From an optimization exercise on the open Yosys and OpenROAD flow, aimed at small area; shortcuts taken in it are not production practice.
Function was checked by simulation only, so behaviour that the tests miss may differ from the original.
Not every run is shown, and edits may drop behaviour that the tests do not exercise.

$ cat flow/run.sh
#!/bin/bash
# synth_recipe.tcl (not shown) runs the flow's synth.tcl, then flattens the netlist and writes it again
# the make line also repeats each setting of config.mk as NAME=value (left out here)
make -C /OpenROAD-flow-scripts/flow DESIGN_CONFIG=/design/flow/config.mk WORK_HOME=/design/flow/orfs CLKGATE_MAP_FILE= SYNTH_SCRIPT=/design/flow/synth_recipe.tcl finish
$ cat flow/config.mk
export PLATFORM = sky130hd
export DESIGN_NAME = game
export DESIGN_NICKNAME = game
export VERILOG_FILES = /design/flow/design.v
export SDC_FILE = /design/flow/constraint.sdc
export NUM_CORES = 4
export LEC_CHECK = 0
export CAP_MARGIN = 20
export CORE_MARGIN = 2
export CORE_UTILIZATION = 40
export PLACE_DENSITY = 0.6
export SLEW_MARGIN = 20
$ cat flow/constraint.sdc
create_clock -name core_clock -period 10.0 [get_ports {clk}]
set_input_delay 2.0000 -clock core_clock [delete_from_list [all_inputs] [get_ports {clk}]]
set_output_delay 2.0000 -clock core_clock [all_outputs]
set_load 0.01 [all_outputs]
$ cat flow/design.v
`timescale 1ns / 1ps
module debounce(rst, in, master_clk, out);
    input rst;  
    input in;  
    input master_clk;
    output out;  
    reg meta_sync0;  
    reg meta_sync1;
    reg debouncer;  
    reg [15:0] cnt;  
    always @ (posedge master_clk) begin
        if (rst) meta_sync0 <= 1'b0;
        else meta_sync0 <= in;
    end
    always @ (posedge master_clk) begin
        if (rst) meta_sync1 <= 1'b0;
        else meta_sync1 <= meta_sync0;
    end
    always @ (posedge master_clk) begin
        if (rst) begin
            cnt <= 16'd0;
            debouncer <= 1'b0;
        end
        else if (debouncer == meta_sync1) begin
            cnt <= 16'd0;
        end
        else begin
            cnt <= cnt + 1'b1;
            if (cnt == 16'hffff) begin
                    debouncer <= ~out;
            end
        end
    end
    assign out = debouncer;
endmodule
`timescale 1ns / 1ps
module clocks(master_clk, rst, RESET, fast_clk, fast_tick);
    input master_clk;
    input rst;  
    input RESET;
    output wire fast_clk;
    output wire fast_tick;  
    reg [31:0] fast_clk_counter;
    reg curr_fast_clk;
    always @ (posedge master_clk) begin
        if (rst == 1'b1 || RESET == 1'b1) begin
            curr_fast_clk <= 1'b0;
            fast_clk_counter <= 32'd0;
        end
        else if (fast_clk_counter == 32'd83333 - 32'd1) begin
            curr_fast_clk <= ~fast_clk;
            fast_clk_counter <= 32'd0;
        end
        else begin
            fast_clk_counter <= fast_clk_counter + 1;
            curr_fast_clk <= fast_clk;
        end
    end
    assign fast_clk = curr_fast_clk;
    assign fast_tick = (RESET == 1'b0) && (fast_clk_counter == 32'd83333 - 32'd1) && (curr_fast_clk == 1'b0);
endmodule
module control(
    clk,
    rst,
    RESET,
    PROCEED,
    CONFIRM,
    num_0_db,
    num_1_db,
    num_2_db,
    num_3_db,
    num_4_db,
    num_5_db,
    num_6_db,
    num_7_db,
    num_8_db,
    num_9_db,
    dig1,
    dig2,
    dig3,
    dig4
);
input clk;
input rst;  
input PROCEED;
input RESET;
input CONFIRM;
input num_0_db;
input num_1_db;
input num_2_db;
input num_3_db;
input num_4_db;
input num_5_db;
input num_6_db;
input num_7_db;
input num_8_db;
input num_9_db;
output wire [6:0] dig1;
output wire [6:0] dig2;
output wire [6:0] dig3;
output wire [6:0] dig4;
reg [6:0] dig1_reg;
reg [6:0] dig2_reg;
reg [6:0] dig3_reg;
reg [6:0] dig4_reg;
reg [3:0] lfsr_state;  
reg [3:0] secret_reg;
reg [3:0] guess; 
reg [2:0] numTry;
localparam IDLE = 2'b00;
localparam CONFIRM_PRESSED = 2'b01;
localparam FAIL = 2'b10;
localparam SUCCESS = 2'b11;        
reg [1:0] state;
always @ (posedge clk) begin
    if (rst) begin
        dig1_reg <= 7'b0000000;
        dig2_reg <= 7'b0000000;
        dig3_reg <= 7'b0000000;
        dig4_reg <= 7'b0000000;
        state <= IDLE;
        numTry <= 0;
        lfsr_state <= 4'b1101;
        secret_reg <= 0;
        guess <= 0;
    end
    else if (RESET) begin
        dig1_reg <= 7'b1111111;
        dig2_reg <= 7'b1111111;
        dig3_reg <= 7'b1111111;
        dig4_reg <= 7'b1111111;
        state <= IDLE;
        numTry <= 4;
        lfsr_state <= lfsr_state ^ (lfsr_state << 1) ^(lfsr_state << 3);
        secret_reg <= lfsr_state % 10;
        guess <= 12;  
    end
    else begin
        case (state)
            SUCCESS: 
                begin 
                    dig1_reg <= 7'b0010010;  
                    dig2_reg <= 7'b1000110;  
                    dig3_reg <= 7'b1111111;
                    case (numTry)
                            3:
                                dig4_reg <= 7'b0110000;
                            2:
                                dig4_reg <= 7'b0100100;
                            1:
                                dig4_reg <= 7'b1111001;
                            0:                
                                dig4_reg <= 7'b1000000;    
                    endcase
                end
            FAIL:
                begin
                    dig1_reg <= 7'b0000000;
                    dig2_reg <= 7'b0000000;
                    dig3_reg <= 7'b0000000;
                    dig4_reg <= 7'b0000000;
                 end
            IDLE:
                begin
                    if(CONFIRM && guess != 12) begin
                        numTry <= numTry - 1;
                        state <= CONFIRM_PRESSED;  
                    end
                    dig1_reg <= 7'b1111111;
                    dig2_reg <= 7'b1111111;
                    if (num_0_db == 1'b1) begin
                        dig4_reg <= 7'b1000000;
                        guess <= 0;
                    end
                    else if (num_1_db == 1'b1) begin 
                        dig4_reg <= 7'b1111001;
                        guess <= 1;
                    end 
                    else if (num_2_db == 1'b1) begin 
                        dig4_reg <= 7'b0100100;
                        guess <= 2;
                    end     
                    else if (num_3_db == 1'b1) begin 
                        dig4_reg <= 7'b0110000;
                        guess <= 3;
                    end 
                    else if (num_4_db == 1'b1) begin 
                        dig4_reg <= 7'b0011001;
                        guess <= 4;
                    end     
                    else if (num_5_db == 1'b1) begin 
                        dig4_reg <= 7'b0010010;
                        guess <= 5;
                    end     
                    else if (num_6_db == 1'b1) begin 
                        dig4_reg <= 7'b0000010;
                        guess <= 6;
                    end     
                    else if (num_7_db == 1'b1) begin 
                        dig4_reg <= 7'b1111000;
                        guess <= 7;
                    end 
                    else if (num_8_db == 1'b1) begin 
                        dig4_reg <= 7'b0000000;
                        guess <= 8;
                    end     
                    else if (num_9_db == 1'b1) begin 
                        dig4_reg <= 7'b0010000;
                        guess <= 9;
                    end 
                    else begin
                        dig4_reg <= 7'b1111111;
                        guess <= 12;
                    end 
                end
            CONFIRM_PRESSED:
                begin
                    if (guess == secret_reg) begin
                        state <= SUCCESS;  
                    end
                    else if (numTry == 0) begin
                        state <= FAIL;  
                    end
                    if(PROCEED) begin
                        state <= IDLE;  
                    end
                    else if (guess < secret_reg) begin 
                        dig1_reg <= 7'b1000111;  
                        dig2_reg <= 7'b1000000;  
                        dig3_reg <= 7'b1111111;
                        dig4_reg <= 7'b1111111;         
                    end
                    else if (guess > secret_reg) begin 
                        dig1_reg <= 7'b0001001;  
                        dig2_reg <= 7'b1111001;  
                        dig3_reg <= 7'b1111111;
                        dig4_reg <= 7'b1111111;         
                    end
                 end
             endcase
        end                
    end
assign dig1 = dig1_reg;
assign dig2 = dig2_reg;
assign dig3 = dig3_reg;
assign dig4 = dig4_reg;
endmodule
`timescale 1ns / 1ps
module cathode_and_anode(clk,rst,fast_tick,dig1,dig2,dig3,dig4,cathode, anode);
    input clk;
    input rst;  
    input fast_tick;  
    input [6:0] dig1;
    input [6:0] dig2;
    input [6:0] dig3;
    input [6:0] dig4;
    output [6:0] cathode;
    output [3:0] anode;
    reg [6:0] cathode_reg; 
    reg [3:0] anode_reg;
    reg [1:0] itr;
    always @(posedge clk) begin
        if (rst) begin
            itr <= 2'b00;
            anode_reg <= 4'b0000;
            cathode_reg <= 7'b0000000;
        end
        else if (!fast_tick) begin
        end
        else if(itr == 0) begin
            itr <= itr + 2'b1;
            anode_reg <= 4'b0111;
            cathode_reg <= dig1;
        end
        else if (itr == 1) begin
            itr <= itr + 2'b1;
            anode_reg <= 4'b1011;
                cathode_reg <= dig2;
        end
        else if (itr == 2) begin
            itr <= itr + 2'b1;
            anode_reg <= 4'b1101;
                cathode_reg <= dig3;
        end
        else if (itr == 3) begin
            itr <= 2'b00;
            anode_reg <= 4'b1110;
                cathode_reg <= dig4;
        end
    end
    assign cathode = cathode_reg;
    assign anode = anode_reg;
endmodule
module game(clk,rst,btnU,btnR,btnL,sw,an,seg);
    input clk;
    input rst;  
    input btnR;
    input btnL;
    input btnU;
    input [9:0] sw;
    output [3:0] an;
    output [6:0] seg;
    wire debounced0;
    wire debounced1;
    wire debounced2;
    wire debounced3;
    wire debounced4;
    wire debounced5;
    wire debounced6;
    wire debounced7;
    wire debounced8;
    wire debounced9;
    wire debouncedRst;
    wire debouncedCfm;
    wire debouncedPcd;
    debounce debounce0(.rst(rst),.in(sw[0]),.master_clk(clk),.out(debounced0));
    debounce debounce1(.rst(rst),.in(sw[1]),.master_clk(clk),.out(debounced1));
    debounce debounce2(.rst(rst),.in(sw[2]),.master_clk(clk),.out(debounced2));
    debounce debounce3(.rst(rst),.in(sw[3]),.master_clk(clk),.out(debounced3));
    debounce debounce4(.rst(rst),.in(sw[4]),.master_clk(clk),.out(debounced4));
    debounce debounce5(.rst(rst),.in(sw[5]),.master_clk(clk),.out(debounced5));
    debounce debounce6(.rst(rst),.in(sw[6]),.master_clk(clk),.out(debounced6));
    debounce debounce7(.rst(rst),.in(sw[7]),.master_clk(clk),.out(debounced7));
    debounce debounce8(.rst(rst),.in(sw[8]),.master_clk(clk),.out(debounced8));
    debounce debounce9(.rst(rst),.in(sw[9]),.master_clk(clk),.out(debounced9));
    debounce debounceRst(.rst(rst),.in(btnR),.master_clk(clk),.out(debouncedRst));
    debounce debounceCfm(.rst(rst),.in(btnL),.master_clk(clk),.out(debouncedCfm));
    debounce debouncePcd(.rst(rst),.in(btnU),.master_clk(clk),.out(debouncedPcd));
    wire fast_clk;
    wire fast_tick;
    clocks clk_div(.master_clk(clk),.rst(rst),.RESET(debouncedRst),.fast_clk(fast_clk),.fast_tick(fast_tick));
    wire [6:0] dig1;
    wire [6:0] dig2;
    wire [6:0] dig3;
    wire [6:0] dig4;
    control controlUnit(.clk(clk),.rst(rst),.CONFIRM(debouncedCfm),.RESET(debouncedRst),.PROCEED(debouncedPcd),.num_0_db(debounced0),.num_1_db(debounced1),.num_2_db(debounced2),.num_3_db(debounced3),
    .num_4_db(debounced4),.num_5_db(debounced5),.num_6_db(debounced6),.num_7_db(debounced7),.num_8_db(debounced8),
    .num_9_db(debounced9),.dig1(dig1),.dig2(dig2),.dig3(dig3),.dig4(dig4));
    cathode_and_anode display(.clk(clk),.rst(rst),.fast_tick(fast_tick),.dig1(dig1),.dig2(dig2),.dig3(dig3),.dig4(dig4),.cathode(seg),.anode(an));
endmodule
==> impl_results.md, run 1 <==
- P&R area growth vs syn: 13.1%
- Core ar.: 0.0344 mm²
- Worst-case clock buffer depth: 3
- Slew HR: 26.2%
- Status: finished clean
- Syn Std Cell Area: around 0.014 mm²
- Initial DRC count: 529
- Fin Hold WS: 0.428 ns
- Final hold vios: 0
- Synth Flop Type: dfxtp_1
- Reg-to-reg slack, setup: 7.12 ns
- CP max FO: 72
- Worst hold start: debounce5.meta_sync0
- Post-CTS Setup Inserts: 0
- FF-to-FF End: display.itr[0]
- Nets: 1622
- Cts bufs inserted: 37
- Full die area: 0.0363 mm²
- DP HPWL: between 15 and 20 mm
- All-Layer GR Usage: 14.7%
- Largest register by flop count: clk_div.fast_clk_counter
- Clk pin slew, worst setup/hold paths: 0.06 ns
- Clock Tree Root: clkbuf_16
- Die Span Y: 191 µm
- Share of post-route cells with drive strength above 1: ~5%
- GP Congestion: 0.819
- Worst EP arrival: roughly 3.9 ns
- CTS sink count: 324
- CTS tree: yes
- Endpoints failing setup: 0
- ANT nets after route: 0
- Number of synthesized register bits: ~320
- DRC: 0
- Max-slew violations: 0
- H-tree Lvls: 2
- Worst min path class: reg2reg
- Setup crit end kind: register
- Die X: 191 µm
- Ant. Diodes: 0
- Drt wl/cell: 12.6 µm
- RSZ-0062 raised after global routing: no
- Async set-or-reset flop fraction in the synthesized netlist: 0%
- Skew final: 0.0169 ns
- Reg2reg path depth: 7
- Critical path class: in2reg
- Starting utilization of the core area: 40.5%
- Via-to-Cell Ratio: 4.98
- Total of max-cap violations: 0
- Crit start category: input port
- Tightest Pin Transition: between 1 and 1.5 ns
- Io pins: 26
- Top-area cell type share of the netlist area: 46.6%
- Final period util: about 34%
- CTS hold repair buffers: 0
- Syn Nets: ~1600
- Largest net degree at the start of global routing: 73
- Hold-critical path endpoint: debounce5.meta_sync1
- Hold Path Cell Cnt: 1
- Pre-antenna DRT Iters: 5
- Worst Path Required: between 10 and 15 ns
- Number of global-route vias before repair: 9893
- Synthesized area per cell: 8.94 µm²
- R2R Path Start: display.itr[0]
- Max FFs per register: 32
- Mapped Cells: 1558
- Largest area contributor in the netlist: dfxtp_1
- Distinct cells, synth: 58
- Setup TNS: 0 ns
- First-pass GRT wire length: 45.5 mm
- Register area share after synthesis: 46.6%
- Clock latency (worst-skew pair): roughly 0.52 ns
- CTS resizes: 0
- Gr ovfl total: 0
- Fmax: approximately 290 MHz
- Post-synth EDFFs: 0
- # port buffers: 25
- Yosys warnings: 4
- Initial antenna violation count: 0
- Site row count: 68
[run 1: routing by layer]
| layer | GRT usage, % | up-vias | part of all wire [%] |
|---|---|---|---|
| met5 | 0 | - | 0 |
| met4 | 4.50 | 0 | 1.9 |
| li1 | - | 5329 | - |
| met1 | 19.8 | 4692 | 50 |
| met2 | 23.8 | 121 | 44 |
| met3 | 2.96 | 41 | 3.8 |
[run 1: layout by cell type, fill, tap and decap left out, drive strengths merged, types with 47 or more instances in the layout]
cell / n
nor2: 276
xnor2: 70
nand4: 48
and3: 52
xor2: 138
nor3: 47
nand2: 96
dfxtp: 324
nand3: 93
clkbuf: 48
[run 1: logic make-up (layout without fill, tap and decap cells)]
logic type | Yosys count | after routing | synth area share [%]
flops | 324 | 324 | 46.6
mux | 20 | 20 | 1.44
fa+ha+maj | 39 | 39 | 3.51
simple gates | 728 | 728 | 25.7
xor+xnor | 208 | 208 | 13.1
buf+inv | 100 | 133 | 2.89
compound gates | 139 | 139 | 6.81
[run 1: area by class of cell]
cell class | instances | area [µm²]
fillers | 3343 | 18600
multi-input cells | 1134 | 7030
clock buffers | 48 | 1050
well taps | 455 | 569
flip-flops and latches | 324 | 6490
inverters | 44 | 165
clock inverters | 14 | 179
repair buffers | 27 | 263
[run 1: synthesized netlist by cell type, drive strengths merged, types with 2 or more instances]
cell and number:
dfxtp 324, o21bai 5, nand4 48, o211a 4
or4 2, and4 25, a21o 4, a221oi 7
a21oi 44, a31o 3, o21ai 35, and3 52
inv 43, nor2b 34, nand2 96, nor2 276
a311oi 6, o311ai 2, nor4 13, a211oi 14
clkbuf 43, or3 22, nand3b 2, or2 2
ha 39, xor2 138, and2 5, nor4bb 3
nand2b 4, nor3 47, xnor2 70, buf 13
nand3 93, o211ai 4, mux2i 20, nor3b 4
o21a 2
[run 1: worst max path at each step]
stage / endpoint / start
final: clk_div.fast_clk_counter[31] / rst
after global routing: clk_div.fast_clk_counter[6] / rst
after CTS: clk_div.fast_clk_counter[22] / rst
after detailed placement: clk_div.fast_clk_counter[25] / rst
after global placement: clk_div.fast_clk_counter[29] / rst
after floorplan: debounce6.cnt[10] / rst
[run 1: through the flow]
| stage | instance area (µm²) | setup slack [ns] | std cells | util [%] |
|---|---|---|---|---|
| finish | 15700 | 6.56 | 2046 | 45.8 |
| global route | 15700 | 6.32 | 2046 | 45.8 |
| CTS | 15700 | 6.53 | 2046 | 45.8 |
| detailed placement | 14500 | 5.99 | 1984 | 42.2 |
| global placement | 14500 | 6.03 | 1984 | 42.2 |
| floorplan | 13900 | 6.70 | 1558 | - |
[run 1: critical path, cell delays in order]
cell and delay [ns]:
buf_4 0.60, clkinv_1 0.28, buf_4 0.33, nand2_1 0.29
nor4_1 0.10, a31o_2 0.21
Fig. 1: run 1, met1 routing
Scale: 3 px per µm. Supply wires on this layer in gray. Cells faint in the background.
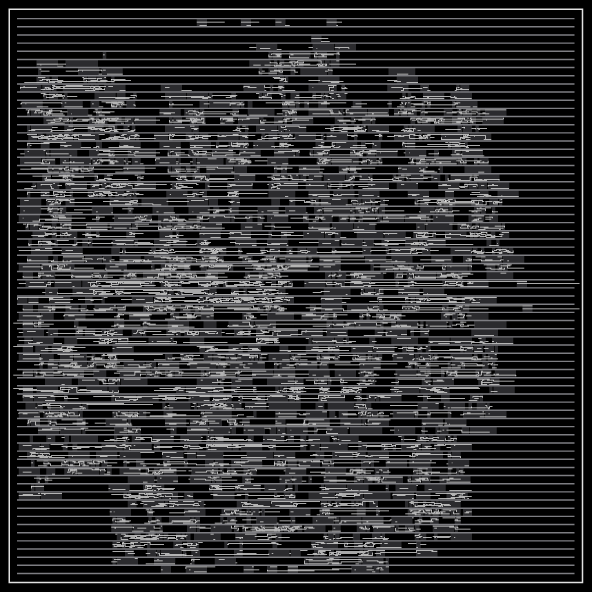
The wires run mostly horizontal. 1532 nets have wire on it.
Vias: 10200
grt met1 use: 19.8%
DRT Wirelength: 25.9 mm

Fig. 2: run 1, met2 routing
Scale: 3 px per µm. Cells faint in the background.
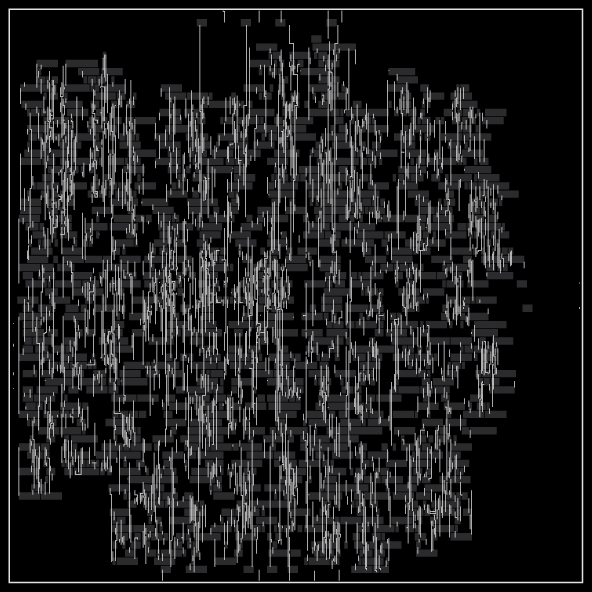
The longest straight run is 62.9 µm. 1314 nets have wire on it. The wires run mostly vertical.
GRT met2 Usage: 23.8%

Fig. 3: run 1, metal 3
Scale: 2 px per µm. Cells faint in the background.
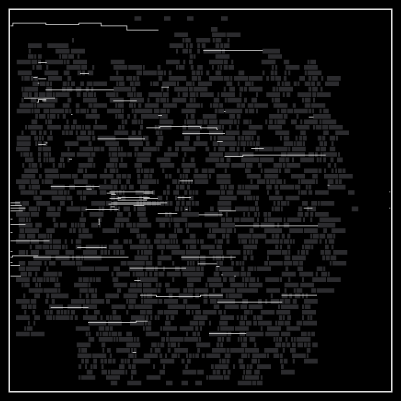
The longest straight run is 47.4 µm. The layer holds 3.8% of the routed length.
GR Layer Usage met3: 2.96%

Fig. 4: run 1, met4 routing
Scale: 2 px per µm. Supply wires on this layer in gray.
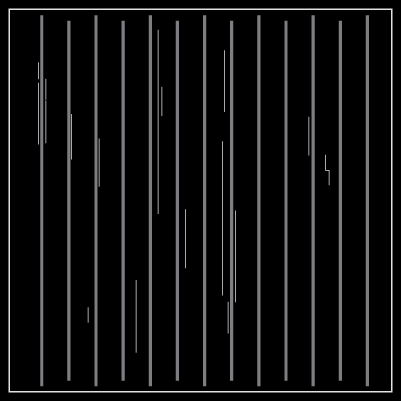
The layer carries 500 µm of wire. The layer holds 1.9% of the routed length.

Fig. 5: run 1, routing congestion
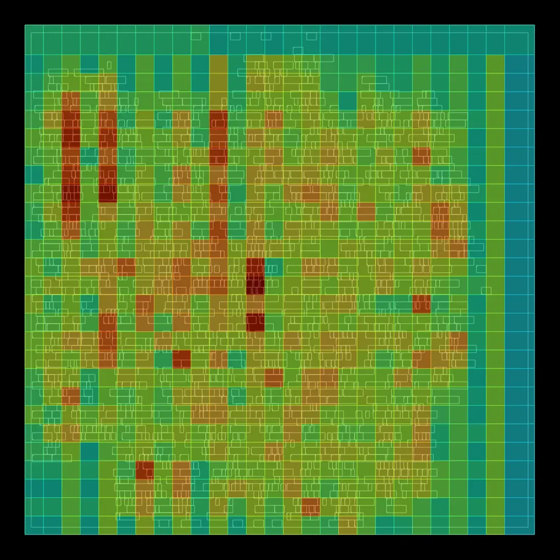

## Run 2: files that changed since run 1, shown whole
==> flow/design.v <==
module debounce(rst, in, master_clk, out);
    input rst;
    input in;
    input master_clk;
    output out;
    localparam [15:0] POL = 16'hAAAA;
    reg s0n, s1n;         
    reg d;                
    reg [15:0] r;         
    wire [15:0] c = r ^ POL;
    wire mm = d ^ ~s1n;   
    wire low_zero = ~|c[14:0];
    wire fb = c[15] ^ c[13] ^ c[12] ^ c[10] ^ low_zero;
    wire term = low_zero & ~c[15];
    wire [15:0] c_next = mm ? {c[14:0], fb} : 16'h0001;
    always @(posedge master_clk) begin
        s0n <= rst | ~in;
        s1n <= s0n;
        r <= c_next ^ POL;
        d <= ~rst & (d ^ (mm & term));
    end
    assign out = d;
endmodule
module clocks(master_clk, rst, RESET, fast_tick);
    input master_clk;
    input rst;
    input RESET;
    output fast_tick;
    localparam [16:0] POL = 17'h0AAAA;
    localparam [16:0] C0 = 17'h00001;
    localparam [16:0] T  = 17'h0B4C5;    
    reg [16:0] r;       
    reg fclk;
    wire [16:0] c = r ^ POL;
    wire term = (c == T);
    wire clr = rst | RESET;
    wire [16:0] c_next = (clr | term) ? C0 : {c[15:0], c[16] ^ c[13]};
    always @(posedge master_clk) begin
        r <= c_next ^ POL;
        fclk <= ~clr & (fclk ^ term);
    end
    assign fast_tick = ~RESET & term & ~fclk;
endmodule
module control(clk, rst, RESET, PROCEED, CONFIRM, num_db, sym1, sym2, sym3, sym4);
    input clk;
    input rst;
    input RESET;
    input PROCEED;
    input CONFIRM;
    input [9:0] num_db;
    output reg [3:0] sym1;
    output reg [3:0] sym2;
    output reg [3:0] sym3;
    output reg [3:0] sym4;
    localparam IDLE = 2'b00;
    localparam CONFIRM_PRESSED = 2'b01;
    localparam FAIL = 2'b10;
    localparam SUCCESS = 2'b11;
    localparam M_ALL   = 3'd0;   
    localparam M_BALL  = 3'd1;   
    localparam M_BLANK = 3'd2;   
    localparam M_SC    = 3'd3;   
    localparam M_LO    = 3'd4;   
    localparam M_HI    = 3'd5;   
    localparam P_INIT = 3'd0;
    localparam P_A = 3'd1;
    localparam P_B = 3'd2;
    localparam P_C = 3'd3;
    localparam P_D = 3'd4;
    reg [1:0] state;
    reg [2:0] numTry;
    reg [3:0] guess;      
    reg [2:0] pos;
    reg [2:0] mode;
    reg [3:0] secret;
    reg [2:0] pos_next;
    always @(*) begin
        case (pos)
            P_A: begin secret = 4'd3; pos_next = P_B; end
            P_B: begin secret = 4'd5; pos_next = P_C; end
            P_C: begin secret = 4'd9; pos_next = P_D; end
            P_D: begin secret = 4'd3; pos_next = P_A; end
            default: begin secret = 4'd0; pos_next = P_A; end
        endcase
    end
    reg [3:0] sel;
    always @(*) begin
        if (num_db[0]) sel = 4'd0;
        else if (num_db[1]) sel = 4'd1;
        else if (num_db[2]) sel = 4'd2;
        else if (num_db[3]) sel = 4'd3;
        else if (num_db[4]) sel = 4'd4;
        else if (num_db[5]) sel = 4'd5;
        else if (num_db[6]) sel = 4'd6;
        else if (num_db[7]) sel = 4'd7;
        else if (num_db[8]) sel = 4'd8;
        else if (num_db[9]) sel = 4'd9;
        else sel = 4'd12;
    end
    always @(posedge clk) begin
        if (rst) begin
            state <= IDLE;
            numTry <= 3'd0;
            guess <= 4'd0;
            pos <= P_INIT;
            mode <= M_ALL;
        end
        else if (RESET) begin
            state <= IDLE;
            numTry <= 3'd4;
            guess <= 4'd12;
            pos <= pos_next;
            mode <= M_BLANK;
        end
        else begin
            case (state)
                SUCCESS: mode <= M_SC;
                FAIL: mode <= M_ALL;
                IDLE: begin
                    if (CONFIRM && guess != 4'd12) begin
                        numTry <= numTry - 3'd1;
                        state <= CONFIRM_PRESSED;
                    end
                    mode <= (mode == M_ALL || mode == M_BALL) ? M_BALL : M_BLANK;
                    guess <= sel;
                end
                CONFIRM_PRESSED: begin
                    if (guess == secret) state <= SUCCESS;
                    else if (numTry == 3'd0) state <= FAIL;
                    if (PROCEED) state <= IDLE;
                    else if (guess < secret) mode <= M_LO;
                    else if (guess > secret) mode <= M_HI;
                end
            endcase
        end
    end
    always @(*) begin
        case (mode)
            M_BALL:  begin sym1 = 4'd12; sym2 = 4'd12; sym3 = 4'd8;  sym4 = guess; end
            M_BLANK: begin sym1 = 4'd12; sym2 = 4'd12; sym3 = 4'd12; sym4 = guess; end
            M_SC:    begin sym1 = 4'd5;  sym2 = 4'd13; sym3 = 4'd12;
                           sym4 = numTry[2] ? guess : {2'b00, numTry[1:0]}; end
            M_LO:    begin sym1 = 4'd10; sym2 = 4'd0;  sym3 = 4'd12; sym4 = 4'd12; end
            M_HI:    begin sym1 = 4'd11; sym2 = 4'd1;  sym3 = 4'd12; sym4 = 4'd12; end
            default: begin sym1 = 4'd8;  sym2 = 4'd8;  sym3 = 4'd8;  sym4 = 4'd8; end
        endcase
    end
endmodule
module cathode_and_anode(clk, rst, fast_tick, sym1, sym2, sym3, sym4, cathode, anode);
    input clk;
    input rst;
    input fast_tick;
    input [3:0] sym1;
    input [3:0] sym2;
    input [3:0] sym3;
    input [3:0] sym4;
    output reg [6:0] cathode;
    output reg [3:0] anode;
    reg [1:0] itr;
    reg started;
    reg [3:0] sym;
    always @(posedge clk) begin
        if (rst) begin
            itr <= 2'd0;
            started <= 1'b0;
            sym <= 4'd8;
        end
        else if (fast_tick) begin
            itr <= itr + 2'd1;
            started <= 1'b1;
            case (itr)
                2'd0: sym <= sym1;
                2'd1: sym <= sym2;
                2'd2: sym <= sym3;
                default: sym <= sym4;
            endcase
        end
    end
    always @(*) begin
        if (!started) anode = 4'b0000;
        else case (itr)
            2'd1: anode = 4'b0111;
            2'd2: anode = 4'b1011;
            2'd3: anode = 4'b1101;
            default: anode = 4'b1110;
        endcase
    end
    localparam [15:0] SEG0 = 16'hDC12;
    localparam [15:0] SEG1 = 16'hF460;
    localparam [15:0] SEG2 = 16'hF404;
    localparam [15:0] SEG3 = 16'hD892;
    localparam [15:0] SEG4 = 16'hD2BA;
    localparam [15:0] SEG5 = 16'hD08E;
    localparam [15:0] SEG6 = 16'hF483;
    always @(*) begin
        cathode = {SEG6[sym], SEG5[sym], SEG4[sym], SEG3[sym], SEG2[sym], SEG1[sym], SEG0[sym]};
    end
endmodule
module game(clk,rst,btnU,btnR,btnL,sw,an,seg);
    input clk;
    input rst;  
    input btnR;
    input btnL;
    input btnU;
    input [9:0] sw;
    output [3:0] an;
    output [6:0] seg;
    wire [9:0] num_db;
    wire debouncedRst;
    wire debouncedCfm;
    wire debouncedPcd;
    genvar i;
    generate
        for (i = 0; i < 10; i = i + 1) begin : db_sw
            debounce u(.rst(rst), .in(sw[i]), .master_clk(clk), .out(num_db[i]));
        end
    endgenerate
    debounce debounceRst(.rst(rst),.in(btnR),.master_clk(clk),.out(debouncedRst));
    debounce debounceCfm(.rst(rst),.in(btnL),.master_clk(clk),.out(debouncedCfm));
    debounce debouncePcd(.rst(rst),.in(btnU),.master_clk(clk),.out(debouncedPcd));
    wire fast_tick;
    clocks clk_div(.master_clk(clk),.rst(rst),.RESET(debouncedRst),.fast_tick(fast_tick));
    wire [3:0] sym1, sym2, sym3, sym4;
    control controlUnit(.clk(clk),.rst(rst),.RESET(debouncedRst),.PROCEED(debouncedPcd),
        .CONFIRM(debouncedCfm),.num_db(num_db),.sym1(sym1),.sym2(sym2),.sym3(sym3),.sym4(sym4));
    cathode_and_anode display(.clk(clk),.rst(rst),.fast_tick(fast_tick),.sym1(sym1),.sym2(sym2),
        .sym3(sym3),.sym4(sym4),.cathode(seg),.anode(an));
endmodule
==> flow/config.mk <==
export PLATFORM = sky130hd
export DESIGN_NAME = game
export DESIGN_NICKNAME = game
export VERILOG_FILES = /design/flow/design.v
export SDC_FILE = /design/flow/constraint.sdc
export NUM_CORES = 4
export LEC_CHECK = 0
export CAP_MARGIN = 20
export CORE_MARGIN = 2
export CORE_UTILIZATION = 40
export CTS_BUF_LIST = sky130_fd_sc_hd__clkbuf_8
export CTS_CLUSTER_DIAMETER = 60
export CTS_CLUSTER_SIZE = 20
export PLACE_DENSITY = 0.6
export SLEW_MARGIN = 20
Fig. 6: run 2, routing congestion
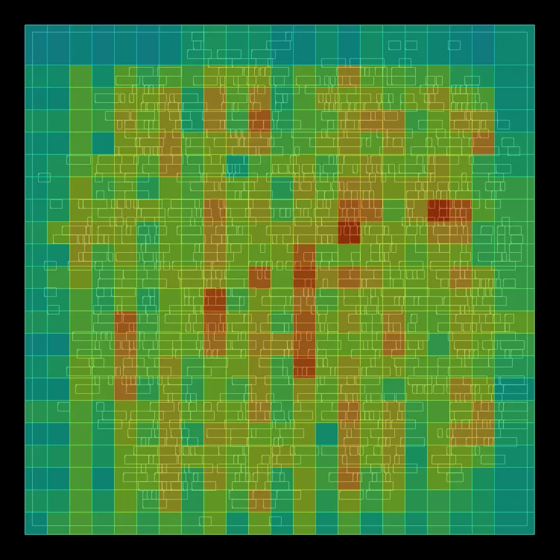
grt met1 use: 17.7%
GRT met2 Usage: 21.6%
All-Layer GR Usage: 13.1%
GR Layer Usage met3: 2.45%

Fig. 7: run 2, metal 3
Scale: 3 px per µm. Cells faint in the background.
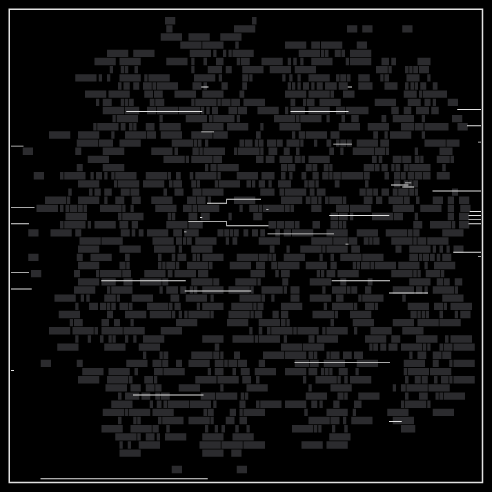
The wires run mostly horizontal. The layer holds 2.8% of the routed length. The longest straight run is 55.4 µm. 24 nets have wire on it. The layer carries 437 µm of wire.

==> run 2 against run 1 <==
  * Clock skew shrank 0.0043 ns
  * Clock-buffer cell count down 29
  * Non-clock buffer count decreased by 2
  * Die area shrank 32%
  * First-iteration DRC count shrank 55%
  * Cell area is 35% lower
  * Sequential share of layout area is 15 points higher
==> impl_results.md, run 2 <==
- Status: finished clean
- Yosys warnings: 4 (unchanged)
- Number of global-route vias before repair: 5947 (-40%)
- Max-slew violations: 0 (unchanged)
- Post-synth EDFFs: 0 (unchanged)
- Initial DRC count: 237 (-55%)
- Syn Std Cell Area: 0.00939 mm² (-33%)
- Die Span Y: 157 µm (-17%)
- Placed Cells incl. Taps: 1262 (-36%)
- Skew final: 0.0127 ns (-0.00425 ns)
- Endpoints failing setup: 0 (unchanged)
- Post-CTS Setup Inserts: 0 (unchanged)
- DRC: 0 (unchanged)
- RSZ-0062 raised after global routing: no
- Most numerous cell in the Yosys netlist: dfxtp_1
- # port buffers: 25 (unchanged)
- R2R Path Start: clk_div.r[13]
- Worst EP arrival: 2.32 ns (-1.53 ns)
- Slew HR: 42.0% (+16 points)
- End of the critical path: seg[0]
- Drt wl/cell: 12.1 µm (-4.5%)
- Crit path cell chain: inv_1 -> ha_1 -> mux4_2 -> clkdlybuf4s50_1
- Synth Flop Type: dfxtp_1
- Sequential Area: 0.00575 mm² (-11%)
- CP max FO: 7 (-90%)
- Setup TNS: 0 ns (unchanged)
- Core ar.: 0.0233 mm² (-32%)
- Reg-to-reg slack, setup: 7.84 ns (+0.72 ns)
- Final hold vios: 0 (unchanged)
- P&R area growth vs syn: 9.39%
- Synthesized area per cell: 10.0 µm² (+12%)
- Final period util: 43.2% (+8.8 points)
- Number of synthesized register bits: 287 (-11%)
- Total of max-cap violations: 0 (unchanged)
- Worst Path Required: 8.00 ns (-2.41 ns)
- CTS resizes: 0 (unchanged)
- ANT nets after route: 0 (unchanged)
- Top-area cell type share of the netlist area: 61.2% (+15 points)
- Clock latency (worst-skew pair): 0.53 ns (about the same)
- Async set-or-reset flop fraction in the synthesized netlist: 0% (unchanged)
- Io pins: 26 (unchanged)
- FF-to-FF End: display.sym[1]
- Syn Nets: 971 (-40%)
- Pre-antenna DRT Iters: 4 (-1)
- Critical path class: reg2out
- Nets: 996 (-39%)
- Full die area: 0.0247 mm² (-32%)
- Fmax: 232 MHz (-20%)
- Gr ovfl total: 0 (unchanged)
- First-pass GRT wire length: 27.3 mm (-40%)
- Worst path max stage delay: 0.49 ns (-0.11 ns)
- Clk pin slew, worst setup/hold paths: 0.11 ns (+0.05 ns)
- Site row count: 56 (-18%)
- Worst setup path start: display.sym[0]
- Setup crit end kind: output port
- Distinct cells, synth: 47 (-19%)
- CTS sink count: 287 (-11%)
- Via-to-Cell Ratio: 4.68 (-6.0%)
- CTS hold repair buffers: 0 (unchanged)
- Worst-case clock buffer depth: 3 (unchanged)
- DRT Wirelength: 15.6 mm (-40%)
- Initial antenna violation count: 0 (unchanged)
- Crit start category: register
- Tightest Pin Transition: 0.870 ns (-0.228 ns)
- CTS tree: yes
- Max FFs per register: 160 (+400%)
- Most frequent cells in the layout: dfxtp_1, nand2_1, nor2_1
- Largest net degree at the start of global routing: 43 (-41%)
- Share of post-route cells with drive strength above 1: 4.84% (-0.25 points)
- Largest register by flop count: db_sw.u.r
- Clock Tree Root: clkbuf_8
- Leading cell type in the layout, fill and taps excluded: dfxtp_1
- FILL cells: 2304 (-31%)
- Cts bufs inserted: 19 (-49%)
Fig. 8: run 2, met4 routing
Scale: 2 px per µm. Supply wires on this layer in gray.
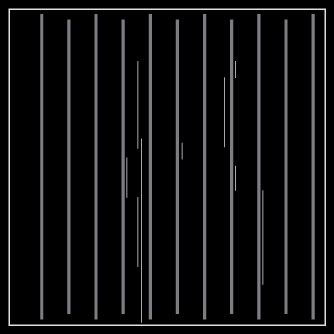
The layer carries 300 µm of wire. The layer holds 1.9% of the routed length. 4 nets have wire on it. The wires run mostly vertical. The longest straight run is 91.8 µm.

-- run 2: worst min-delay path by stage --
stage | start | endpoint | slack (ns) | cells past startpoint
after floorplan | db_sw[0].u.s0n | db_sw[0].u.s1n | 0.31 | 0
after global placement | debounceCfm.s0n | debounceCfm.s1n | 0.31 | 0
after detailed placement | db_sw[7].u.s0n | db_sw[7].u.s1n | 0.31 | 0
after CTS | db_sw[7].u.s0n | db_sw[7].u.s1n | 0.34 | 0
after global routing | db_sw[1].u.s0n | db_sw[1].u.s1n | 0.34 | 0
final | db_sw[7].u.s0n | db_sw[7].u.s1n | 0.34 | 0
-- run 2: kinds of logic after synthesis --
group,Yosys count,synth area share [%]
AOI/OAI and AO/OA,75,4.79
buffers and inverters,42,1.70
DFF,287,61.2
muxes,4,0.706
xor gates and xnor gates,74,6.90
and+or+nand+nor,440,22.5
adders and majority gates,17,2.26
-- run 2: layout make-up --
class / count / share of cell area [%]
Multi-Input combinational cell: 610 / 33.9
Timing Repair Buffer: 25 / 2.39
Clock buffer: 19 / 2.54
Clock inverter: 9 / 0.560
Tap cell: 319 / 3.88
Inverter: 21 / 0.767
Sequential cell: 287 / 55.9
-- run 2: critical path, delay by kind of cell (launching register included) --
| kind | cells | cell delay [ns] |
|---|---|---|
| flops | 1 | 0.47 |
| buf+inv | 2 | 0.65 |
| fa+ha+maj | 1 | 0.23 |
| mux | 1 | 0.44 |
-- run 2: routing by layer --
layer  share of wire, %  vias up
met5                  0        -
met2                 44       49
met4                1.9        0
met1                 51     2789
met3                2.8       24
li1                   -     3173
-- run 2: per-stage QoR --
step | area (µm²) | setup WS (ns) | util, % | hold WS, ns
finish | 10300 | 5.68 | 44.2 | 0.338
detailed placement | 9960 | 6.22 | 42.8 | 0.312
global route | 10300 | 5.51 | 44.2 | 0.343
CTS | 10300 | 5.64 | 44.2 | 0.340
global placement | 9960 | 6.26 | 42.8 | 0.311
floorplan | 9390 | 6.81 | - | 0.310
==> inputs of run 3 (changes only) <==
--- a/flow/config.mk
+++ b/flow/config.mk
@@ -9,7 +9,4 @@
 export CORE_MARGIN = 2
 export CORE_UTILIZATION = 40
-export CTS_BUF_LIST = sky130_fd_sc_hd__clkbuf_8
-export CTS_CLUSTER_DIAMETER = 60
-export CTS_CLUSTER_SIZE = 20
 export PLACE_DENSITY = 0.6
 export SLEW_MARGIN = 20
==> run 3 against run 2 <==
  * Still clean on timing, DRC and antenna
  * Maximum frequency grew 0.11%
  * Via count grew 1.7%
  * Critical path depth is the same
  * Synthesized area is the same
  * Wire length grew 2.5%
  * Critical endpoint unchanged
==> impl_results.md, run 3 <==
- Status: finished clean
- Async set-or-reset flop fraction in the synthesized netlist: 0% (unchanged)
- Final period util: 43.1% (-0.046 points)
- Core ar.: 0.0233 mm² (unchanged)
- Nets: 1007 (+1.1%)
- Total of max-cap violations: 0 (unchanged)
- Largest area contributor in the netlist: dfxtp_1
- Synthesized area per cell: 10.0 µm² (unchanged)
- DRC: 0 (unchanged)
- WP buf/inv: 2 (unchanged)
- Tightest Pin Transition: 0.875 ns (+0.00548 ns)
- Io pins: 26 (unchanged)
- Max-slew violations: 0 (unchanged)
- Initial DRC count: 286 (+21%)
- Cts bufs inserted: 30 (+11)
- Die X: roughly 160 µm
- Yosys warnings: 4 (unchanged)
- H-tree Lvls: 1
- Crit-path leading delay family: buffers and inverters
- Worst path max stage delay: 0.49 ns (about the same)
- Pre-antenna DRT Iters: 4 (unchanged)
- P&R area growth vs syn: 16.4%
- Synth Flop Type: dfxtp_1
- Number of synthesized register bits: 287 (unchanged)
- First-pass GRT wire length: 28.0 mm (+2.2%)
- Worst hold start: db_sw[7].u.s0n
- Worst-case clock buffer depth: 3 (unchanged)
- CTS tree: yes
- Dominant cells by area after synthesis: dfxtp_1, nand2_1, nor2_1
- Crit path cell chain: inv_1 -> ha_1 -> mux4_2 -> clkdlybuf4s50_1
- Distinct cells, synth: 47 (unchanged)
- Starting utilization of the core area: 40.4%
- Via-to-Cell Ratio: 4.66 (-0.36%)
- Site row count: 56 (unchanged)
- All-Layer GR Usage: 13.4% (+0.28 points)
- Worst setup path start: display.sym[0]
- Full die area: 0.0247 mm² (unchanged)
- Clk pin slew, worst setup/hold paths: 0.06 ns (-0.05 ns)
- Worst Path Required: 8.00 ns (about the same)
- Syn Std Cell Area: 0.00939 mm² (unchanged)
- R2R Path Start: clk_div.r[13]
- Most frequent cells in the layout: dfxtp_1, nand2_1, nor2_1
- CTS sink count: 287 (unchanged)
- CP max FO: 7 (unchanged)
- Syn Nets: 971 (unchanged)
- ANT nets after route: 0 (unchanged)
- Slew HR: 41.6% (-0.37 points)
- Number of global-route vias before repair: 6089 (+2.4%)
- Endpoints failing setup: 0 (unchanged)
- Setup TNS: 0 ns (unchanged)
- Most numerous cell in the Yosys netlist: dfxtp_1
- CTS hold repair buffers: 0 (unchanged)
- Max FFs per register: 160 (unchanged)
- Worst EP arrival: 2.31 ns (about the same)
- Register area share after synthesis: 61.2%
- Critical path class: reg2out
- Clock latency (worst-skew pair): 0.55 ns (+0.02 ns)
- Worst min path class: reg2reg
- Post-synth EDFFs: 0 (unchanged)
- Gr ovfl total: 0 (unchanged)
- Leading cell type in the layout, fill and taps excluded: dfxtp_1
- Fmax: 232 MHz (+0.11%)
- Final hold vios: 0 (unchanged)
- Initial antenna violation count: 0 (unchanged)
- Largest register by flop count: db_sw.u.r
- Post-CTS Setup Inserts: 0 (unchanged)
- Die Span Y: 157 µm (unchanged)
- Largest net degree at the start of global routing: 43 (unchanged)
- GP Congestion: around 0.76
- RSZ-0062 raised after global routing: no
- # port buffers: 25 (unchanged)
- Crit start category: register
- Share of post-route cells with drive strength above 1: 7.31% (+2.5 points)
- Clock Tree Root: clkbuf_16
- Top-area cell type share of the netlist area: 61.2% (unchanged)
- DP HPWL: 10.8 mm
- CTS resizes: 0 (unchanged)
- Min Clock Period, post-route: roughly 4.3 ns
- Setup crit end kind: output port
- Placed Cells incl. Taps: 1262 (unchanged)
- Regs by FF count: db_sw.u.r: 160 flops, clk_div.r: 17 flops
- Skew final: 0.0181 ns (+0.00542 ns)
==> run 3: cell counts after synthesis <==
Identical to the previous run, type by type.
==> run 3: path summary, 6_finish.rpt <==
path / endpoint / slack (ns) / depth (start not counted)
worst max-delay path: seg[0] / 5.69 / 4
worst min-delay path: db_sw[7].u.s1n / 0.32 / 0
worst min register to register: db_sw[7].u.s1n / 0.32 / 0
worst max register to register: display.sym[1] / 7.84 / 5
==> run 3: worst register-to-register path, stage by stage, from the launching register on <==
cell       delay, ns
dfxtp_1         0.33
nand4bb_1       0.20
or4_4           0.57
or4_1           0.53
a311oi_1        0.28
a211oi_1        0.09
==> run 3: cell type report <==
type                            count  area (µm²)
Clock buffer                       44         903
Clock inverter                     11        78.8
Fill cell                        2250       12300
Inverter                           21        78.8
Multi-Input combinational cell    610        3490
Sequential cell                   287        5750
Tap cell                          319         399
Timing Repair Buffer               25         245
==> run 3: routing by layer <==
metal  global-route usage [%]  vias up  wire length (µm)
li1                         -     3206                 -
met2                     21.8       75              7030
met3                     2.51       29               567
met1                     17.8     2829              7950
met4                     4.89        0               425
met5                        0        -                 0
==> run 3: kinds of logic after synthesis <==
group                      synth area share (%)
and+or+nand+nor                            22.5
DFF                                        61.2
adders and majority gates                  2.26
AOI/OAI and AO/OA                          4.79
buffers and inverters                      1.70
xor gates and xnor gates                   6.90
muxes                                     0.706
==> run 3: metrics by stage <==
stage | util (%) | hold WS (ns) | cell area (µm²) | setup WS, ns
after floorplan | - | 0.310 | 9390 | 6.81
after global placement | 42.8 | 0.311 | 9960 | 6.26
after detailed placement | 42.8 | 0.312 | 9960 | 6.22
after CTS | 47.0 | 0.319 | 10900 | 5.65
after global routing | 47.0 | 0.321 | 10900 | 5.52
final | 47.0 | 0.320 | 10900 | 5.69
Fig. 9: run 3, met2 routing
Scale: 4 px per µm. Cells faint in the background.
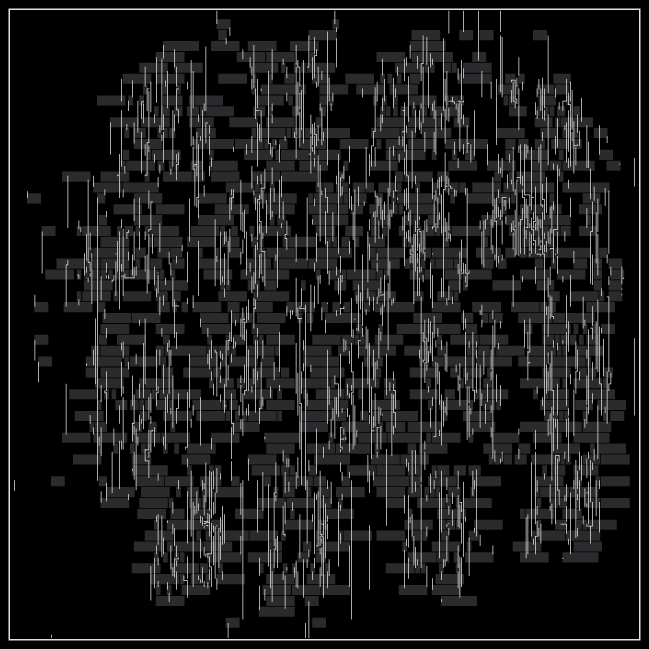
The longest straight run is 70.7 µm. 807 nets have wire on it. The layer holds 44% of the routed length.
Vias: 6139
DRT Wirelength: 16.0 mm
GRT met2 Usage: 21.8%

Fig. 10: run 3, met1 routing
Scale: 4 px per µm. Supply wires on this layer in gray. Cells faint in the background.
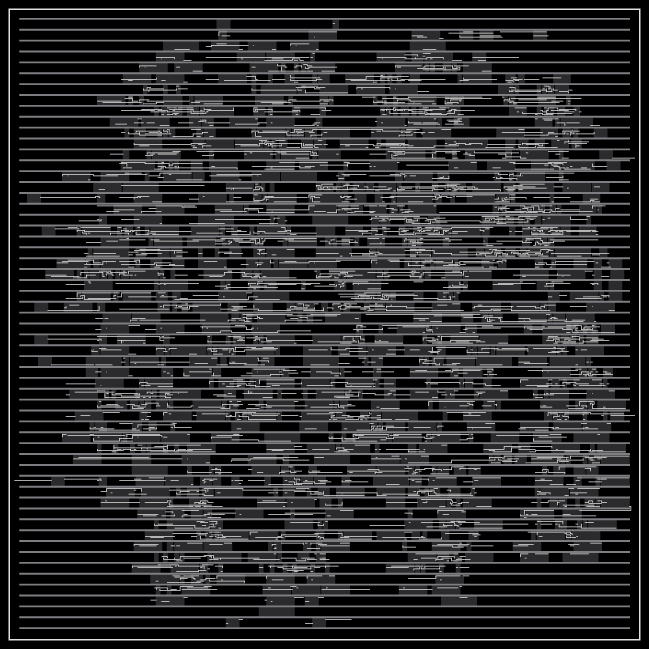
The longest straight run is 33.1 µm. The wires run mostly horizontal. The layer carries 7960 µm of wire.

Fig. 11: run 3, routing congestion
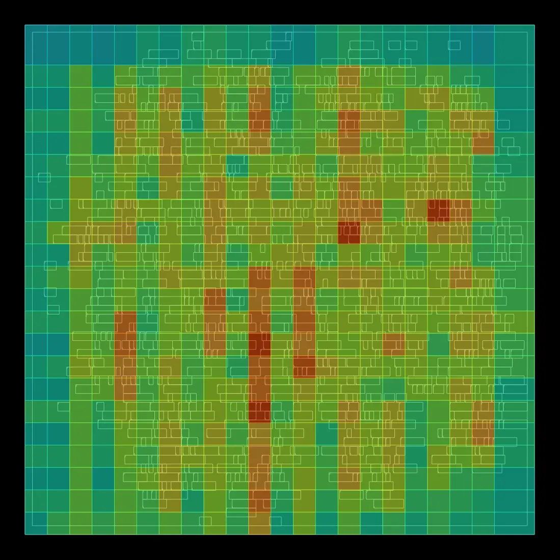
GR peak layer: met2
drt wl/cell: 12.1 µm

Fig. 12: run 3, metal 3
Scale: 3 px per µm. Cells faint in the background.
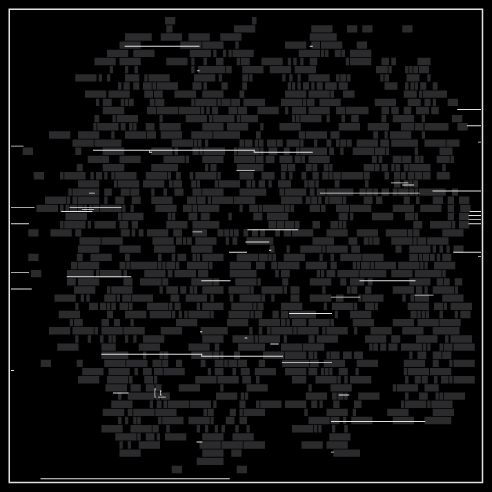

==> inputs of run 4 (changes only) <==
--- a/flow/config.mk
+++ b/flow/config.mk
@@ -8,5 +8,8 @@
 export CAP_MARGIN = 20
 export CORE_MARGIN = 2
-export CORE_UTILIZATION = 40
-export PLACE_DENSITY = 0.6
+export CORE_UTILIZATION = 65
+export CTS_BUF_LIST = sky130_fd_sc_hd__clkbuf_4
+export CTS_CLUSTER_DIAMETER = 40
+export CTS_CLUSTER_SIZE = 12
+export PLACE_DENSITY = 0.8
 export SLEW_MARGIN = 20
Fig. 13: run 4, metal 3
Scale: 4 px per µm. Cells faint in the background.
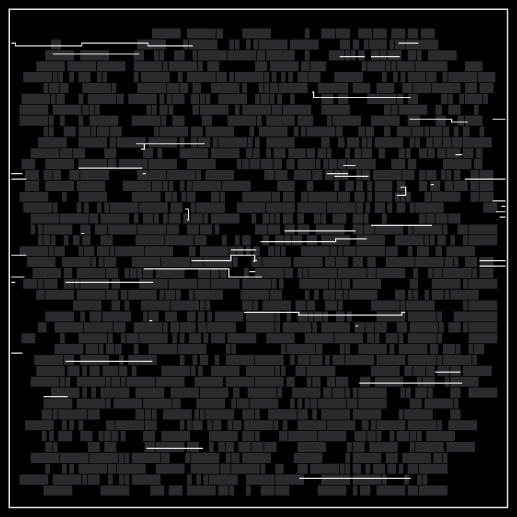
The layer carries 515 µm of wire. The wires run mostly horizontal. The layer holds 3.3% of the routed length. 30 nets have wire on it. The longest straight run is 27.6 µm.
DRT Wirelength: 15.4 mm
Vias: 6214
GR Layer Usage met3: 3.79%

Fig. 14: run 4, met2 routing
Scale: 4 px per µm. Cells faint in the background.
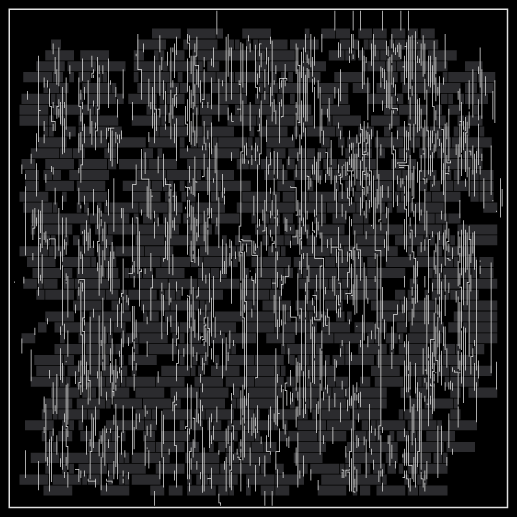
The layer holds 46% of the routed length. 840 nets have wire on it. The longest straight run is 43.9 µm. The wires run mostly vertical. The layer carries 7050 µm of wire.

==> run 4 against run 3 <==
  * Clock skew shrank 0.0021 ns
  * Setup slack worse by 0.11 ns
  * Largest cell class unchanged
  * Critical endpoint unchanged
  * Hold slack improved by 0.016 ns
==> impl_results.md, run 4 <==
- Clk pin slew, worst setup/hold paths: 0.11 ns (+0.05 ns)
- Critical path's slowest cell: clkdlybuf4s50_1
- Yosys warnings: 4 (unchanged)
- # port buffers: 25 (unchanged)
- Setup crit end kind: output port
- Clock Tree Root: clkbuf_4
- Setup TNS: 0 ns (unchanged)
- Async set-or-reset flop fraction in the synthesized netlist: 0% (unchanged)
- Skew final: 0.0160 ns (-0.00206 ns)
- Drt wl/cell: 13.1 µm (+8.1%)
- Tightest Pin Transition: 0.858 ns (-0.0179 ns)
- Synthesized area per cell: 10.0 µm² (unchanged)
- CP max FO: 7 (unchanged)
- Most numerous cell in the Yosys netlist: dfxtp_1
- DP HPWL: 10.6 mm (-2.0%)
- Largest area contributor in the netlist: dfxtp_1
- Reg-to-reg slack, setup: 7.71 ns (-0.13 ns)
- All-Layer GR Usage: 20.3% (+6.9 points)
- Starting utilization of the core area: 67.2% (+27 points)
- Clock latency (worst-skew pair): 0.60 ns (+0.05 ns)
- Reg2reg path depth: 5 (unchanged)
- Cts bufs inserted: 34 (+13%)
- Largest net degree at the start of global routing: 43 (unchanged)
- Full die area: 0.0154 mm² (-38%)
- FF-to-FF End: display.sym[1]
- Distinct cells, synth: 47 (unchanged)
- CTS resizes: 0 (unchanged)
- Gr ovfl total: 0 (unchanged)
- Initial DRC count: 328 (+15%)
- CTS tree: yes
- R2R Path Start: clk_div.r[13]
- Min Clock Period, post-route: 4.42 ns (+0.105 ns)
- Initial antenna violation count: 1 (+1)
- Worst-case clock buffer depth: 3 (unchanged)
- Final period util: 44.2% (+1.1 points)
- Nets: 1011 (+0.40%)
- Max-slew violations: 0 (unchanged)
- CTS hold repair buffers: 0 (unchanged)
- Worst Path Required: 8.00 ns (about the same)
- FILL cells: 1037 (-54%)
- Top-area cell type share of the netlist area: 61.2% (unchanged)
- CTS sink count: 287 (unchanged)
- Pre-CTS setup slack: 6.21 ns (-0.0119 ns)
- GRT met2 Usage: 33.3% (+11 points)
- Placed Cells incl. Taps: 1123 (-11%)
- Final Worst Setup Slack: 5.58 ns (-0.105 ns)
- Crit path cell chain: inv_1 -> ha_1 -> mux4_2 -> clkdlybuf4s50_1
- First-pass GRT wire length: 27.0 mm (-3.4%)
- GR peak layer: met2
- Syn Std Cell Area: 0.00939 mm² (unchanged)
- Status: finished clean
- Crit-path leading delay family: buffers and inverters
- Fin Hold WS: 0.336 ns (+0.0163 ns)
- Via-to-Cell Ratio: 5.28 (+13%)
- P&R area growth vs syn: 8.55%
- Hold-critical path endpoint: debouncePcd.s1n
- Post-synth EDFFs: 0 (unchanged)
- Most frequent cells in the layout: dfxtp_1, nand2_1, nor2_1
- Post-synth top cells: dfxtp_1, nand2_1, nor2_1
- Slew HR: 42.8% (+1.2 points)
- Final hold vios: 0 (unchanged)
- Number of synthesized register bits: 287 (unchanged)
- Leading cell type in the layout, fill and taps excluded: dfxtp_1
- Max FFs per register: 160 (unchanged)
- Worst hold start: debouncePcd.s0n
- Share of post-route cells with drive strength above 1: 7.52% (+0.21 points)
- WP buf/inv: 2 (unchanged)
- GP Congestion: 0.791 (+3.7%)
- Post-CTS Setup Inserts: 0 (unchanged)
- Core ar.: 0.0140 mm² (-40%)
- Synth Flop Type: dfxtp_1
- Hold Path Cell Cnt: 0 (unchanged)
- Worst path max stage delay: 0.50 ns (about the same)
- Pre-antenna DRT Iters: 4 (unchanged)
- Dominant cells by area after synthesis: dfxtp_1, nand2_1, nor2_1
- Mapped Cells: roughly 940
- Register area share after synthesis: 61.2% (unchanged)
- RSZ-0062 raised after global routing: no
- Number of global-route vias before repair: 6078 (-0.18%)
- Regs by FF count: db_sw.u.r: 160 flops, clk_div.r: 17 flops
- DRC: 0 (unchanged)
- Grt met1 use: 27.7% (+9.9 points)
- Worst EP arrival: 2.42 ns (+0.11 ns)
- Crit start category: register
- Fmax: 226 MHz (-2.4%)
- Worst min path class: reg2reg
- Total of max-cap violations: 0 (unchanged)
- ANT nets after route: 0 (unchanged)
- Syn Nets: 971 (unchanged)
- Critical path class: reg2out
- Endpoints failing setup: 0 (unchanged)
- H-tree Lvls: 2 (+1)
- Largest register by flop count: db_sw.u.r
Fig. 15: run 4, full-chip view from the flow's report step
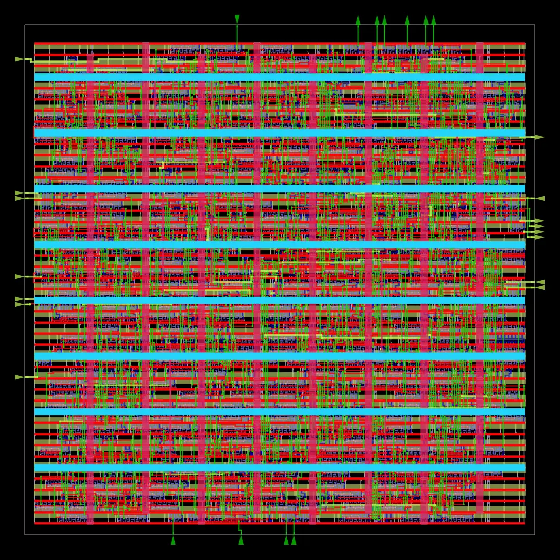
final core utilization: 72.9%
Die X: 124 µm
non-filler instance count after layout: 1178
site row count: 43
io pins: 26

-- run 4: worst max path at each step --
stage                         from      to  slack (ns)  cells after the start
detailed placement  display.sym[1]  seg[0]        6.21                      4
finish              display.sym[1]  seg[0]        5.58                      4
global placement    display.sym[0]  seg[0]        6.26                      4
global route        display.sym[0]  seg[3]        5.47                      6
CTS                 display.sym[1]  seg[0]        5.56                      4
floorplan           display.sym[1]  seg[0]        6.81                      3
-- run 4: area by class of cell --
type                            count  area [µm²]  area share, %
Clock inverter                     14         111           1.09
Sequential cell                   287        5750           56.3
Inverter                           21        78.8          0.773
Antenna cell                        1        2.50         0.0245
Multi-Input combinational cell    610        3490           34.2
Clock buffer                       40         300           2.94
Tap cell                          180         225           2.21
Timing Repair Buffer               25         245           2.40
-- run 4: cell families after synthesis --
family          after synthesis  synth area share [%]
compound gates               75                  4.79
xor+xnor                     74                  6.90
fa+ha+maj                    17                  2.26
buf+inv                      42                  1.70
flops                       287                  61.2
mux                           4                 0.706
simple gates                440                  22.5
-- run 4: per-layer routing --
| metal | vias up | wire length [µm] |
|---|---|---|
| met3 | 22 | 515 |
| li1 | 3209 | - |
| met5 | - | 0 |
| met2 | 77 | 7050 |
| met4 | 0 | 231 |
| met1 | 2906 | 7650 |
-- run 4: metrics by stage --
| step | cell area (µm²) | utilization, % |
|---|---|---|
| floorplan | 9390 | - |
| global placement | 9780 | 69.9 |
| detailed placement | 9780 | 69.9 |
| CTS | 10200 | 72.9 |
| global route | 10200 | 72.9 |
| finish | 10200 | 72.9 |
==> inputs of run 5 (changes only) <==
--- a/flow/design.v
+++ b/flow/design.v
@@ -5,9 +5,10 @@
     output out;
     localparam [15:0] POL = 16'hAAAA;
-    reg s0n, s1n;         
-    reg d;                
-    reg [15:0] r;         
+    reg s0n, s1n;
+    reg d;
+    reg [15:0] r;
     wire [15:0] c = r ^ POL;
-    wire mm = d ^ ~s1n;   
+    wire s1 = ~s1n;
+    wire mm = d ^ s1;
     wire low_zero = ~|c[14:0];
     wire fb = c[15] ^ c[13] ^ c[12] ^ c[10] ^ low_zero;
@@ -18,5 +19,5 @@
         s1n <= s0n;
         r <= c_next ^ POL;
-        d <= ~rst & (d ^ (mm & term));
+        d <= ~rst & (term ? s1 : d);
     end
     assign out = d;
@@ -73,15 +74,9 @@
     reg [2:0] pos;
     reg [2:0] mode;
-    reg [3:0] secret;
-    reg [2:0] pos_next;
-    always @(*) begin
-        case (pos)
-            P_A: begin secret = 4'd3; pos_next = P_B; end
-            P_B: begin secret = 4'd5; pos_next = P_C; end
-            P_C: begin secret = 4'd9; pos_next = P_D; end
-            P_D: begin secret = 4'd3; pos_next = P_A; end
-            default: begin secret = 4'd0; pos_next = P_A; end
-        endcase
-    end
+    localparam [127:0] LT = 128'h000000000000000701FF001F00070000;
+    localparam [127:0] EQ = 128'h00010001000100080200002000080001;
+    wire g_lt = LT[{pos, guess}];
+    wire g_eq = EQ[{pos, guess}];
+    wire [2:0] pos_next = (pos == P_C) ? P_D : (pos == P_B) ? P_C : (pos == P_A) ? P_B : P_A;
     reg [3:0] sel;
     always @(*) begin
@@ -126,9 +121,9 @@
                 end
                 CONFIRM_PRESSED: begin
-                    if (guess == secret) state <= SUCCESS;
+                    if (g_eq) state <= SUCCESS;
                     else if (numTry == 3'd0) state <= FAIL;
                     if (PROCEED) state <= IDLE;
-                    else if (guess < secret) mode <= M_LO;
-                    else if (guess > secret) mode <= M_HI;
+                    else if (g_lt) mode <= M_LO;
+                    else if (!g_eq) mode <= M_HI;
                 end
             endcase
@@ -162,15 +157,15 @@
     always @(posedge clk) begin
         if (rst) begin
-            itr <= 2'd0;
+            itr <= 2'b00;
             started <= 1'b0;
             sym <= 4'd8;
         end
         else if (fast_tick) begin
-            itr <= itr + 2'd1;
+            itr <= {itr[0], ~itr[1]};
             started <= 1'b1;
             case (itr)
-                2'd0: sym <= sym1;
-                2'd1: sym <= sym2;
-                2'd2: sym <= sym3;
+                2'b00: sym <= sym1;
+                2'b01: sym <= sym2;
+                2'b11: sym <= sym3;
                 default: sym <= sym4;
             endcase
@@ -180,19 +175,25 @@
         if (!started) anode = 4'b0000;
         else case (itr)
-            2'd1: anode = 4'b0111;
-            2'd2: anode = 4'b1011;
-            2'd3: anode = 4'b1101;
+            2'b01: anode = 4'b0111;
+            2'b11: anode = 4'b1011;
+            2'b10: anode = 4'b1101;
             default: anode = 4'b1110;
         endcase
     end
-    localparam [15:0] SEG0 = 16'hDC12;
-    localparam [15:0] SEG1 = 16'hF460;
-    localparam [15:0] SEG2 = 16'hF404;
-    localparam [15:0] SEG3 = 16'hD892;
-    localparam [15:0] SEG4 = 16'hD2BA;
-    localparam [15:0] SEG5 = 16'hD08E;
-    localparam [15:0] SEG6 = 16'hF483;
-    always @(*) begin
-        cathode = {SEG6[sym], SEG5[sym], SEG4[sym], SEG3[sym], SEG2[sym], SEG1[sym], SEG0[sym]};
+    always @(*) begin
+        cathode = 7'b1111111;
+        if (sym == 4'd0)  cathode = 7'b1000000;
+        if (sym == 4'd1)  cathode = 7'b1111001;
+        if (sym == 4'd2)  cathode = 7'b0100100;
+        if (sym == 4'd3)  cathode = 7'b0110000;
+        if (sym == 4'd4)  cathode = 7'b0011001;
+        if (sym == 4'd5)  cathode = 7'b0010010;
+        if (sym == 4'd6)  cathode = 7'b0000010;
+        if (sym == 4'd7)  cathode = 7'b1111000;
+        if (sym == 4'd8)  cathode = 7'b0000000;
+        if (sym == 4'd9)  cathode = 7'b0010000;
+        if (sym == 4'd10) cathode = 7'b1000111;
+        if (sym == 4'd11) cathode = 7'b0001001;
+        if (sym == 4'd13) cathode = 7'b1000110;
     end
 endmodule
==> flow/flow/run.sh (new file) <==
#!/bin/bash
# Layout flow: the standard flow with the port buffers and clock tree
# made of small cells.
set -e
bash standard.sh > standard.log 2>&1
==> flow/standard.sh (new file) <==
#!/bin/bash
# synth_recipe.tcl (not shown) runs the flow's synth.tcl, then flattens the netlist and writes it again
# the make line also repeats each setting of config.mk as NAME=value (left out here)
make -C /OpenROAD-flow-scripts/flow DESIGN_CONFIG=/design/flow/config.mk WORK_HOME=/design/flow/orfs CLKGATE_MAP_FILE= SYNTH_SCRIPT=/design/flow/synth_recipe.tcl "${@:-finish}"
==> flow/config.mk (replaced) <==
export PLATFORM = sky130hd
export DESIGN_NAME = game
export DESIGN_NICKNAME = game
export VERILOG_FILES = /design/flow/design.v
export SDC_FILE = /design/flow/constraint.sdc
export NUM_CORES = 4
export LEC_CHECK = 0
export CAP_MARGIN = 20
export CORE_MARGIN = 2
export CORE_UTILIZATION = 40
export CTS_BUF_LIST = sky130_fd_sc_hd__clkbuf_8
export CTS_CLUSTER_DIAMETER = 60
export CTS_CLUSTER_SIZE = 20
export PLACE_DENSITY = 0.6
export SLEW_MARGIN = 20
removed: flow/run.sh
==> run 5 against run 4 <==
  * Synthesized area down 0.63%
  * Flip-flop and latch count unchanged
  * Critical endpoint is now seg[3]
  * Sequential share of layout area down 0.90 points
==> impl_results.md, run 5 <==
- Final hold vios: 0 (unchanged)
- Endpoints failing setup: 0 (unchanged)
- Regs by FF count: db_sw.u.r: 160 flops, clk_div.r: 17 flops
- ANT nets after route: 0 (unchanged)
- Synth Flop Type: dfxtp_1
- Setup TNS: 0 ns (unchanged)
- Starting utilization of the core area: 41.0% (-26 points)
- CP max FO: 7 (unchanged)
- Clk pin slew, worst setup/hold paths: 0.12 ns (about the same)
- Core ar.: 0.0228 mm² (+63%)
- Mapped Cells: 922 (-1.8%)
- Most frequent cells in the layout: dfxtp_1, nand2_1, nor2_1
- Number of synthesized register bits: 287 (unchanged)
- Yosys warnings: 4 (unchanged)
- RSZ-0062 raised after global routing: no
- Post-CTS Setup Inserts: 0 (unchanged)
- Placed Cells incl. Taps: 1240 (+10%)
- Clock Tree Root: clkbuf_8
- Worst EP arrival: 2.11 ns (-0.31 ns)
- Gr ovfl total: 0 (unchanged)
- Site row count: 55 (+28%)
- CTS hold repair buffers: 0 (unchanged)
- H-tree Lvls: 1 (-1)
- All-Layer GR Usage: 13.5% (-6.8 points)
- # port buffers: 25 (unchanged)
- Io pins: 26 (unchanged)
- WP buf/inv: 2 (unchanged)
- CTS resizes: 0 (unchanged)
- Crit path cell chain: inv_1 -> nor2_1 -> a221oi_1 -> clkdlybuf4s50_1
- Clock latency (worst-skew pair): 0.55 ns (-0.05 ns)
- DRC: 0 (unchanged)
- Tightest Pin Transition: 0.787 ns (-0.0708 ns)
- Nets: 967 (-4.4%)
- Synthesized area per cell: 10.1 µm² (+1.2%)
- Largest register by flop count: db_sw.u.r
- Most numerous cell in the Yosys netlist: dfxtp_1
- Largest net degree at the start of global routing: 26 (-40%)
- Pre-antenna DRT Iters: 4 (unchanged)
- Syn Std Cell Area: 0.00934 mm² (-0.63%)
- Max-slew violations: 0 (unchanged)
- Worst-case clock buffer depth: 3 (unchanged)
- Distinct cells, synth: 62 (+32%)
- Post-synth EDFFs: 0 (unchanged)
- Setup crit end kind: output port
- Total of max-cap violations: 0 (unchanged)
- Worst path max stage delay: 0.59 ns (+0.09 ns)
- Status: finished clean
- Top-area cell type share of the netlist area: 61.5% (+0.39 points)
- Initial DRC count: 282 (-14%)
- CTS sink count: 287 (unchanged)
- Full die area: 0.0246 mm² (+59%)
- Min Clock Period, post-route: 4.11 ns (-0.308 ns)
- Crit start category: register
- Crit-path leading delay family: buffers and inverters
- Critical path's slowest cell: clkdlybuf4s50_1
- Final period util: 41.1% (-3.1 points)
- Via-to-Cell Ratio: 4.72 (-11%)
- Initial antenna violation count: 0 (-1)
- Ant. Diodes: 0 (-1)
- Worst min path class: reg2reg
- Cts bufs inserted: 21 (-38%)
- Post-synth top cells: dfxtp_1, nand2_1, nor2_1
- Max FFs per register: 160 (unchanged)
- Number of global-route vias before repair: 5818 (-4.3%)
- CTS tree: yes
- Share of post-route cells with drive strength above 1: 5.41% (-2.1 points)
- First-pass GRT wire length: 27.5 mm (+1.8%)
- Async set-or-reset flop fraction in the synthesized netlist: 0% (unchanged)
- Leading cell type in the layout, fill and taps excluded: dfxtp_1
- DP HPWL: 10.9 mm (+3.7%)
- Slew HR: 47.2% (+4.3 points)
- Drt wl/cell: 12.4 µm (-5.5%)
- P&R area growth vs syn: 11.0%
- GP Congestion: 0.783 (-1.1%)
[run 5: changes by cell type after synthesis, moves of 11 or more]
cell,change
ha_1,-15
nand2b_1,-18
or4_1,-13
nand2_1,+11
nor4_1,-11
[run 5: metrics by stage]
step	setup WS (ns)	hold WS, ns	area, µm²	util, %
floorplan	6.88	0.310	9340	-
finish	5.89	0.330	10400	45.5
global route	5.73	0.348	10400	45.5
detailed placement	5.64	0.312	9900	43.5
global placement	5.72	0.311	9900	43.5
CTS	5.86	0.321	10400	45.5
[run 5: cell families after synthesis]
kind of cell               after synthesis  share of synthesized area [%]
AOI/OAI and AO/OA                       87                           6.13
xor gates and xnor gates                77                           7.22
adders and majority gates                2                          0.268
buffers and inverters                   37                           1.50
DFF                                    287                           61.5
muxes                                    6                          0.643
and+or+nand+nor                        426                           22.7
[run 5: worst reg2reg max path, cell delays in order, from the launching register on]
cell and delay (ns):
dfxtp_1 0.32, nand4b_1 0.18, nor4_2 0.54, nand3_1 0.39, a211oi_1 0.31, nor3_1 0.07
[run 5: final timing paths]
kind,startpoint,endpoint,slack (ns),depth (start not counted)
max,display.sym[1],seg[3],5.89,4
min,db_sw[3].u.s0n,db_sw[3].u.s1n,0.33,0
max reg2reg,clk_div.r[7],display.sym[0],8.08,5
min reg2reg,db_sw[3].u.s0n,db_sw[3].u.s1n,0.33,0
[run 5: area by class of cell]
| type | instances | area (µm²) |
|---|---|---|
| fillers | 2167 | 12400 |
| well taps | 313 | 392 |
| clock inverters | 13 | 155 |
| clock buffers | 22 | 303 |
| inverters | 16 | 60.1 |
| multi-input cells | 598 | 3450 |
| flip-flops and latches | 287 | 5750 |
| repair buffers | 26 | 258 |
[run 5: metal layers]
| layer | share of wire, % | track usage (%) | vias up |
|---|---|---|---|
| met2 | 44 | 20.8 | 59 |
| met3 | 2.8 | 2.05 | 20 |
| met1 | 52 | 19.2 | 2793 |
| met5 | 0 | 0 | - |
| li1 | - | - | 3144 |
| met4 | 2.0 | 4.59 | 0 |
Fig. 16: run 5, routing congestion
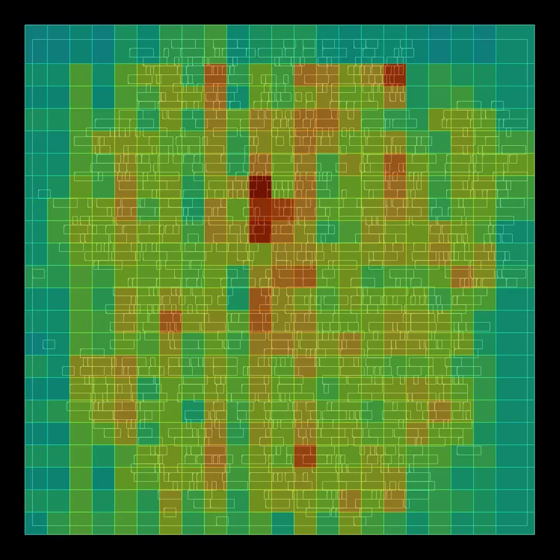
final core utilization: 45.5%
grt met1 use: 19.2%
GRT met2 Usage: 20.8%

Fig. 17: run 5, met1 routing
Scale: 4 px per µm. Supply wires on this layer in gray. Cells faint in the background.
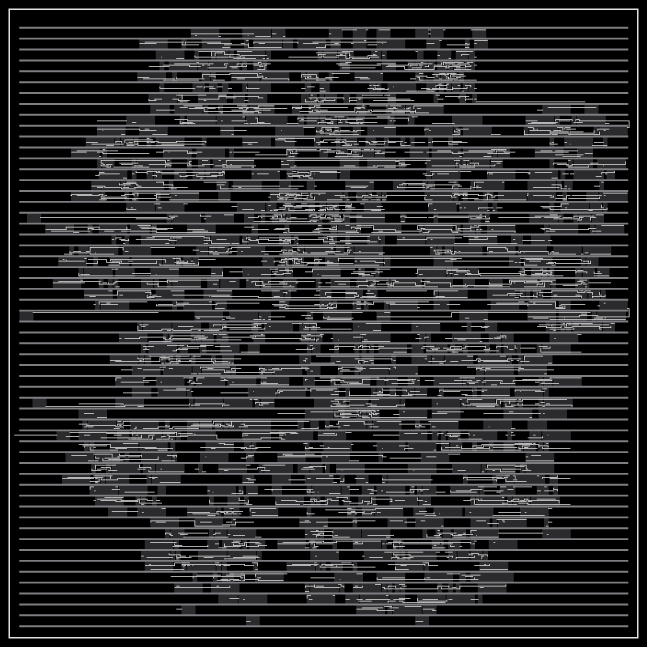
The layer holds 52% of the routed length. The longest straight run is 35.9 µm. 937 nets have wire on it.
DRT Wirelength: 15.8 mm
Vias: 6016

Fig. 18: run 5, met4 routing
Scale: 2 px per µm. Supply wires on this layer in gray.
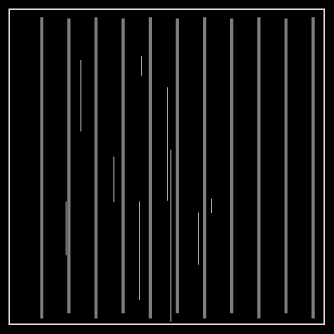
The layer carries 318 µm of wire. The wires run mostly vertical. The layer holds 2.0% of the routed length.

==> inputs of run 6 (changes only) <==
==> flow/run.sh (new file) <==
#!/bin/bash
# synth_recipe.tcl (not shown) runs the flow's synth.tcl, then flattens the netlist and writes it again
# the make line also repeats each setting of config.mk as NAME=value (left out here)
make -C /OpenROAD-flow-scripts/flow DESIGN_CONFIG=/design/flow/config.mk WORK_HOME=/design/flow/orfs CLKGATE_MAP_FILE= SYNTH_SCRIPT=/design/flow/synth_recipe.tcl finish
removed: flow/flow/run.sh
removed: flow/standard.sh
==> run 6 against run 5 <==
  * Still clean on timing, DRC and antenna
  * Die area unchanged
  * Clock-buffer cell count did not move
  * Via count stayed put
  * Cell count is the same
  * Hold slack did not move
  * Register-to-register slack is essentially flat
==> impl_results.md, run 6 <==
- Leading cell type in the layout, fill and taps excluded: dfxtp_1
- P&R area growth vs syn: 11.0% (unchanged)
- XOR/XNOR Fraction of Synth Area: 7.22% (unchanged)
- Core ar.: 0.0228 mm² (unchanged)
- Top-area cell type share of the netlist area: 61.5% (unchanged)
- Setup crit end kind: output port
- Ant. Diodes: 0 (unchanged)
- Synth Area in Simple Gates: 22.7% (unchanged)
- Distinct cells, synth: 62 (unchanged)
- Regs by FF count: db_sw.u.r: 160 flops, clk_div.r: 17 flops
- DRT Wirelength: 15.8 mm (unchanged)
- Largest net degree at the start of global routing: 26 (unchanged)
- Full die area: 0.0246 mm² (unchanged)
- Number of synthesized register bits: 287 (unchanged)
- All-Layer GR Usage: 13.5% (unchanged)
- Synthesized area per cell: 10.1 µm² (unchanged)
- Slew HR: 47.2% (unchanged)
- Worst EP arrival: 2.11 ns (about the same)
- Gr ovfl total: 0 (unchanged)
- Worst-case clock buffer depth: 3 (unchanged)
- Worst min path class: reg2reg
- FF-to-FF End: display.sym[0]
- Clk pin slew, worst setup/hold paths: 0.12 ns (about the same)
- Post-synthesis compound-gate area fraction: 6.13% (unchanged)
- Max FFs per register: 160 (unchanged)
- Async set-or-reset flop fraction in the synthesized netlist: 0% (unchanged)
- Final period util: 41.1% (unchanged)
- Area after DPL: 0.00990 mm² (unchanged)
- GR peak layer: met2
- Setup TNS: 0 ns (unchanged)
- Total of max-cap violations: 0 (unchanged)
- Yosys warnings: 4 (unchanged)
- # port buffers: 25 (unchanged)
- CTS hold repair buffers: 0 (unchanged)
- R2R Path Start: clk_div.r[7]
- Status: finished clean
- Reg-to-reg slack, setup: 8.08 ns (about the same)
- CTS resizes: 0 (unchanged)
- Crit start category: register
- Clock latency (worst-skew pair): 0.55 ns (about the same)
- Cts bufs inserted: 21 (unchanged)
- DP HPWL: 10.9 mm (unchanged)
- Endpoints failing setup: 0 (unchanged)
- Most frequent cells in the layout: dfxtp_1, nand2_1, nor2_1
- First-pass GRT wire length: 27.5 mm (unchanged)
- Largest register by flop count: db_sw.u.r
- CP max FO: 7 (unchanged)
- Max-slew violations: 0 (unchanged)
- Share of post-route cells with drive strength above 1: 5.41% (unchanged)
- Initial antenna violation count: 0 (unchanged)
- Vias: 6016 (unchanged)
- Mapped Cells: 922 (unchanged)
- GRT met2 Usage: 20.8% (unchanged)
- Syn Std Cell Area: 0.00934 mm² (unchanged)
- CTS sink count: 287 (unchanged)
- GP Congestion: 0.783 (unchanged)
- Mux contribution to synthesized area: 0.643% (unchanged)
## run 6: cell counts in the layout (fill, tap and decap cells not counted)
Identical to the previous run, type by type.
## run 6: stage by stage
stage	instances	hold slack, ns	setup slack (ns)
finish	1275	0.330	5.89
global route	1275	0.348	5.73
CTS	1275	0.321	5.86
detailed placement	1240	0.312	5.64
global placement	1240	0.311	5.72
floorplan	922	0.310	6.88
## run 6: area by class of cell
class | instances | area, µm²
clock buffers | 22 | 303
well taps | 313 | 392
multi-input cells | 598 | 3450
fillers | 2167 | 12400
repair buffers | 26 | 258
inverters | 16 | 60.1
flip-flops and latches | 287 | 5750
clock inverters | 13 | 155
## run 6: per-layer routing
metal / up-vias / routed length, µm / part of all wire [%]
li1: 3144 / - / -
met1: 2793 / 8150 / 52
met4: 0 / 317 / 2.0
met3: 20 / 443 / 2.8
met5: - / 0 / 0
met2: 59 / 6880 / 44
## run 6: worst min-delay path by stage
stage                           end  depth (start not counted)  slack [ns]       startpoint
global route         db_sw[4].u.s1n                          0        0.35   db_sw[4].u.s0n
detailed placement   db_sw[5].u.s1n                          0        0.31   db_sw[5].u.s0n
floorplan            db_sw[0].u.s1n                          0        0.31   db_sw[0].u.s0n
CTS                 debouncePcd.s1n                          0        0.32  debouncePcd.s0n
global placement     db_sw[9].u.s1n                          0        0.31   db_sw[9].u.s0n
finish               db_sw[3].u.s1n                          0        0.33   db_sw[3].u.s0n
## run 6: worst max-delay path, delay by kind of cell, from the launching register on
| kind | cells | cell delay (ns) |
|---|---|---|
| buf+inv | 2 | 0.78 |
| simple gates | 1 | 0.11 |
| compound gates | 1 | 0.31 |
| flops | 1 | 0.37 |
## run 6: cell families after synthesis
group	after synthesis
xor+xnor	77
simple gates	426
flops	287
fa+ha+maj	2
buf+inv	37
compound gates	87
mux	6
Fig. 19: run 6, full-chip view from the flow's report step
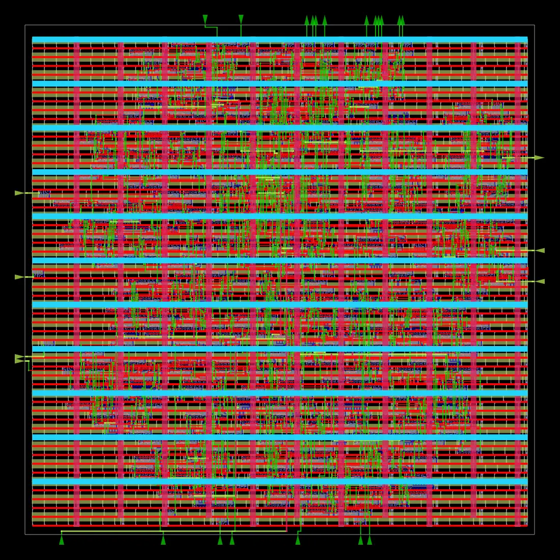
Die Span Y: 157 µm
fin area: 0.0104 mm²

Fig. 20: run 6, met2 routing
Scale: 4 px per µm. Cells faint in the background.
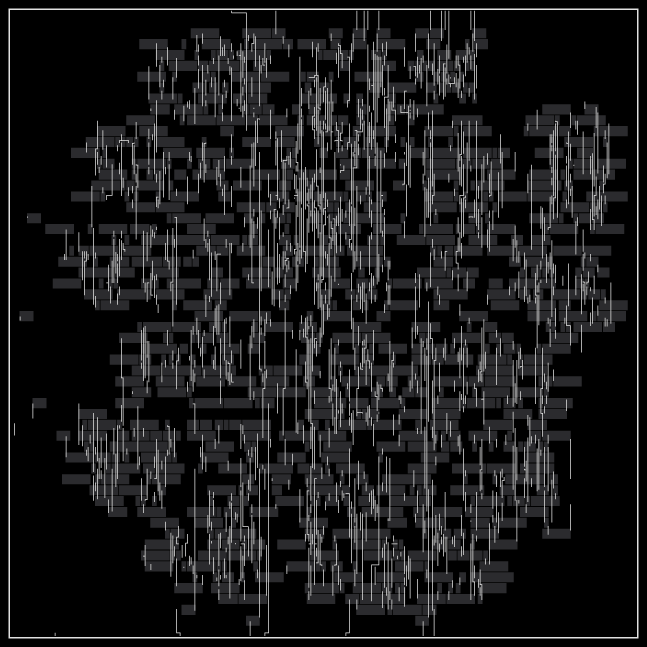
783 nets have wire on it. The layer holds 44% of the routed length. The wires run mostly vertical.

Fig. 21: run 6, metal 3
Scale: 3 px per µm. Cells faint in the background.
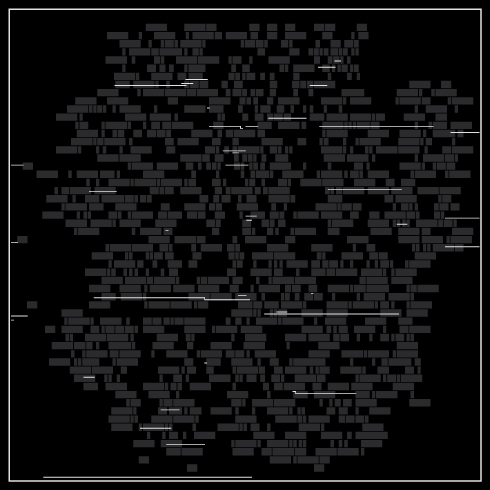
The layer holds 2.8% of the routed length. 21 nets have wire on it. The longest straight run is 69.2 µm. The wires run mostly horizontal. The layer carries 443 µm of wire.

==> inputs of run 7 (changes only) <==
==> flow/flow/run.sh (new file) <==
#!/bin/bash
# Layout flow: the standard flow (standard.sh, unchanged synthesis), with
# the port buffers made of buf_1 cells and a clock tree without dummy loads.
set -e
bash standard.sh \
  BUFFER_PORTS_ARGS="-buffer_cell sky130_fd_sc_hd__buf_1" \
  CTS_ARGS="-sink_clustering_enable -repair_clock_nets -sink_clustering_size 20 -sink_clustering_max_diameter 60 -buf_list sky130_fd_sc_hd__clkbuf_8 -dont_use_dummy_load" \
  finish > standard.log 2>&1
==> flow/standard.sh (new file) <==
#!/bin/bash
# synth_recipe.tcl (not shown) runs the flow's synth.tcl, then flattens the netlist and writes it again
# the make line also repeats each setting of config.mk as NAME=value (left out here)
make -C /OpenROAD-flow-scripts/flow DESIGN_CONFIG=/design/flow/config.mk WORK_HOME=/design/flow/orfs CLKGATE_MAP_FILE= SYNTH_SCRIPT=/design/flow/synth_recipe.tcl "${@:-finish}"
removed: flow/run.sh
==> run 7 against run 6 <==
  * Flip-flop and latch count unchanged
  * Largest cell class unchanged
  * Utilization down 1.5 points
  * Wire length down 0.49%
  * Via count down 0.58%
  * Clock skew up 0.026 ns
  * Sequential share of layout area up 1.8 points
  * Critical path depth up 1
  * Global-route usage down 0.38 points
==> impl_results.md, run 7 <==
- Most frequent cells in the layout: dfxtp_1, nand2_1, nor2_1
- Site row count: 55
- FF-to-FF End: display.sym[0]
- Clk pin slew, worst setup/hold paths: 0.09 ns (-0.03 ns)
- Skew final: 0.0473 ns
- DP HPWL: 10.8 mm (-0.98%)
- All-Layer GR Usage: 13.1% (-0.38 points)
- Ant. Diodes: 0 (unchanged)
- Clock Tree Root: clkbuf_8
- Gr ovfl total: 0 (unchanged)
- CP max FO: 7 (unchanged)
- Syn Nets: 939
- H-tree Lvls: 1
- Status: finished clean
- CTS sink count: 287 (unchanged)
- Final Worst Setup Slack: 6.36 ns (+0.474 ns)
- Initial DRC count: 305
- Max FFs per register: 160 (unchanged)
- Synthesized area per cell: 10.1 µm² (unchanged)
- Setup crit end kind: output port
- Hold-critical path endpoint: db_sw[8].u.s1n
- Number of synthesized register bits: 287 (unchanged)
- Max-slew violations: 0 (unchanged)
- Reg-to-reg slack, setup: 8.09 ns (about the same)
- Largest net degree at the start of global routing: 26 (unchanged)
- Initial antenna violation count: 0 (unchanged)
- Register area share after synthesis: 61.5%
- Fin area: 0.0100 mm² (-3.2%)
- Post-CTS Setup Inserts: 0
- Setup TNS: 0 ns (unchanged)
- Endpoints failing setup: 0 (unchanged)
- Distinct cells, synth: 62 (unchanged)
- DRC: 0
- Worst Path Required: 8.00 ns
- Yosys warnings: 4 (unchanged)
- P&R area growth vs syn: 7.45%
- Leading cell type in the layout, fill and taps excluded: dfxtp_1
- Async set-or-reset flop fraction in the synthesized netlist: 0% (unchanged)
- Clock latency (worst-skew pair): 0.54 ns (about the same)
- Worst-case clock buffer depth: 3 (unchanged)
- R2R Path Start: clk_div.r[4]
- Worst min path class: reg2reg
- Total of max-cap violations: 0 (unchanged)
- Mapped Cells: 922 (unchanged)
- Worst hold start: db_sw[8].u.s0n
- Via-to-Cell Ratio: around 4.7
- Area after DPL: 0.00976 mm² (-1.5%)
- Largest area contributor in the netlist: dfxtp_1
- CTS resizes: 0 (unchanged)
- Nets: 967
- Worst EP arrival: 1.64 ns (-0.47 ns)
- ANT nets after route: 0
- Most numerous cell in the Yosys netlist: dfxtp_1
- # port buffers: 25 (unchanged)
- Regs by FF count: db_sw.u.r: 160 flops, clk_div.r: 17 flops
- Top-area cell type share of the netlist area: 61.5% (unchanged)
- Number of global-route vias before repair: around 5600
- Tightest Pin Transition: 0.783 ns
- CTS tree: yes
- Hold Path Cell Cnt: 0 (unchanged)
- First-pass GRT wire length: 26.8 mm (-2.6%)
- Syn Std Cell Area: 0.00934 mm² (unchanged)
- Crit start category: register
- Final hold vios: 0
- Drt wl/cell: 12.5 µm
- Starting utilization of the core area: between 40% and 50%
- GP Congestion: 0.742 (-5.2%)
- Fmax: about 280 MHz
- Core ar.: 0.0228 mm² (unchanged)
- CTS hold repair buffers: 0 (unchanged)
- Post-synth EDFFs: 0
- Dominant cells by area after synthesis: dfxtp_1, nand2_1, nor2_1
- Slew HR: 47.4% (+0.26 points)
- Post-synth top cells: dfxtp_1, nand2_1, nor2_1
- Reg2reg path depth: 5
- Cts bufs inserted: 20 (-4.8%)
- Io pins: 26
- Fin Hold WS: 0.337 ns (+0.00680 ns)
- RSZ-0062 raised after global routing: no
- Share of post-route cells with drive strength above 1: 4.32% (-1.1 points)
- Min Clock Period, post-route: between 3 and 4 ns
- Largest register by flop count: db_sw.u.r
- Pre-antenna DRT Iters: 4
- Final core utilization: 44.0%
- Critical path class: reg2out
- Pre-CTS setup slack: 6.75 ns (+1.10 ns)
- Final period util: 36.4% (-4.7 points)
## run 7: area by class of cell
type | count | area, µm²
clock buffers | 20 | 275
well taps | 313 | 392
fillers | 2236 | 12700
flip-flops and latches | 287 | 5750
inverters | 16 | 60.1
repair buffers | 27 | 109
multi-input cells | 598 | 3450
## run 7: cell families after synthesis
family / share of synthesized area (%)
flops: 61.5
simple gates: 22.7
xor+xnor: 7.22
mux: 0.643
fa+ha+maj: 0.268
compound gates: 6.13
buf+inv: 1.50
## run 7: stage by stage
step,std cells
after global routing,1261
after global placement,1241
final,1261
after CTS,1261
after detailed placement,1241
after floorplan,922
## run 7: worst max-delay path by stage
stage | cells after the start | slack [ns] | from | to
4_1_cts | 3 | 6.34 | display.sym[2] | seg[3]
2_1_floorplan | 3 | 6.88 | display.sym[2] | seg[3]
5_1_grt | 5 | 6.17 | display.sym[1] | seg[5]
3_3_place_gp | 6 | 6.77 | rst | clk_div.r[1]
3_5_place_dp | 6 | 6.75 | rst | clk_div.r[7]
6_report | 5 | 6.36 | display.sym[1] | seg[5]
## run 7: per-layer routing
layer,share of wire (%),GRT usage (%),vias up
met3,3.5,2.30,24
met2,44,20.3,55
met5,0,0,-
li1,-,-,3122
met1,51,18.8,2780
met4,1.8,3.67,0
## run 7: critical path, cell delays in order, from the launching register on
cell     delay [ns]
dfxtp_1        0.43
inv_1          0.15
nor2_1         0.15
o21ai_0        0.10
o22ai_1        0.16
buf_1          0.17
Fig. 22: run 7, met4 routing
Scale: 2 px per µm. Supply wires on this layer in gray.
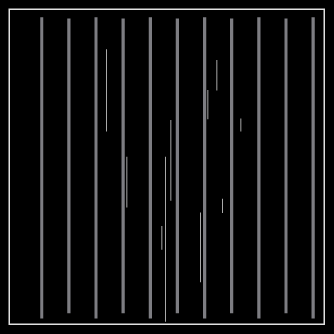
4 nets have wire on it. The wires run mostly vertical. The longest straight run is 82.3 µm. The layer holds 1.8% of the routed length.
DRT Wirelength: 15.7 mm
Vias: 5981

Fig. 23: run 7, metal 3
Scale: 3 px per µm. Cells faint in the background.
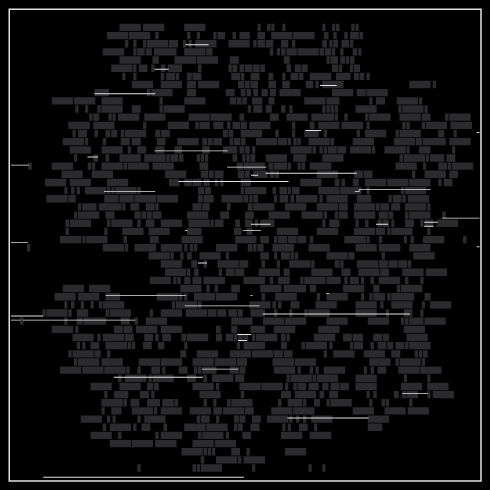
The longest straight run is 66.5 µm. The wires run mostly horizontal. The layer carries 544 µm of wire.
GR Layer Usage met3: 2.30%

Fig. 24: run 7, full-chip view from the flow's report step
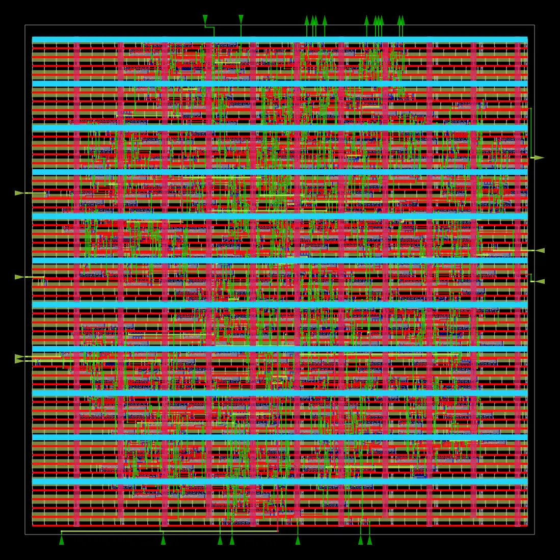
full die area: 0.0246 mm²
Die X: 157 µm

==> inputs of run 8 (changes only) <==
--- a/flow/config.mk
+++ b/flow/config.mk
@@ -8,8 +8,8 @@
 export CAP_MARGIN = 20
 export CORE_MARGIN = 2
-export CORE_UTILIZATION = 40
+export CORE_UTILIZATION = 80
 export CTS_BUF_LIST = sky130_fd_sc_hd__clkbuf_8
 export CTS_CLUSTER_DIAMETER = 60
 export CTS_CLUSTER_SIZE = 20
-export PLACE_DENSITY = 0.6
+export PLACE_DENSITY = 0.9
 export SLEW_MARGIN = 20
Fig. 25: run 8, metal 3
Scale: 4 px per µm. Cells faint in the background.
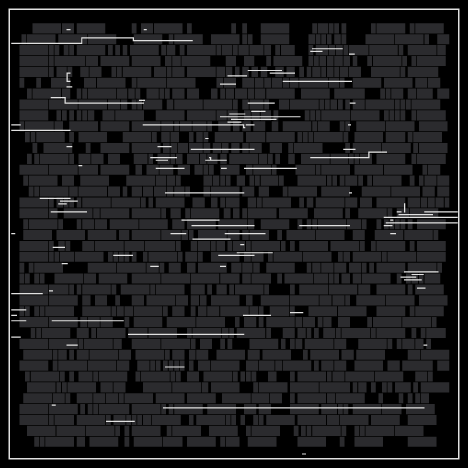
The wires run mostly horizontal. The longest straight run is 65.1 µm.

Fig. 26: run 8, met1 routing
Scale: 4 px per µm. Supply wires on this layer in gray. Cells faint in the background.
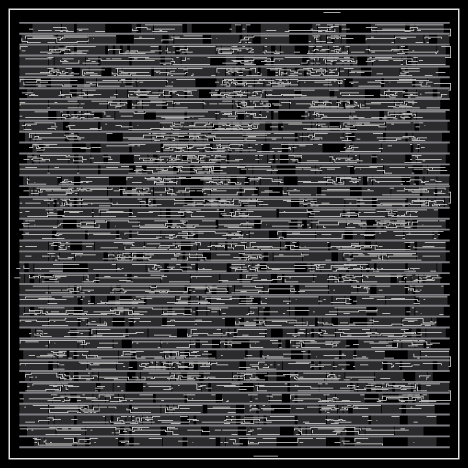
The longest straight run is 29.4 µm. 928 nets have wire on it.
DRT Wirelength: 17.1 mm
grt met1 use: 34.9%
Vias: 6394

Fig. 27: run 8, routing congestion
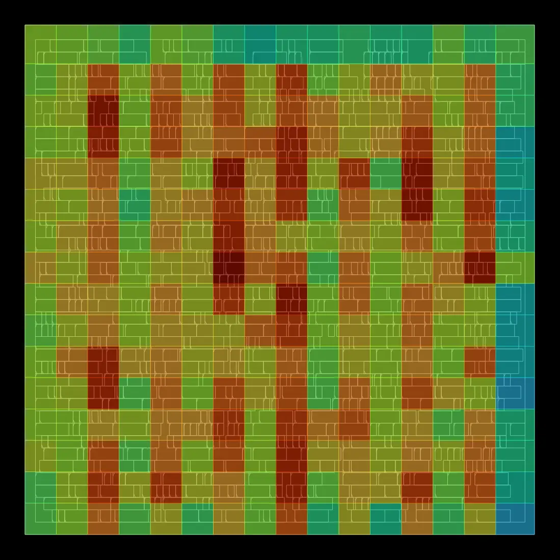
GRT met2 Usage: 49.5%
All-Layer GR Usage: 27.6%

==> run 8 against run 7 <==
  * Cell count down 14%
  * Clock-buffer cell count down 2
  * Flip-flop and latch count unchanged
  * Synthesized cell count unchanged
  * Critical path type unchanged
  * Highest routed layer unchanged
==> impl_results.md, run 8 <==
- Status: finished clean
- Drt wl/cell: 15.8 µm (+26%)
- Syn Nets: 939 (unchanged)
- Fmax: 272 MHz (-1.0%)
- Leading cell type in the layout, fill and taps excluded: dfxtp_1
- First-pass GRT wire length: 29.0 mm (+8.2%)
- Worst Path Required: 8.00 ns (about the same)
- Total of max-cap violations: 0 (unchanged)
- Dominant cells by area after synthesis: dfxtp_1, nand2_1, nor2_1
- # port buffers: 25 (unchanged)
- CTS sink count: 287 (unchanged)
- Starting utilization of the core area: 81.8% (+41 points)
- Max FFs per register: 160 (unchanged)
- Die X: 112 µm (-29%)
- R2R Path Start: clk_div.r[7]
- Share of post-route cells with drive strength above 1: 4.02% (-0.30 points)
- Worst min path class: reg2reg
- Clk pin slew, worst setup/hold paths: 0.11 ns (+0.02 ns)
- Endpoints failing setup: 0 (unchanged)
- Largest area contributor in the netlist: dfxtp_1
- Skew final: 0.0372 ns (-0.0101 ns)
- Largest register by flop count: db_sw.u.r
- Async set-or-reset flop fraction in the synthesized netlist: 0% (unchanged)
- CTS hold repair buffers: 0 (unchanged)
- DP HPWL: 12.0 mm (+11%)
- Max-slew violations: 0 (unchanged)
- Min Clock Period, post-route: 3.67 ns (+0.0367 ns)
- Slew HR: 48.6% (+1.1 points)
- Worst setup path start: display.sym[1]
- Setup crit end kind: output port
- CTS resizes: 0 (unchanged)
- Distinct cells, synth: 62 (unchanged)
- Worst EP arrival: 1.67 ns (+0.03 ns)
- Site row count: 39 (-29%)
- Clock Tree Root: clkbuf_8
- FF-to-FF End: display.sym[0]
- Post-synth top cells: dfxtp_1, nand2_1, nor2_1
- Core ar.: 0.0114 mm² (-50%)
- CP max FO: 7 (unchanged)
- Full die area: 0.0125 mm² (-49%)
- Register area share after synthesis: 61.5% (unchanged)
- Yosys warnings: 4 (unchanged)
## run 8: how the worst min path moves through the flow
stage	startpoint	endpoint	slack, ns	cells after the start
after floorplan	db_sw[0].u.s0n	db_sw[0].u.s1n	0.31	0
after global placement	debounceCfm.s0n	debounceCfm.s1n	0.31	0
after detailed placement	db_sw[8].u.s0n	db_sw[8].u.s1n	0.31	0
after CTS	db_sw[1].u.s0n	db_sw[1].u.s1n	0.33	0
after global routing	db_sw[1].u.s0n	db_sw[1].u.s1n	0.33	0
final	db_sw[1].u.s0n	db_sw[1].u.s1n	0.32	0
## run 8: worst max-delay path, stage by stage, from the launching register on
cell and delay [ns]:
dfxtp_1 0.43, inv_1 0.15, nor2_1 0.18, o21ai_0 0.10, o22ai_1 0.15, buf_1 0.17
## run 8: logic make-up (layout without fill, tap and decap cells)
kind of cell / count (synthesis) / in the layout / synth area share, %
xor+xnor: 77 / 77 / 7.22
fa+ha+maj: 2 / 2 / 0.268
simple gates: 426 / 426 / 22.7
mux: 6 / 6 / 0.643
flops: 287 / 287 / 61.5
buf+inv: 37 / 60 / 1.50
compound gates: 87 / 87 / 6.13
## run 8: through the flow
stage	hold WS [ns]	cells	area [µm²]	util [%]
3_5_place_dp	0.312	1070	9540	83.5
2_1_floorplan	0.310	922	9340	-
3_3_place_gp	0.311	1070	9540	83.5
6_report	0.324	1088	9780	85.7
5_1_grt	0.331	1088	9780	85.7
4_1_cts	0.333	1088	9780	85.7
## run 8: final cells by class
cell class	instances	area, µm²	share of cell area (%)
Sequential cell	287	5750	58.7
Inverter	16	60.1	0.614
Timing Repair Buffer	26	101	1.04
Clock buffer	18	248	2.53
Multi-Input combinational cell	598	3450	35.3
Tap cell	143	179	1.83
## run 8: routing by layer
metal	track usage, %	share of wire [%]	vias to the layer above	routed length [µm]
met5	0	0	-	0
met1	34.9	44	3091	7460
met2	49.5	51	148	8670
li1	-	-	3120	-
met3	4.48	3.9	35	668
met4	7.40	2.0	0	342
==> inputs of run 9 (changes only) <==
--- a/flow/config.mk
+++ b/flow/config.mk
@@ -8,8 +8,8 @@
 export CAP_MARGIN = 20
 export CORE_MARGIN = 2
-export CORE_UTILIZATION = 80
+export CORE_UTILIZATION = 65
 export CTS_BUF_LIST = sky130_fd_sc_hd__clkbuf_8
 export CTS_CLUSTER_DIAMETER = 60
 export CTS_CLUSTER_SIZE = 20
-export PLACE_DENSITY = 0.9
+export PLACE_DENSITY = 0.8
 export SLEW_MARGIN = 20
==> run 9 against run 8 <==
  * Still clean on timing, DRC and antenna
  * Global-route usage decreased by 6.7 points
  * Register-to-register slack got worse by 0.04 ns
  * Maximum frequency decreased by 0.40%
  * Hold slack improved by 0.013 ns
  * Synthesized area unchanged
  * Critical path depth decreased by 2
  * Critical path type unchanged
  * Highest routed layer unchanged
==> impl_results.md, run 9 <==
- Worst min path class: reg2reg
- Syn Nets: 939 (unchanged)
- Min Clock Period, post-route: 3.69 ns (+0.0148 ns)
- Final hold vios: 0
- Tightest Pin Transition: 0.765 ns
- Worst Path Required: 8.00 ns (about the same)
- Final period util: 36.9%
- Slew HR: 48.6% (+0.076 points)
- Drt wl/cell: 13.7 µm (-13%)
- Max-slew violations: 0 (unchanged)
- Register area share after synthesis: 61.5% (unchanged)
- Critical path class: reg2out
- # port buffers: 25 (unchanged)
- Full die area: 0.0153 mm² (+22%)
- Worst EP arrival: 1.69 ns (+0.02 ns)
- Sequential Area: 0.00575 mm² (unchanged)
- Largest area contributor in the netlist: dfxtp_1
- Core ar.: 0.0139 mm² (+22%)
- Number of global-route vias before repair: 5777
- Site row count: 43 (+10%)
- Crit path cell chain: nand2_1 -> a221oi_1 -> buf_1
- Max FFs per register: 160 (unchanged)
- Nets: 964
- Syn Std Cell Area: roughly 0.0093 mm²
- DP HPWL: 10.8 mm (-10%)
- Io pins: 26
- Via-to-Cell Ratio: 5.37
- Async set-or-reset flop fraction in the synthesized netlist: 0% (unchanged)
- Endpoints failing setup: 0 (unchanged)
- Status: finished clean
- Initial DRC count: 319
- Worst path max stage delay: 0.59 ns (+0.16 ns)
- Dominant cells by area after synthesis: dfxtp_1, nand2_1, nor2_1
- Largest net degree at the start of global routing: 26
- CP max FO: 14 (+7)
- Share of post-route cells with drive strength above 1: 4.02% (unchanged)
- Critical path's slowest cell: dfxtp_1
- Clock Tree Root: clkbuf_8
- Synth Flop Type: dfxtp_1
- DRC: 0
- CTS hold repair buffers: 0 (unchanged)
- Starting utilization of the core area: 67.0% (-15 points)
- Skew final: 0.0248 ns (-0.0124 ns)
- Largest register by flop count: db_sw.u.r
- Leading cell type in the layout, fill and taps excluded: dfxtp_1
- Multi-input gate area: 0.00345 mm² (unchanged)
- Clock latency (worst-skew pair): about 0.50 ns
- Total of max-cap violations: 0 (unchanged)
- Worst-case clock buffer depth: 3
- FILL cells: 1046
- CTS sink count: 287 (unchanged)
- Fmax: 271 MHz (-0.40%)
- Pre-antenna DRT Iters: 4
- Distinct cells, synth: 62 (unchanged)
- First-pass GRT wire length: 26.2 mm (-9.6%)
- Synthesized area per cell: 10.1 µm²
- Yosys warnings: 4 (unchanged)
- CTS resizes: 0 (unchanged)
- Clk pin slew, worst setup/hold paths: 0.11 ns (about the same)
- ANT nets after route: 0
- Setup crit end kind: output port
- Post-synth top cells: dfxtp_1, nand2_1, nor2_1
- Die X: 124 µm (+11%)
==> run 9: cell counts after synthesis <==
No cell type changed its count.
==> run 9: routing by layer <==
metal | track usage (%) | wire length (µm) | vias up | share of wire, %
li1 | - | - | 3117 | -
met2 | 33.7 | 7050 | 53 | 46
met3 | 3.71 | 479 | 18 | 3.1
met1 | 29.6 | 7700 | 2853 | 50
met5 | 0 | 0 | - | 0
met4 | 4.69 | 211 | 0 | 1.4
==> run 9: layout make-up <==
type                    instances  area share [%]
multi-input cells             598            35.1
inverters                      16           0.611
repair buffers                 26            1.03
flip-flops and latches        287            58.5
well taps                     180            2.29
clock buffers                  18            2.52
==> run 9: metrics by stage <==
| stage | area [µm²] | hold WS, ns | cells |
|---|---|---|---|
| floorplan | 9340 | 0.310 | 922 |
| global route | 9830 | 0.347 | 1125 |
| finish | 9830 | 0.337 | 1125 |
| CTS | 9830 | 0.340 | 1125 |
| global placement | 9580 | 0.310 | 1107 |
| detailed placement | 9580 | 0.314 | 1107 |
==> run 9: final timing paths <==
kind                          to      startpoint  depth (start not counted)  slack (ns)
setup reg to reg  display.sym[0]    clk_div.r[7]                          5        8.12
hold reg to reg   db_sw[8].u.s1n  db_sw[8].u.s0n                          0        0.34
setup / recovery          seg[3]  display.sym[2]                          3        6.31
hold / removal    db_sw[8].u.s1n  db_sw[8].u.s0n                          0        0.34
==> run 9: critical path: cells and delay by family (launching register included) <==
family	cells	cell delay (ns)
AO/OA/AOI/OAI	1	0.28
flip-flops	1	0.59
AND/OR/NAND/NOR	1	0.13
buffers and inverters	1	0.18
==> run 9: cells by family after synthesis <==
group                    count (synthesis)  synth area share [%]
AO/OA/AOI/OAI                           87                  6.13
XOR/XNOR                                77                  7.22
adder cells (fa/ha/maj)                  2                 0.268
buffers and inverters                   37                  1.50
flip-flops                             287                  61.5
multiplexers                             6                 0.643
AND/OR/NAND/NOR                        426                  22.7
Fig. 28: run 9, met4 routing
Scale: 3 px per µm. Supply wires on this layer in gray.
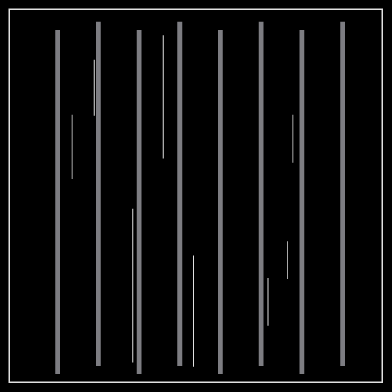
The wires run mostly vertical. The layer carries 212 µm of wire.
DRT Wirelength: 15.4 mm
Vias: 6041

Fig. 29: run 9, routing congestion
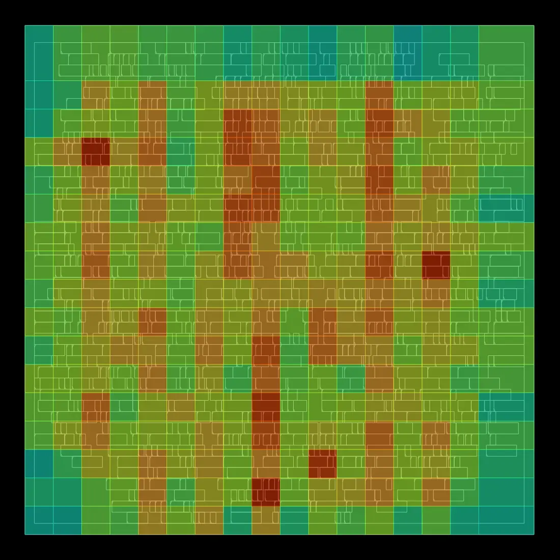
final core utilization: 70.5%
All-Layer GR Usage: 20.9%

Fig. 30: run 9, met1 routing
Scale: 4 px per µm. Supply wires on this layer in gray. Cells faint in the background.
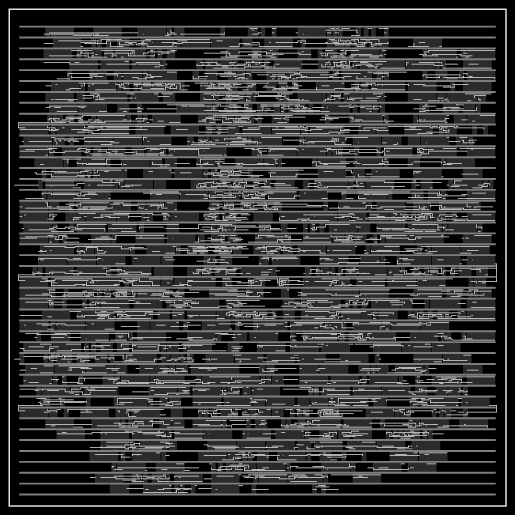
The longest straight run is 32.7 µm. The layer carries 7700 µm of wire. 929 nets have wire on it. The wires run mostly horizontal. The layer holds 50% of the routed length.

==> inputs of run 10 (changes only) <==
==> flow/flow/run.sh (replaced) <==
#!/bin/bash
# Layout flow: the standard flow (standard.sh, unchanged synthesis), with
# the port buffers made of buf_1 cells and a clock tree without dummy loads.
set -e
bash standard.sh \
  BUFFER_PORTS_ARGS="-buffer_cell sky130_fd_sc_hd__buf_1" \
  CTS_ARGS="-sink_clustering_enable -repair_clock_nets -sink_clustering_size 10 -sink_clustering_max_diameter 40 -buf_list sky130_fd_sc_hd__clkbuf_4 -dont_use_dummy_load" \
  finish > standard.log 2>&1
Fig. 31: run 10, met2 routing
Scale: 4 px per µm. Cells faint in the background.
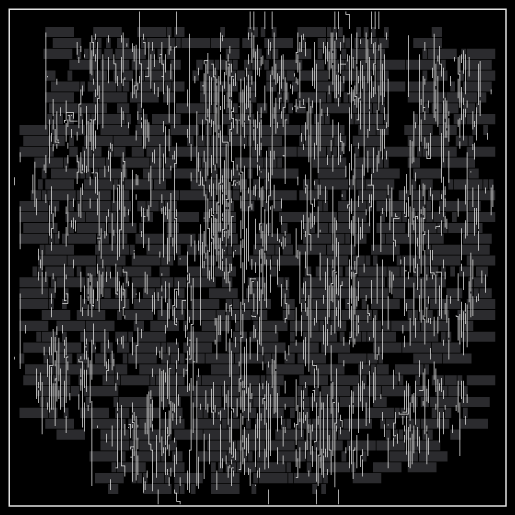
821 nets have wire on it. The layer carries 6890 µm of wire. The longest straight run is 29.2 µm. The layer holds 44% of the routed length. The wires run mostly vertical.

Fig. 32: run 10, routing congestion
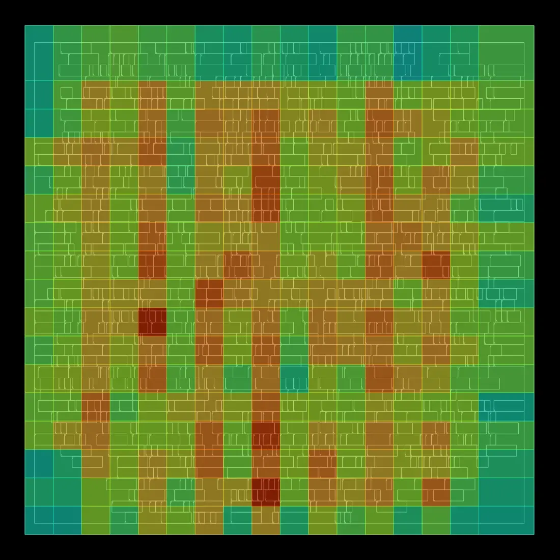
grt met1 use: 29.4%
GRT met2 Usage: 33.3%
GR Layer Usage met3: 4.90%

==> run 10 against run 9 <==
  * Synthesized cell count unchanged
  * Utilization up 0.18 points
  * Critical path depth unchanged
  * Clock-buffer cell count up 18
  * Still clean on timing, DRC and antenna
  * Largest cell class unchanged
==> impl_results.md, run 10 <==
- Critical path class: reg2out
- Synth Flop Type: dfxtp_1
- Worst EP arrival: 1.78 ns (+0.09 ns)
- Worst-case clock buffer depth: 3 (unchanged)
- Status: finished clean
- Core ar.: 0.0139 mm² (unchanged)
- Initial DRC count: 292 (-8.5%)
- Drt wl/cell: 13.5 µm (-1.3%)
- GR peak layer: met2
- DRC: 0 (unchanged)
- # port buffers: 25 (unchanged)
- Skew final: 0.0329 ns (+0.00813 ns)
- Fmax: 265 MHz (-2.4%)
- Max-slew violations: 0 (unchanged)
- Register area share after synthesis: 61.5% (unchanged)
- Starting utilization of the core area: 67.0% (unchanged)
- First-pass GRT wire length: 26.5 mm (+0.92%)
- Worst Path Required: 8.00 ns (about the same)
- Total of max-cap violations: 0 (unchanged)
- Number of global-route vias before repair: 5860 (+1.4%)
- Min Clock Period, post-route: 3.78 ns (+0.0901 ns)
- Largest net degree at the start of global routing: 26 (unchanged)
- CTS hold repair buffers: 0 (unchanged)
- Yosys warnings: 4 (unchanged)
- Leading cell type in the layout, fill and taps excluded: dfxtp_1
- Final hold vios: 0 (unchanged)
- Setup crit end kind: output port
- Io pins: 26 (unchanged)
- Async set-or-reset flop fraction in the synthesized netlist: 0% (unchanged)
- Largest area contributor in the netlist: dfxtp_1
- Via-to-Cell Ratio: 5.40 (+0.63%)
- DP HPWL: 10.8 mm (unchanged)
- Pre-antenna DRT Iters: 4 (unchanged)
- Slew HR: 47.5% (-1.2 points)
- Dominant cells by area after synthesis: dfxtp_1, nand2_1, nor2_1
- Nets: 982 (+1.9%)
- Multi-input gate area: 0.00345 mm² (unchanged)
- Die X: 124 µm (unchanged)
- Syn Nets: 939 (unchanged)
- Max FFs per register: 160 (unchanged)
- Worst min path class: reg2reg
- Sequential Area: 0.00575 mm² (unchanged)
- DRT Wirelength: 15.5 mm (+0.36%)
Fig. 33: run 10, met4 routing
Scale: 3 px per µm. Supply wires on this layer in gray.
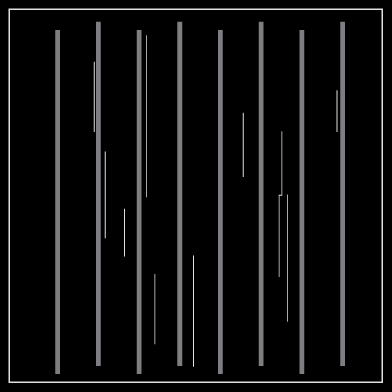
The layer holds 2.0% of the routed length. The longest straight run is 53.7 µm. The wires run mostly vertical. 7 nets have wire on it. The layer carries 307 µm of wire.

run 10: cell counts after synthesis:
Identical to the previous run, type by type.
run 10: final timing paths:
check,slack (ns),to,cells after the start,from
setup reg to reg,8.10,display.sym[0],5,clk_div.r[7]
hold reg to reg,0.32,db_sw[5].u.s1n,0,db_sw[5].u.s0n
setup / recovery,6.22,seg[3],3,display.sym[2]
hold / removal,0.32,db_sw[5].u.s1n,0,db_sw[5].u.s0n
run 10: logic make-up after synthesis:
family / count (synthesis) / share of synthesized area, %
simple gates: 426 / 22.7
flops: 287 / 61.5
compound gates: 87 / 6.13
xor+xnor: 77 / 7.22
buf+inv: 37 / 1.50
mux: 6 / 0.643
fa+ha+maj: 2 / 0.268
run 10: layout make-up:
cell class / instances / area share (%)
Timing Repair Buffer: 26 / 1.03
Inverter: 16 / 0.609
Antenna cell: 1 / 0.0254
Clock buffer: 36 / 2.74
Multi-Input combinational cell: 598 / 35.0
Tap cell: 180 / 2.29
Sequential cell: 287 / 58.3
run 10: stage by stage:
| stage | util [%] | cells | cell area (µm²) | hold slack [ns] |
|---|---|---|---|---|
| 4_1_cts | 70.7 | 1143 | 9850 | 0.319 |
| 5_1_grt | 70.7 | 1144 | 9850 | 0.321 |
| 3_5_place_dp | 68.8 | 1107 | 9580 | 0.314 |
| 6_report | 70.7 | 1144 | 9850 | 0.316 |
| 3_3_place_gp | 68.8 | 1107 | 9580 | 0.310 |
| 2_1_floorplan | - | 922 | 9340 | 0.310 |
run 10: critical path, cell delays in order, from the launching register on:
cell      delay (ns)
dfxtp_1         0.59
nand2_1         0.13
a221oi_1        0.29
buf_1           0.18
run 10: layer usage:
layer | vias to the layer above | part of all wire [%]
met1 | 2884 | 49
met4 | 0 | 2.0
li1 | 3174 | -
met3 | 26 | 4.9
met5 | - | 0
met2 | 98 | 44
==> inputs of run 11 (changes only) <==
==> flow/flow/run.sh (replaced) <==
#!/bin/bash
# Layout flow: the standard flow (standard.sh), with three changes:
#  - after the standard synthesis, the combinational logic between the
#    registers is mapped again by ABC for area (flow/reopt.abc); the
#    registers, their cells, instance names and output nets are kept;
#  - the port buffers are buf_1 cells;
#  - the clock tree is built from clkbuf_8 without dummy loads.
# Each tool writes its full output to its own log file here.
set -euo pipefail
R=orfs/results/sky130hd/game/base
LIB=$FLOW_HOME/platforms/sky130hd/lib/sky130_fd_sc_hd__tt_025C_1v80.lib
YOSYS=$(command -v yosys || echo "$FLOW_HOME/../tools/install/yosys/bin/yosys")

bash standard.sh synth > synth.log 2>&1

cp $R/1_2_yosys.v $R/1_2_yosys_standard.v
DONT_USE=""
for c in $(sed -n '/^export DONT_USE_CELLS/,/^$/p' $FLOW_HOME/platforms/sky130hd/config.mk | grep -o 'sky130_fd_sc_hd__[a-z0-9_]*'); do
  DONT_USE="$DONT_USE -dont_use $c"
done
cat > reopt.ys <<EOS
read_liberty -wb -ignore_miss_func $LIB
read_verilog $R/1_2_yosys_standard.v
hierarchy -top $FLOW_TOP
setattr -mod -unset whitebox -set blackbox 1 =sky130_fd_sc_hd__dfxtp_1 =sky130_fd_sc_hd__edfxtp_1 =sky130_fd_sc_hd__conb_1
rename -hide c:* t:sky130_fd_sc_hd__dfxtp_1 t:sky130_fd_sc_hd__edfxtp_1 %u %d
rename -hide w:_*_
flatten -wb
opt_clean -purge
tee -o reopt_stat_before.txt stat -liberty $LIB
abc -liberty $LIB -script flow/reopt.abc $DONT_USE
opt_clean -purge
hilomap -singleton -hicell sky130_fd_sc_hd__conb_1 HI -locell sky130_fd_sc_hd__conb_1 LO
splitnets
opt_clean -purge
write_verilog -noattr -nohex -nodec reopt.v
EOS
"$YOSYS" -l reopt.log -q reopt.ys > /dev/null 2>&1
# check the new netlist against the library as the standard synthesis does
cat > reopt_check.ys <<EOS
read_liberty -lib $LIB
read_verilog reopt.v
hierarchy -check -top $FLOW_TOP
check -assert -mapped
tee -o reopt_stat_after.txt stat -liberty $LIB
EOS
"$YOSYS" -l reopt_check.log -q reopt_check.ys > /dev/null 2>&1
cp reopt.v $R/1_2_yosys.v
touch $R/1_2_yosys.v

bash standard.sh \
  BUFFER_PORTS_ARGS="-buffer_cell sky130_fd_sc_hd__buf_1" \
  CTS_ARGS="-sink_clustering_enable -repair_clock_nets -sink_clustering_size 30 -sink_clustering_max_diameter 80 -buf_list sky130_fd_sc_hd__clkbuf_16 -dont_use_dummy_load" \
  finish > standard.log 2>&1
==> flow/flow/reopt.abc (new file) <==
strash
ifraig
balance
rewrite
refactor
balance
rewrite
rewrite -z
balance
refactor -z
rewrite -z
balance
balance
rewrite
refactor
balance
rewrite
rewrite -z
balance
refactor -z
rewrite -z
balance
dch -f
map -a
topo
strash
balance
rewrite
refactor
balance
rewrite
rewrite -z
balance
refactor -z
rewrite -z
balance
dch -f
map -a
Fig. 34: run 11, met1 routing
Scale: 4 px per µm. Supply wires on this layer in gray. Cells faint in the background.
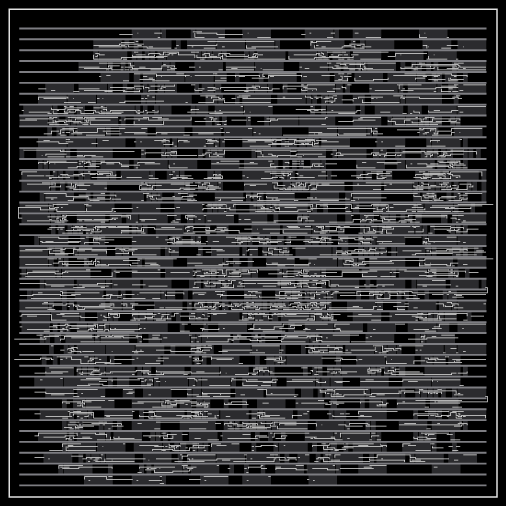
The layer holds 51% of the routed length. 1003 nets have wire on it.
DRT Wirelength: 14.7 mm
grt met1 use: 29.0%

Fig. 35: run 11, met4 routing
Scale: 3 px per µm. Supply wires on this layer in gray.
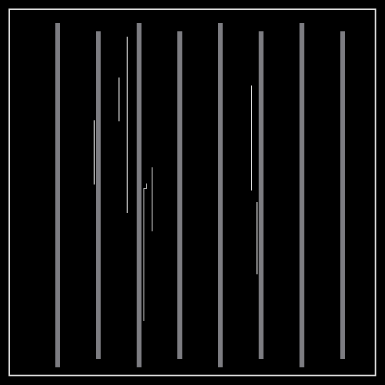
4 nets have wire on it. The layer carries 220 µm of wire. The layer holds 1.5% of the routed length. The longest straight run is 58.5 µm.

==> run 11 against run 10 <==
  * Still clean
  * Critical path type unchanged
  * Utilization increased by 1.4 points
  * Non-clock buffer count down 1
  * Largest cell class unchanged
  * Maximum frequency is 2.4% higher
  * Flip-flop and latch count stayed put
  * Die area decreased by 3.6%
==> impl_results.md, run 11 <==
- Via-to-Cell Ratio: 5.18 (-4.1%)
- Number of global-route vias before repair: 5813 (-0.80%)
- Area after DPL: 0.00930 mm² (-3.0%)
- Multi-input gate area: 0.00293 mm² (-15%)
- Io pins: 26 (unchanged)
- Nets: 1044 (+6.3%)
- Worst EP arrival: 1.69 ns (-0.09 ns)
- CP most frequent cell: o21ai_0
- Final period util: between 30% and 40%
- Slew HR: 43.1% (-4.3 points)
- Setup crit end kind: output port
- Placed Cells incl. Taps: 1190 (+7.5%)
- Min Clock Period, post-route: 3.69 ns (-0.0898 ns)
- # port buffers: 25 (unchanged)
- Sequential Area: 0.00575 mm² (unchanged)
- Critical path's slowest cell: dfxtp_1
- Max-slew violations: 0 (unchanged)
- Worst-case clock buffer depth: 3 (unchanged)
- Max FFs per register: 160 (unchanged)
- Pre-antenna DRT Iters: 5 (+1)
- Leading cell type in the layout, fill and taps excluded: dfxtp_1
- Final hold vios: 0 (unchanged)
- Status: finished clean
- Die X: 122 µm (-1.8%)
- Starting utilization of the core area: 67.3% (+0.32 points)
- Worst path max stage delay: 0.45 ns (-0.14 ns)
- Critical path class: reg2out
- DRC: 0 (unchanged)
- DP HPWL: 10.3 mm (-4.4%)
- Ant. Diodes: 0 (-1)
- CTS hold repair buffers: 0 (unchanged)
- First-pass GRT wire length: 25.5 mm (-3.7%)
- Final core utilization: 72.1% (+1.4 points)
- Skew final: 0.0256 ns (-0.00733 ns)
- Core ar.: 0.0133 mm² (-4.2%)
- Fin area: 0.00962 mm² (-2.3%)
Fig. 36: run 11, metal 3
Scale: 4 px per µm. Cells faint in the background.
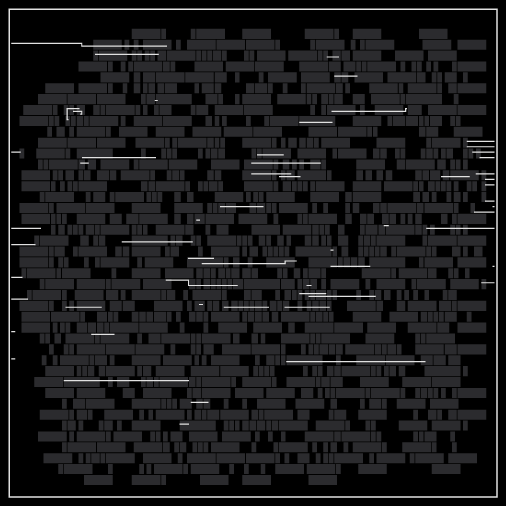
The layer holds 3.2% of the routed length. The longest straight run is 34.5 µm. 46 nets have wire on it.
Vias: 6235
GR Layer Usage met3: 2.81%

run 11: final timing paths:
path                       start        endpoint  slack [ns]  cells past startpoint
setup / recovery  display.sym[1]          seg[6]        6.31                      5
hold / removal    db_sw[6].u.s0n  db_sw[6].u.s1n        0.30                      0
hold reg to reg   db_sw[6].u.s0n  db_sw[6].u.s1n        0.30                      0
setup reg to reg   debounceRst.d    clk_div.r[0]        7.73                      6
run 11: area by class of cell:
| cell class | instances | share of cell area (%) |
|---|---|---|
| clock buffers | 13 | 3.38 |
| multi-input cells | 619 | 30.4 |
| well taps | 176 | 2.29 |
| repair buffers | 25 | 0.975 |
| flip-flops and latches | 287 | 59.7 |
| inverters | 83 | 3.24 |
run 11: through the flow:
stage	hold WS, ns
floorplan	0.310
global placement	0.310
detailed placement	0.313
CTS	0.309
global route	0.317
finish	0.303
run 11: metal layers:
metal	routed length (µm)	up-vias	global-route usage [%]
met5	0	-	0
met4	219	0	4.09
met3	467	17	2.81
met2	6610	82	34.2
met1	7450	2846	29.0
li1	-	3290	-
run 11: critical path, delay by kind of cell (launching register included):
kind                   cells  cell delay [ns]
AND/OR/NAND/NOR            1             0.18
AO/OA/AOI/OAI              2             0.27
buffers and inverters      2             0.33
flip-flops                 1             0.45

==> gallery <==
Full-chip view from the flow's report step.
panel A
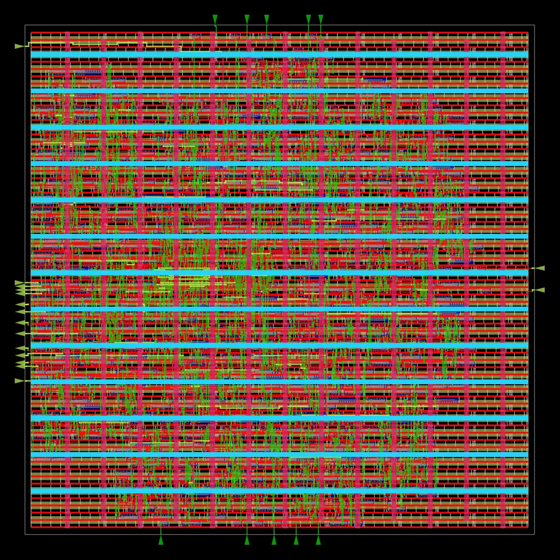
panel B
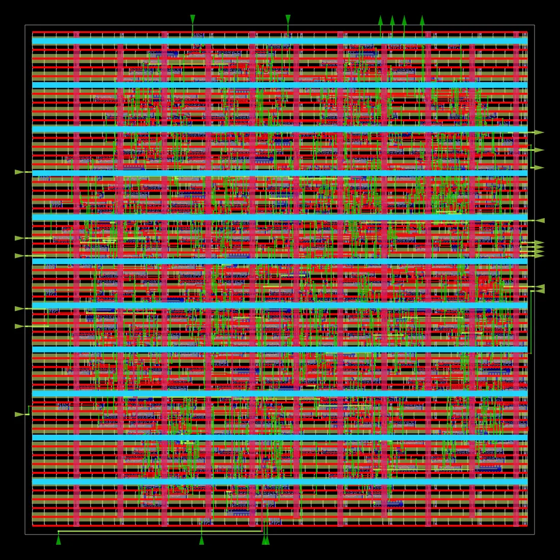
panel C
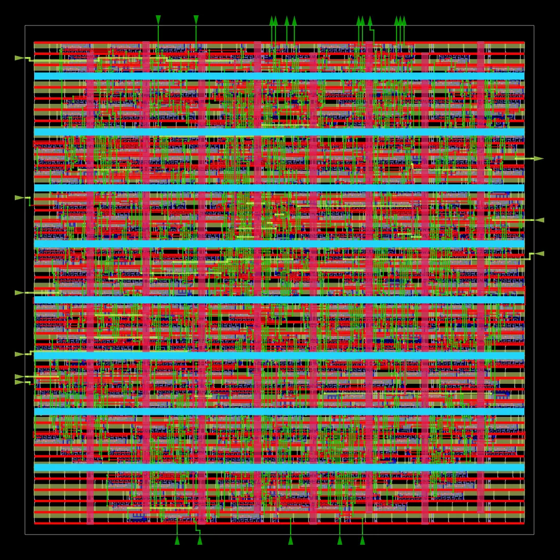
panel D
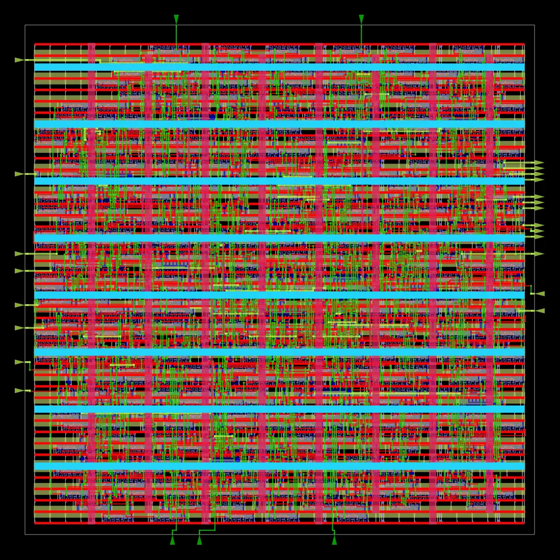
- run 9 = panel C
- run 11 = panel D
- run 3 = panel B
- run 1 = panel A

## re-timing with driven ports
No port has a modelled driver above. Below, the same layouts with a new extraction and two added sets of constraints.
Step 1 (the two cells are an assumption about what drives the block):
set clk [get_ports {clk}]
set_driving_cell -lib_cell sky130_fd_sc_hd__clkbuf_16 $clk
set_driving_cell -lib_cell sky130_fd_sc_hd__buf_2 [delete_from_list [all_inputs] $clk]
Step 2 times the ports against the registers' clock, not the clock port: input delays grow and output delays shrink by t, the midpoint of the rising clock arrivals with the driver on.
a / b / c = ideal / step 1 / step 2; a / b = the first two.
| run | t (ns) | setup slack, ns | hold WS [ns] |
|---|---|---|---|
| run 1 | 0.558 | 6.561 / 6.536 / 6.019 | 0.428 / 0.428 / 0.428 |
| run 2 | 0.568 | 5.683 / 5.643 / 6.210 | 0.338 / 0.338 / 0.338 |
| run 3 | 0.583 | 5.688 / 5.644 / 6.228 | 0.320 / 0.320 / 0.320 |
| run 4 | 0.628 | 5.583 / 5.543 / 6.171 | 0.336 / 0.336 / 0.336 |
| run 5 | 0.577 | 5.890 / 5.851 / 5.747 | 0.330 / 0.330 / 0.330 |
| run 6 | 0.577 | 5.890 / 5.851 / 5.747 | 0.330 / 0.330 / 0.330 |
| run 7 | 0.554 | 6.364 / 6.323 / 6.703 | 0.337 / 0.337 / 0.337 |
| run 8 | 0.536 | 6.327 / 6.289 / 6.111 | 0.324 / 0.324 / 0.324 |
| run 9 | 0.532 | 6.313 / 6.273 / 6.178 | 0.337 / 0.337 / 0.337 |
| run 10 | 0.621 | 6.222 / 6.185 / 6.148 | 0.316 / 0.316 / 0.316 |
| run 11 | 0.502 | 6.312 / 6.270 / 5.911 | 0.303 / 0.303 / 0.303 |
After both steps every run listed still meets setup and hold. The setup slack of run 1, which loses most, moves by -0.025 ns with the drivers and by -0.542 ns with both steps.
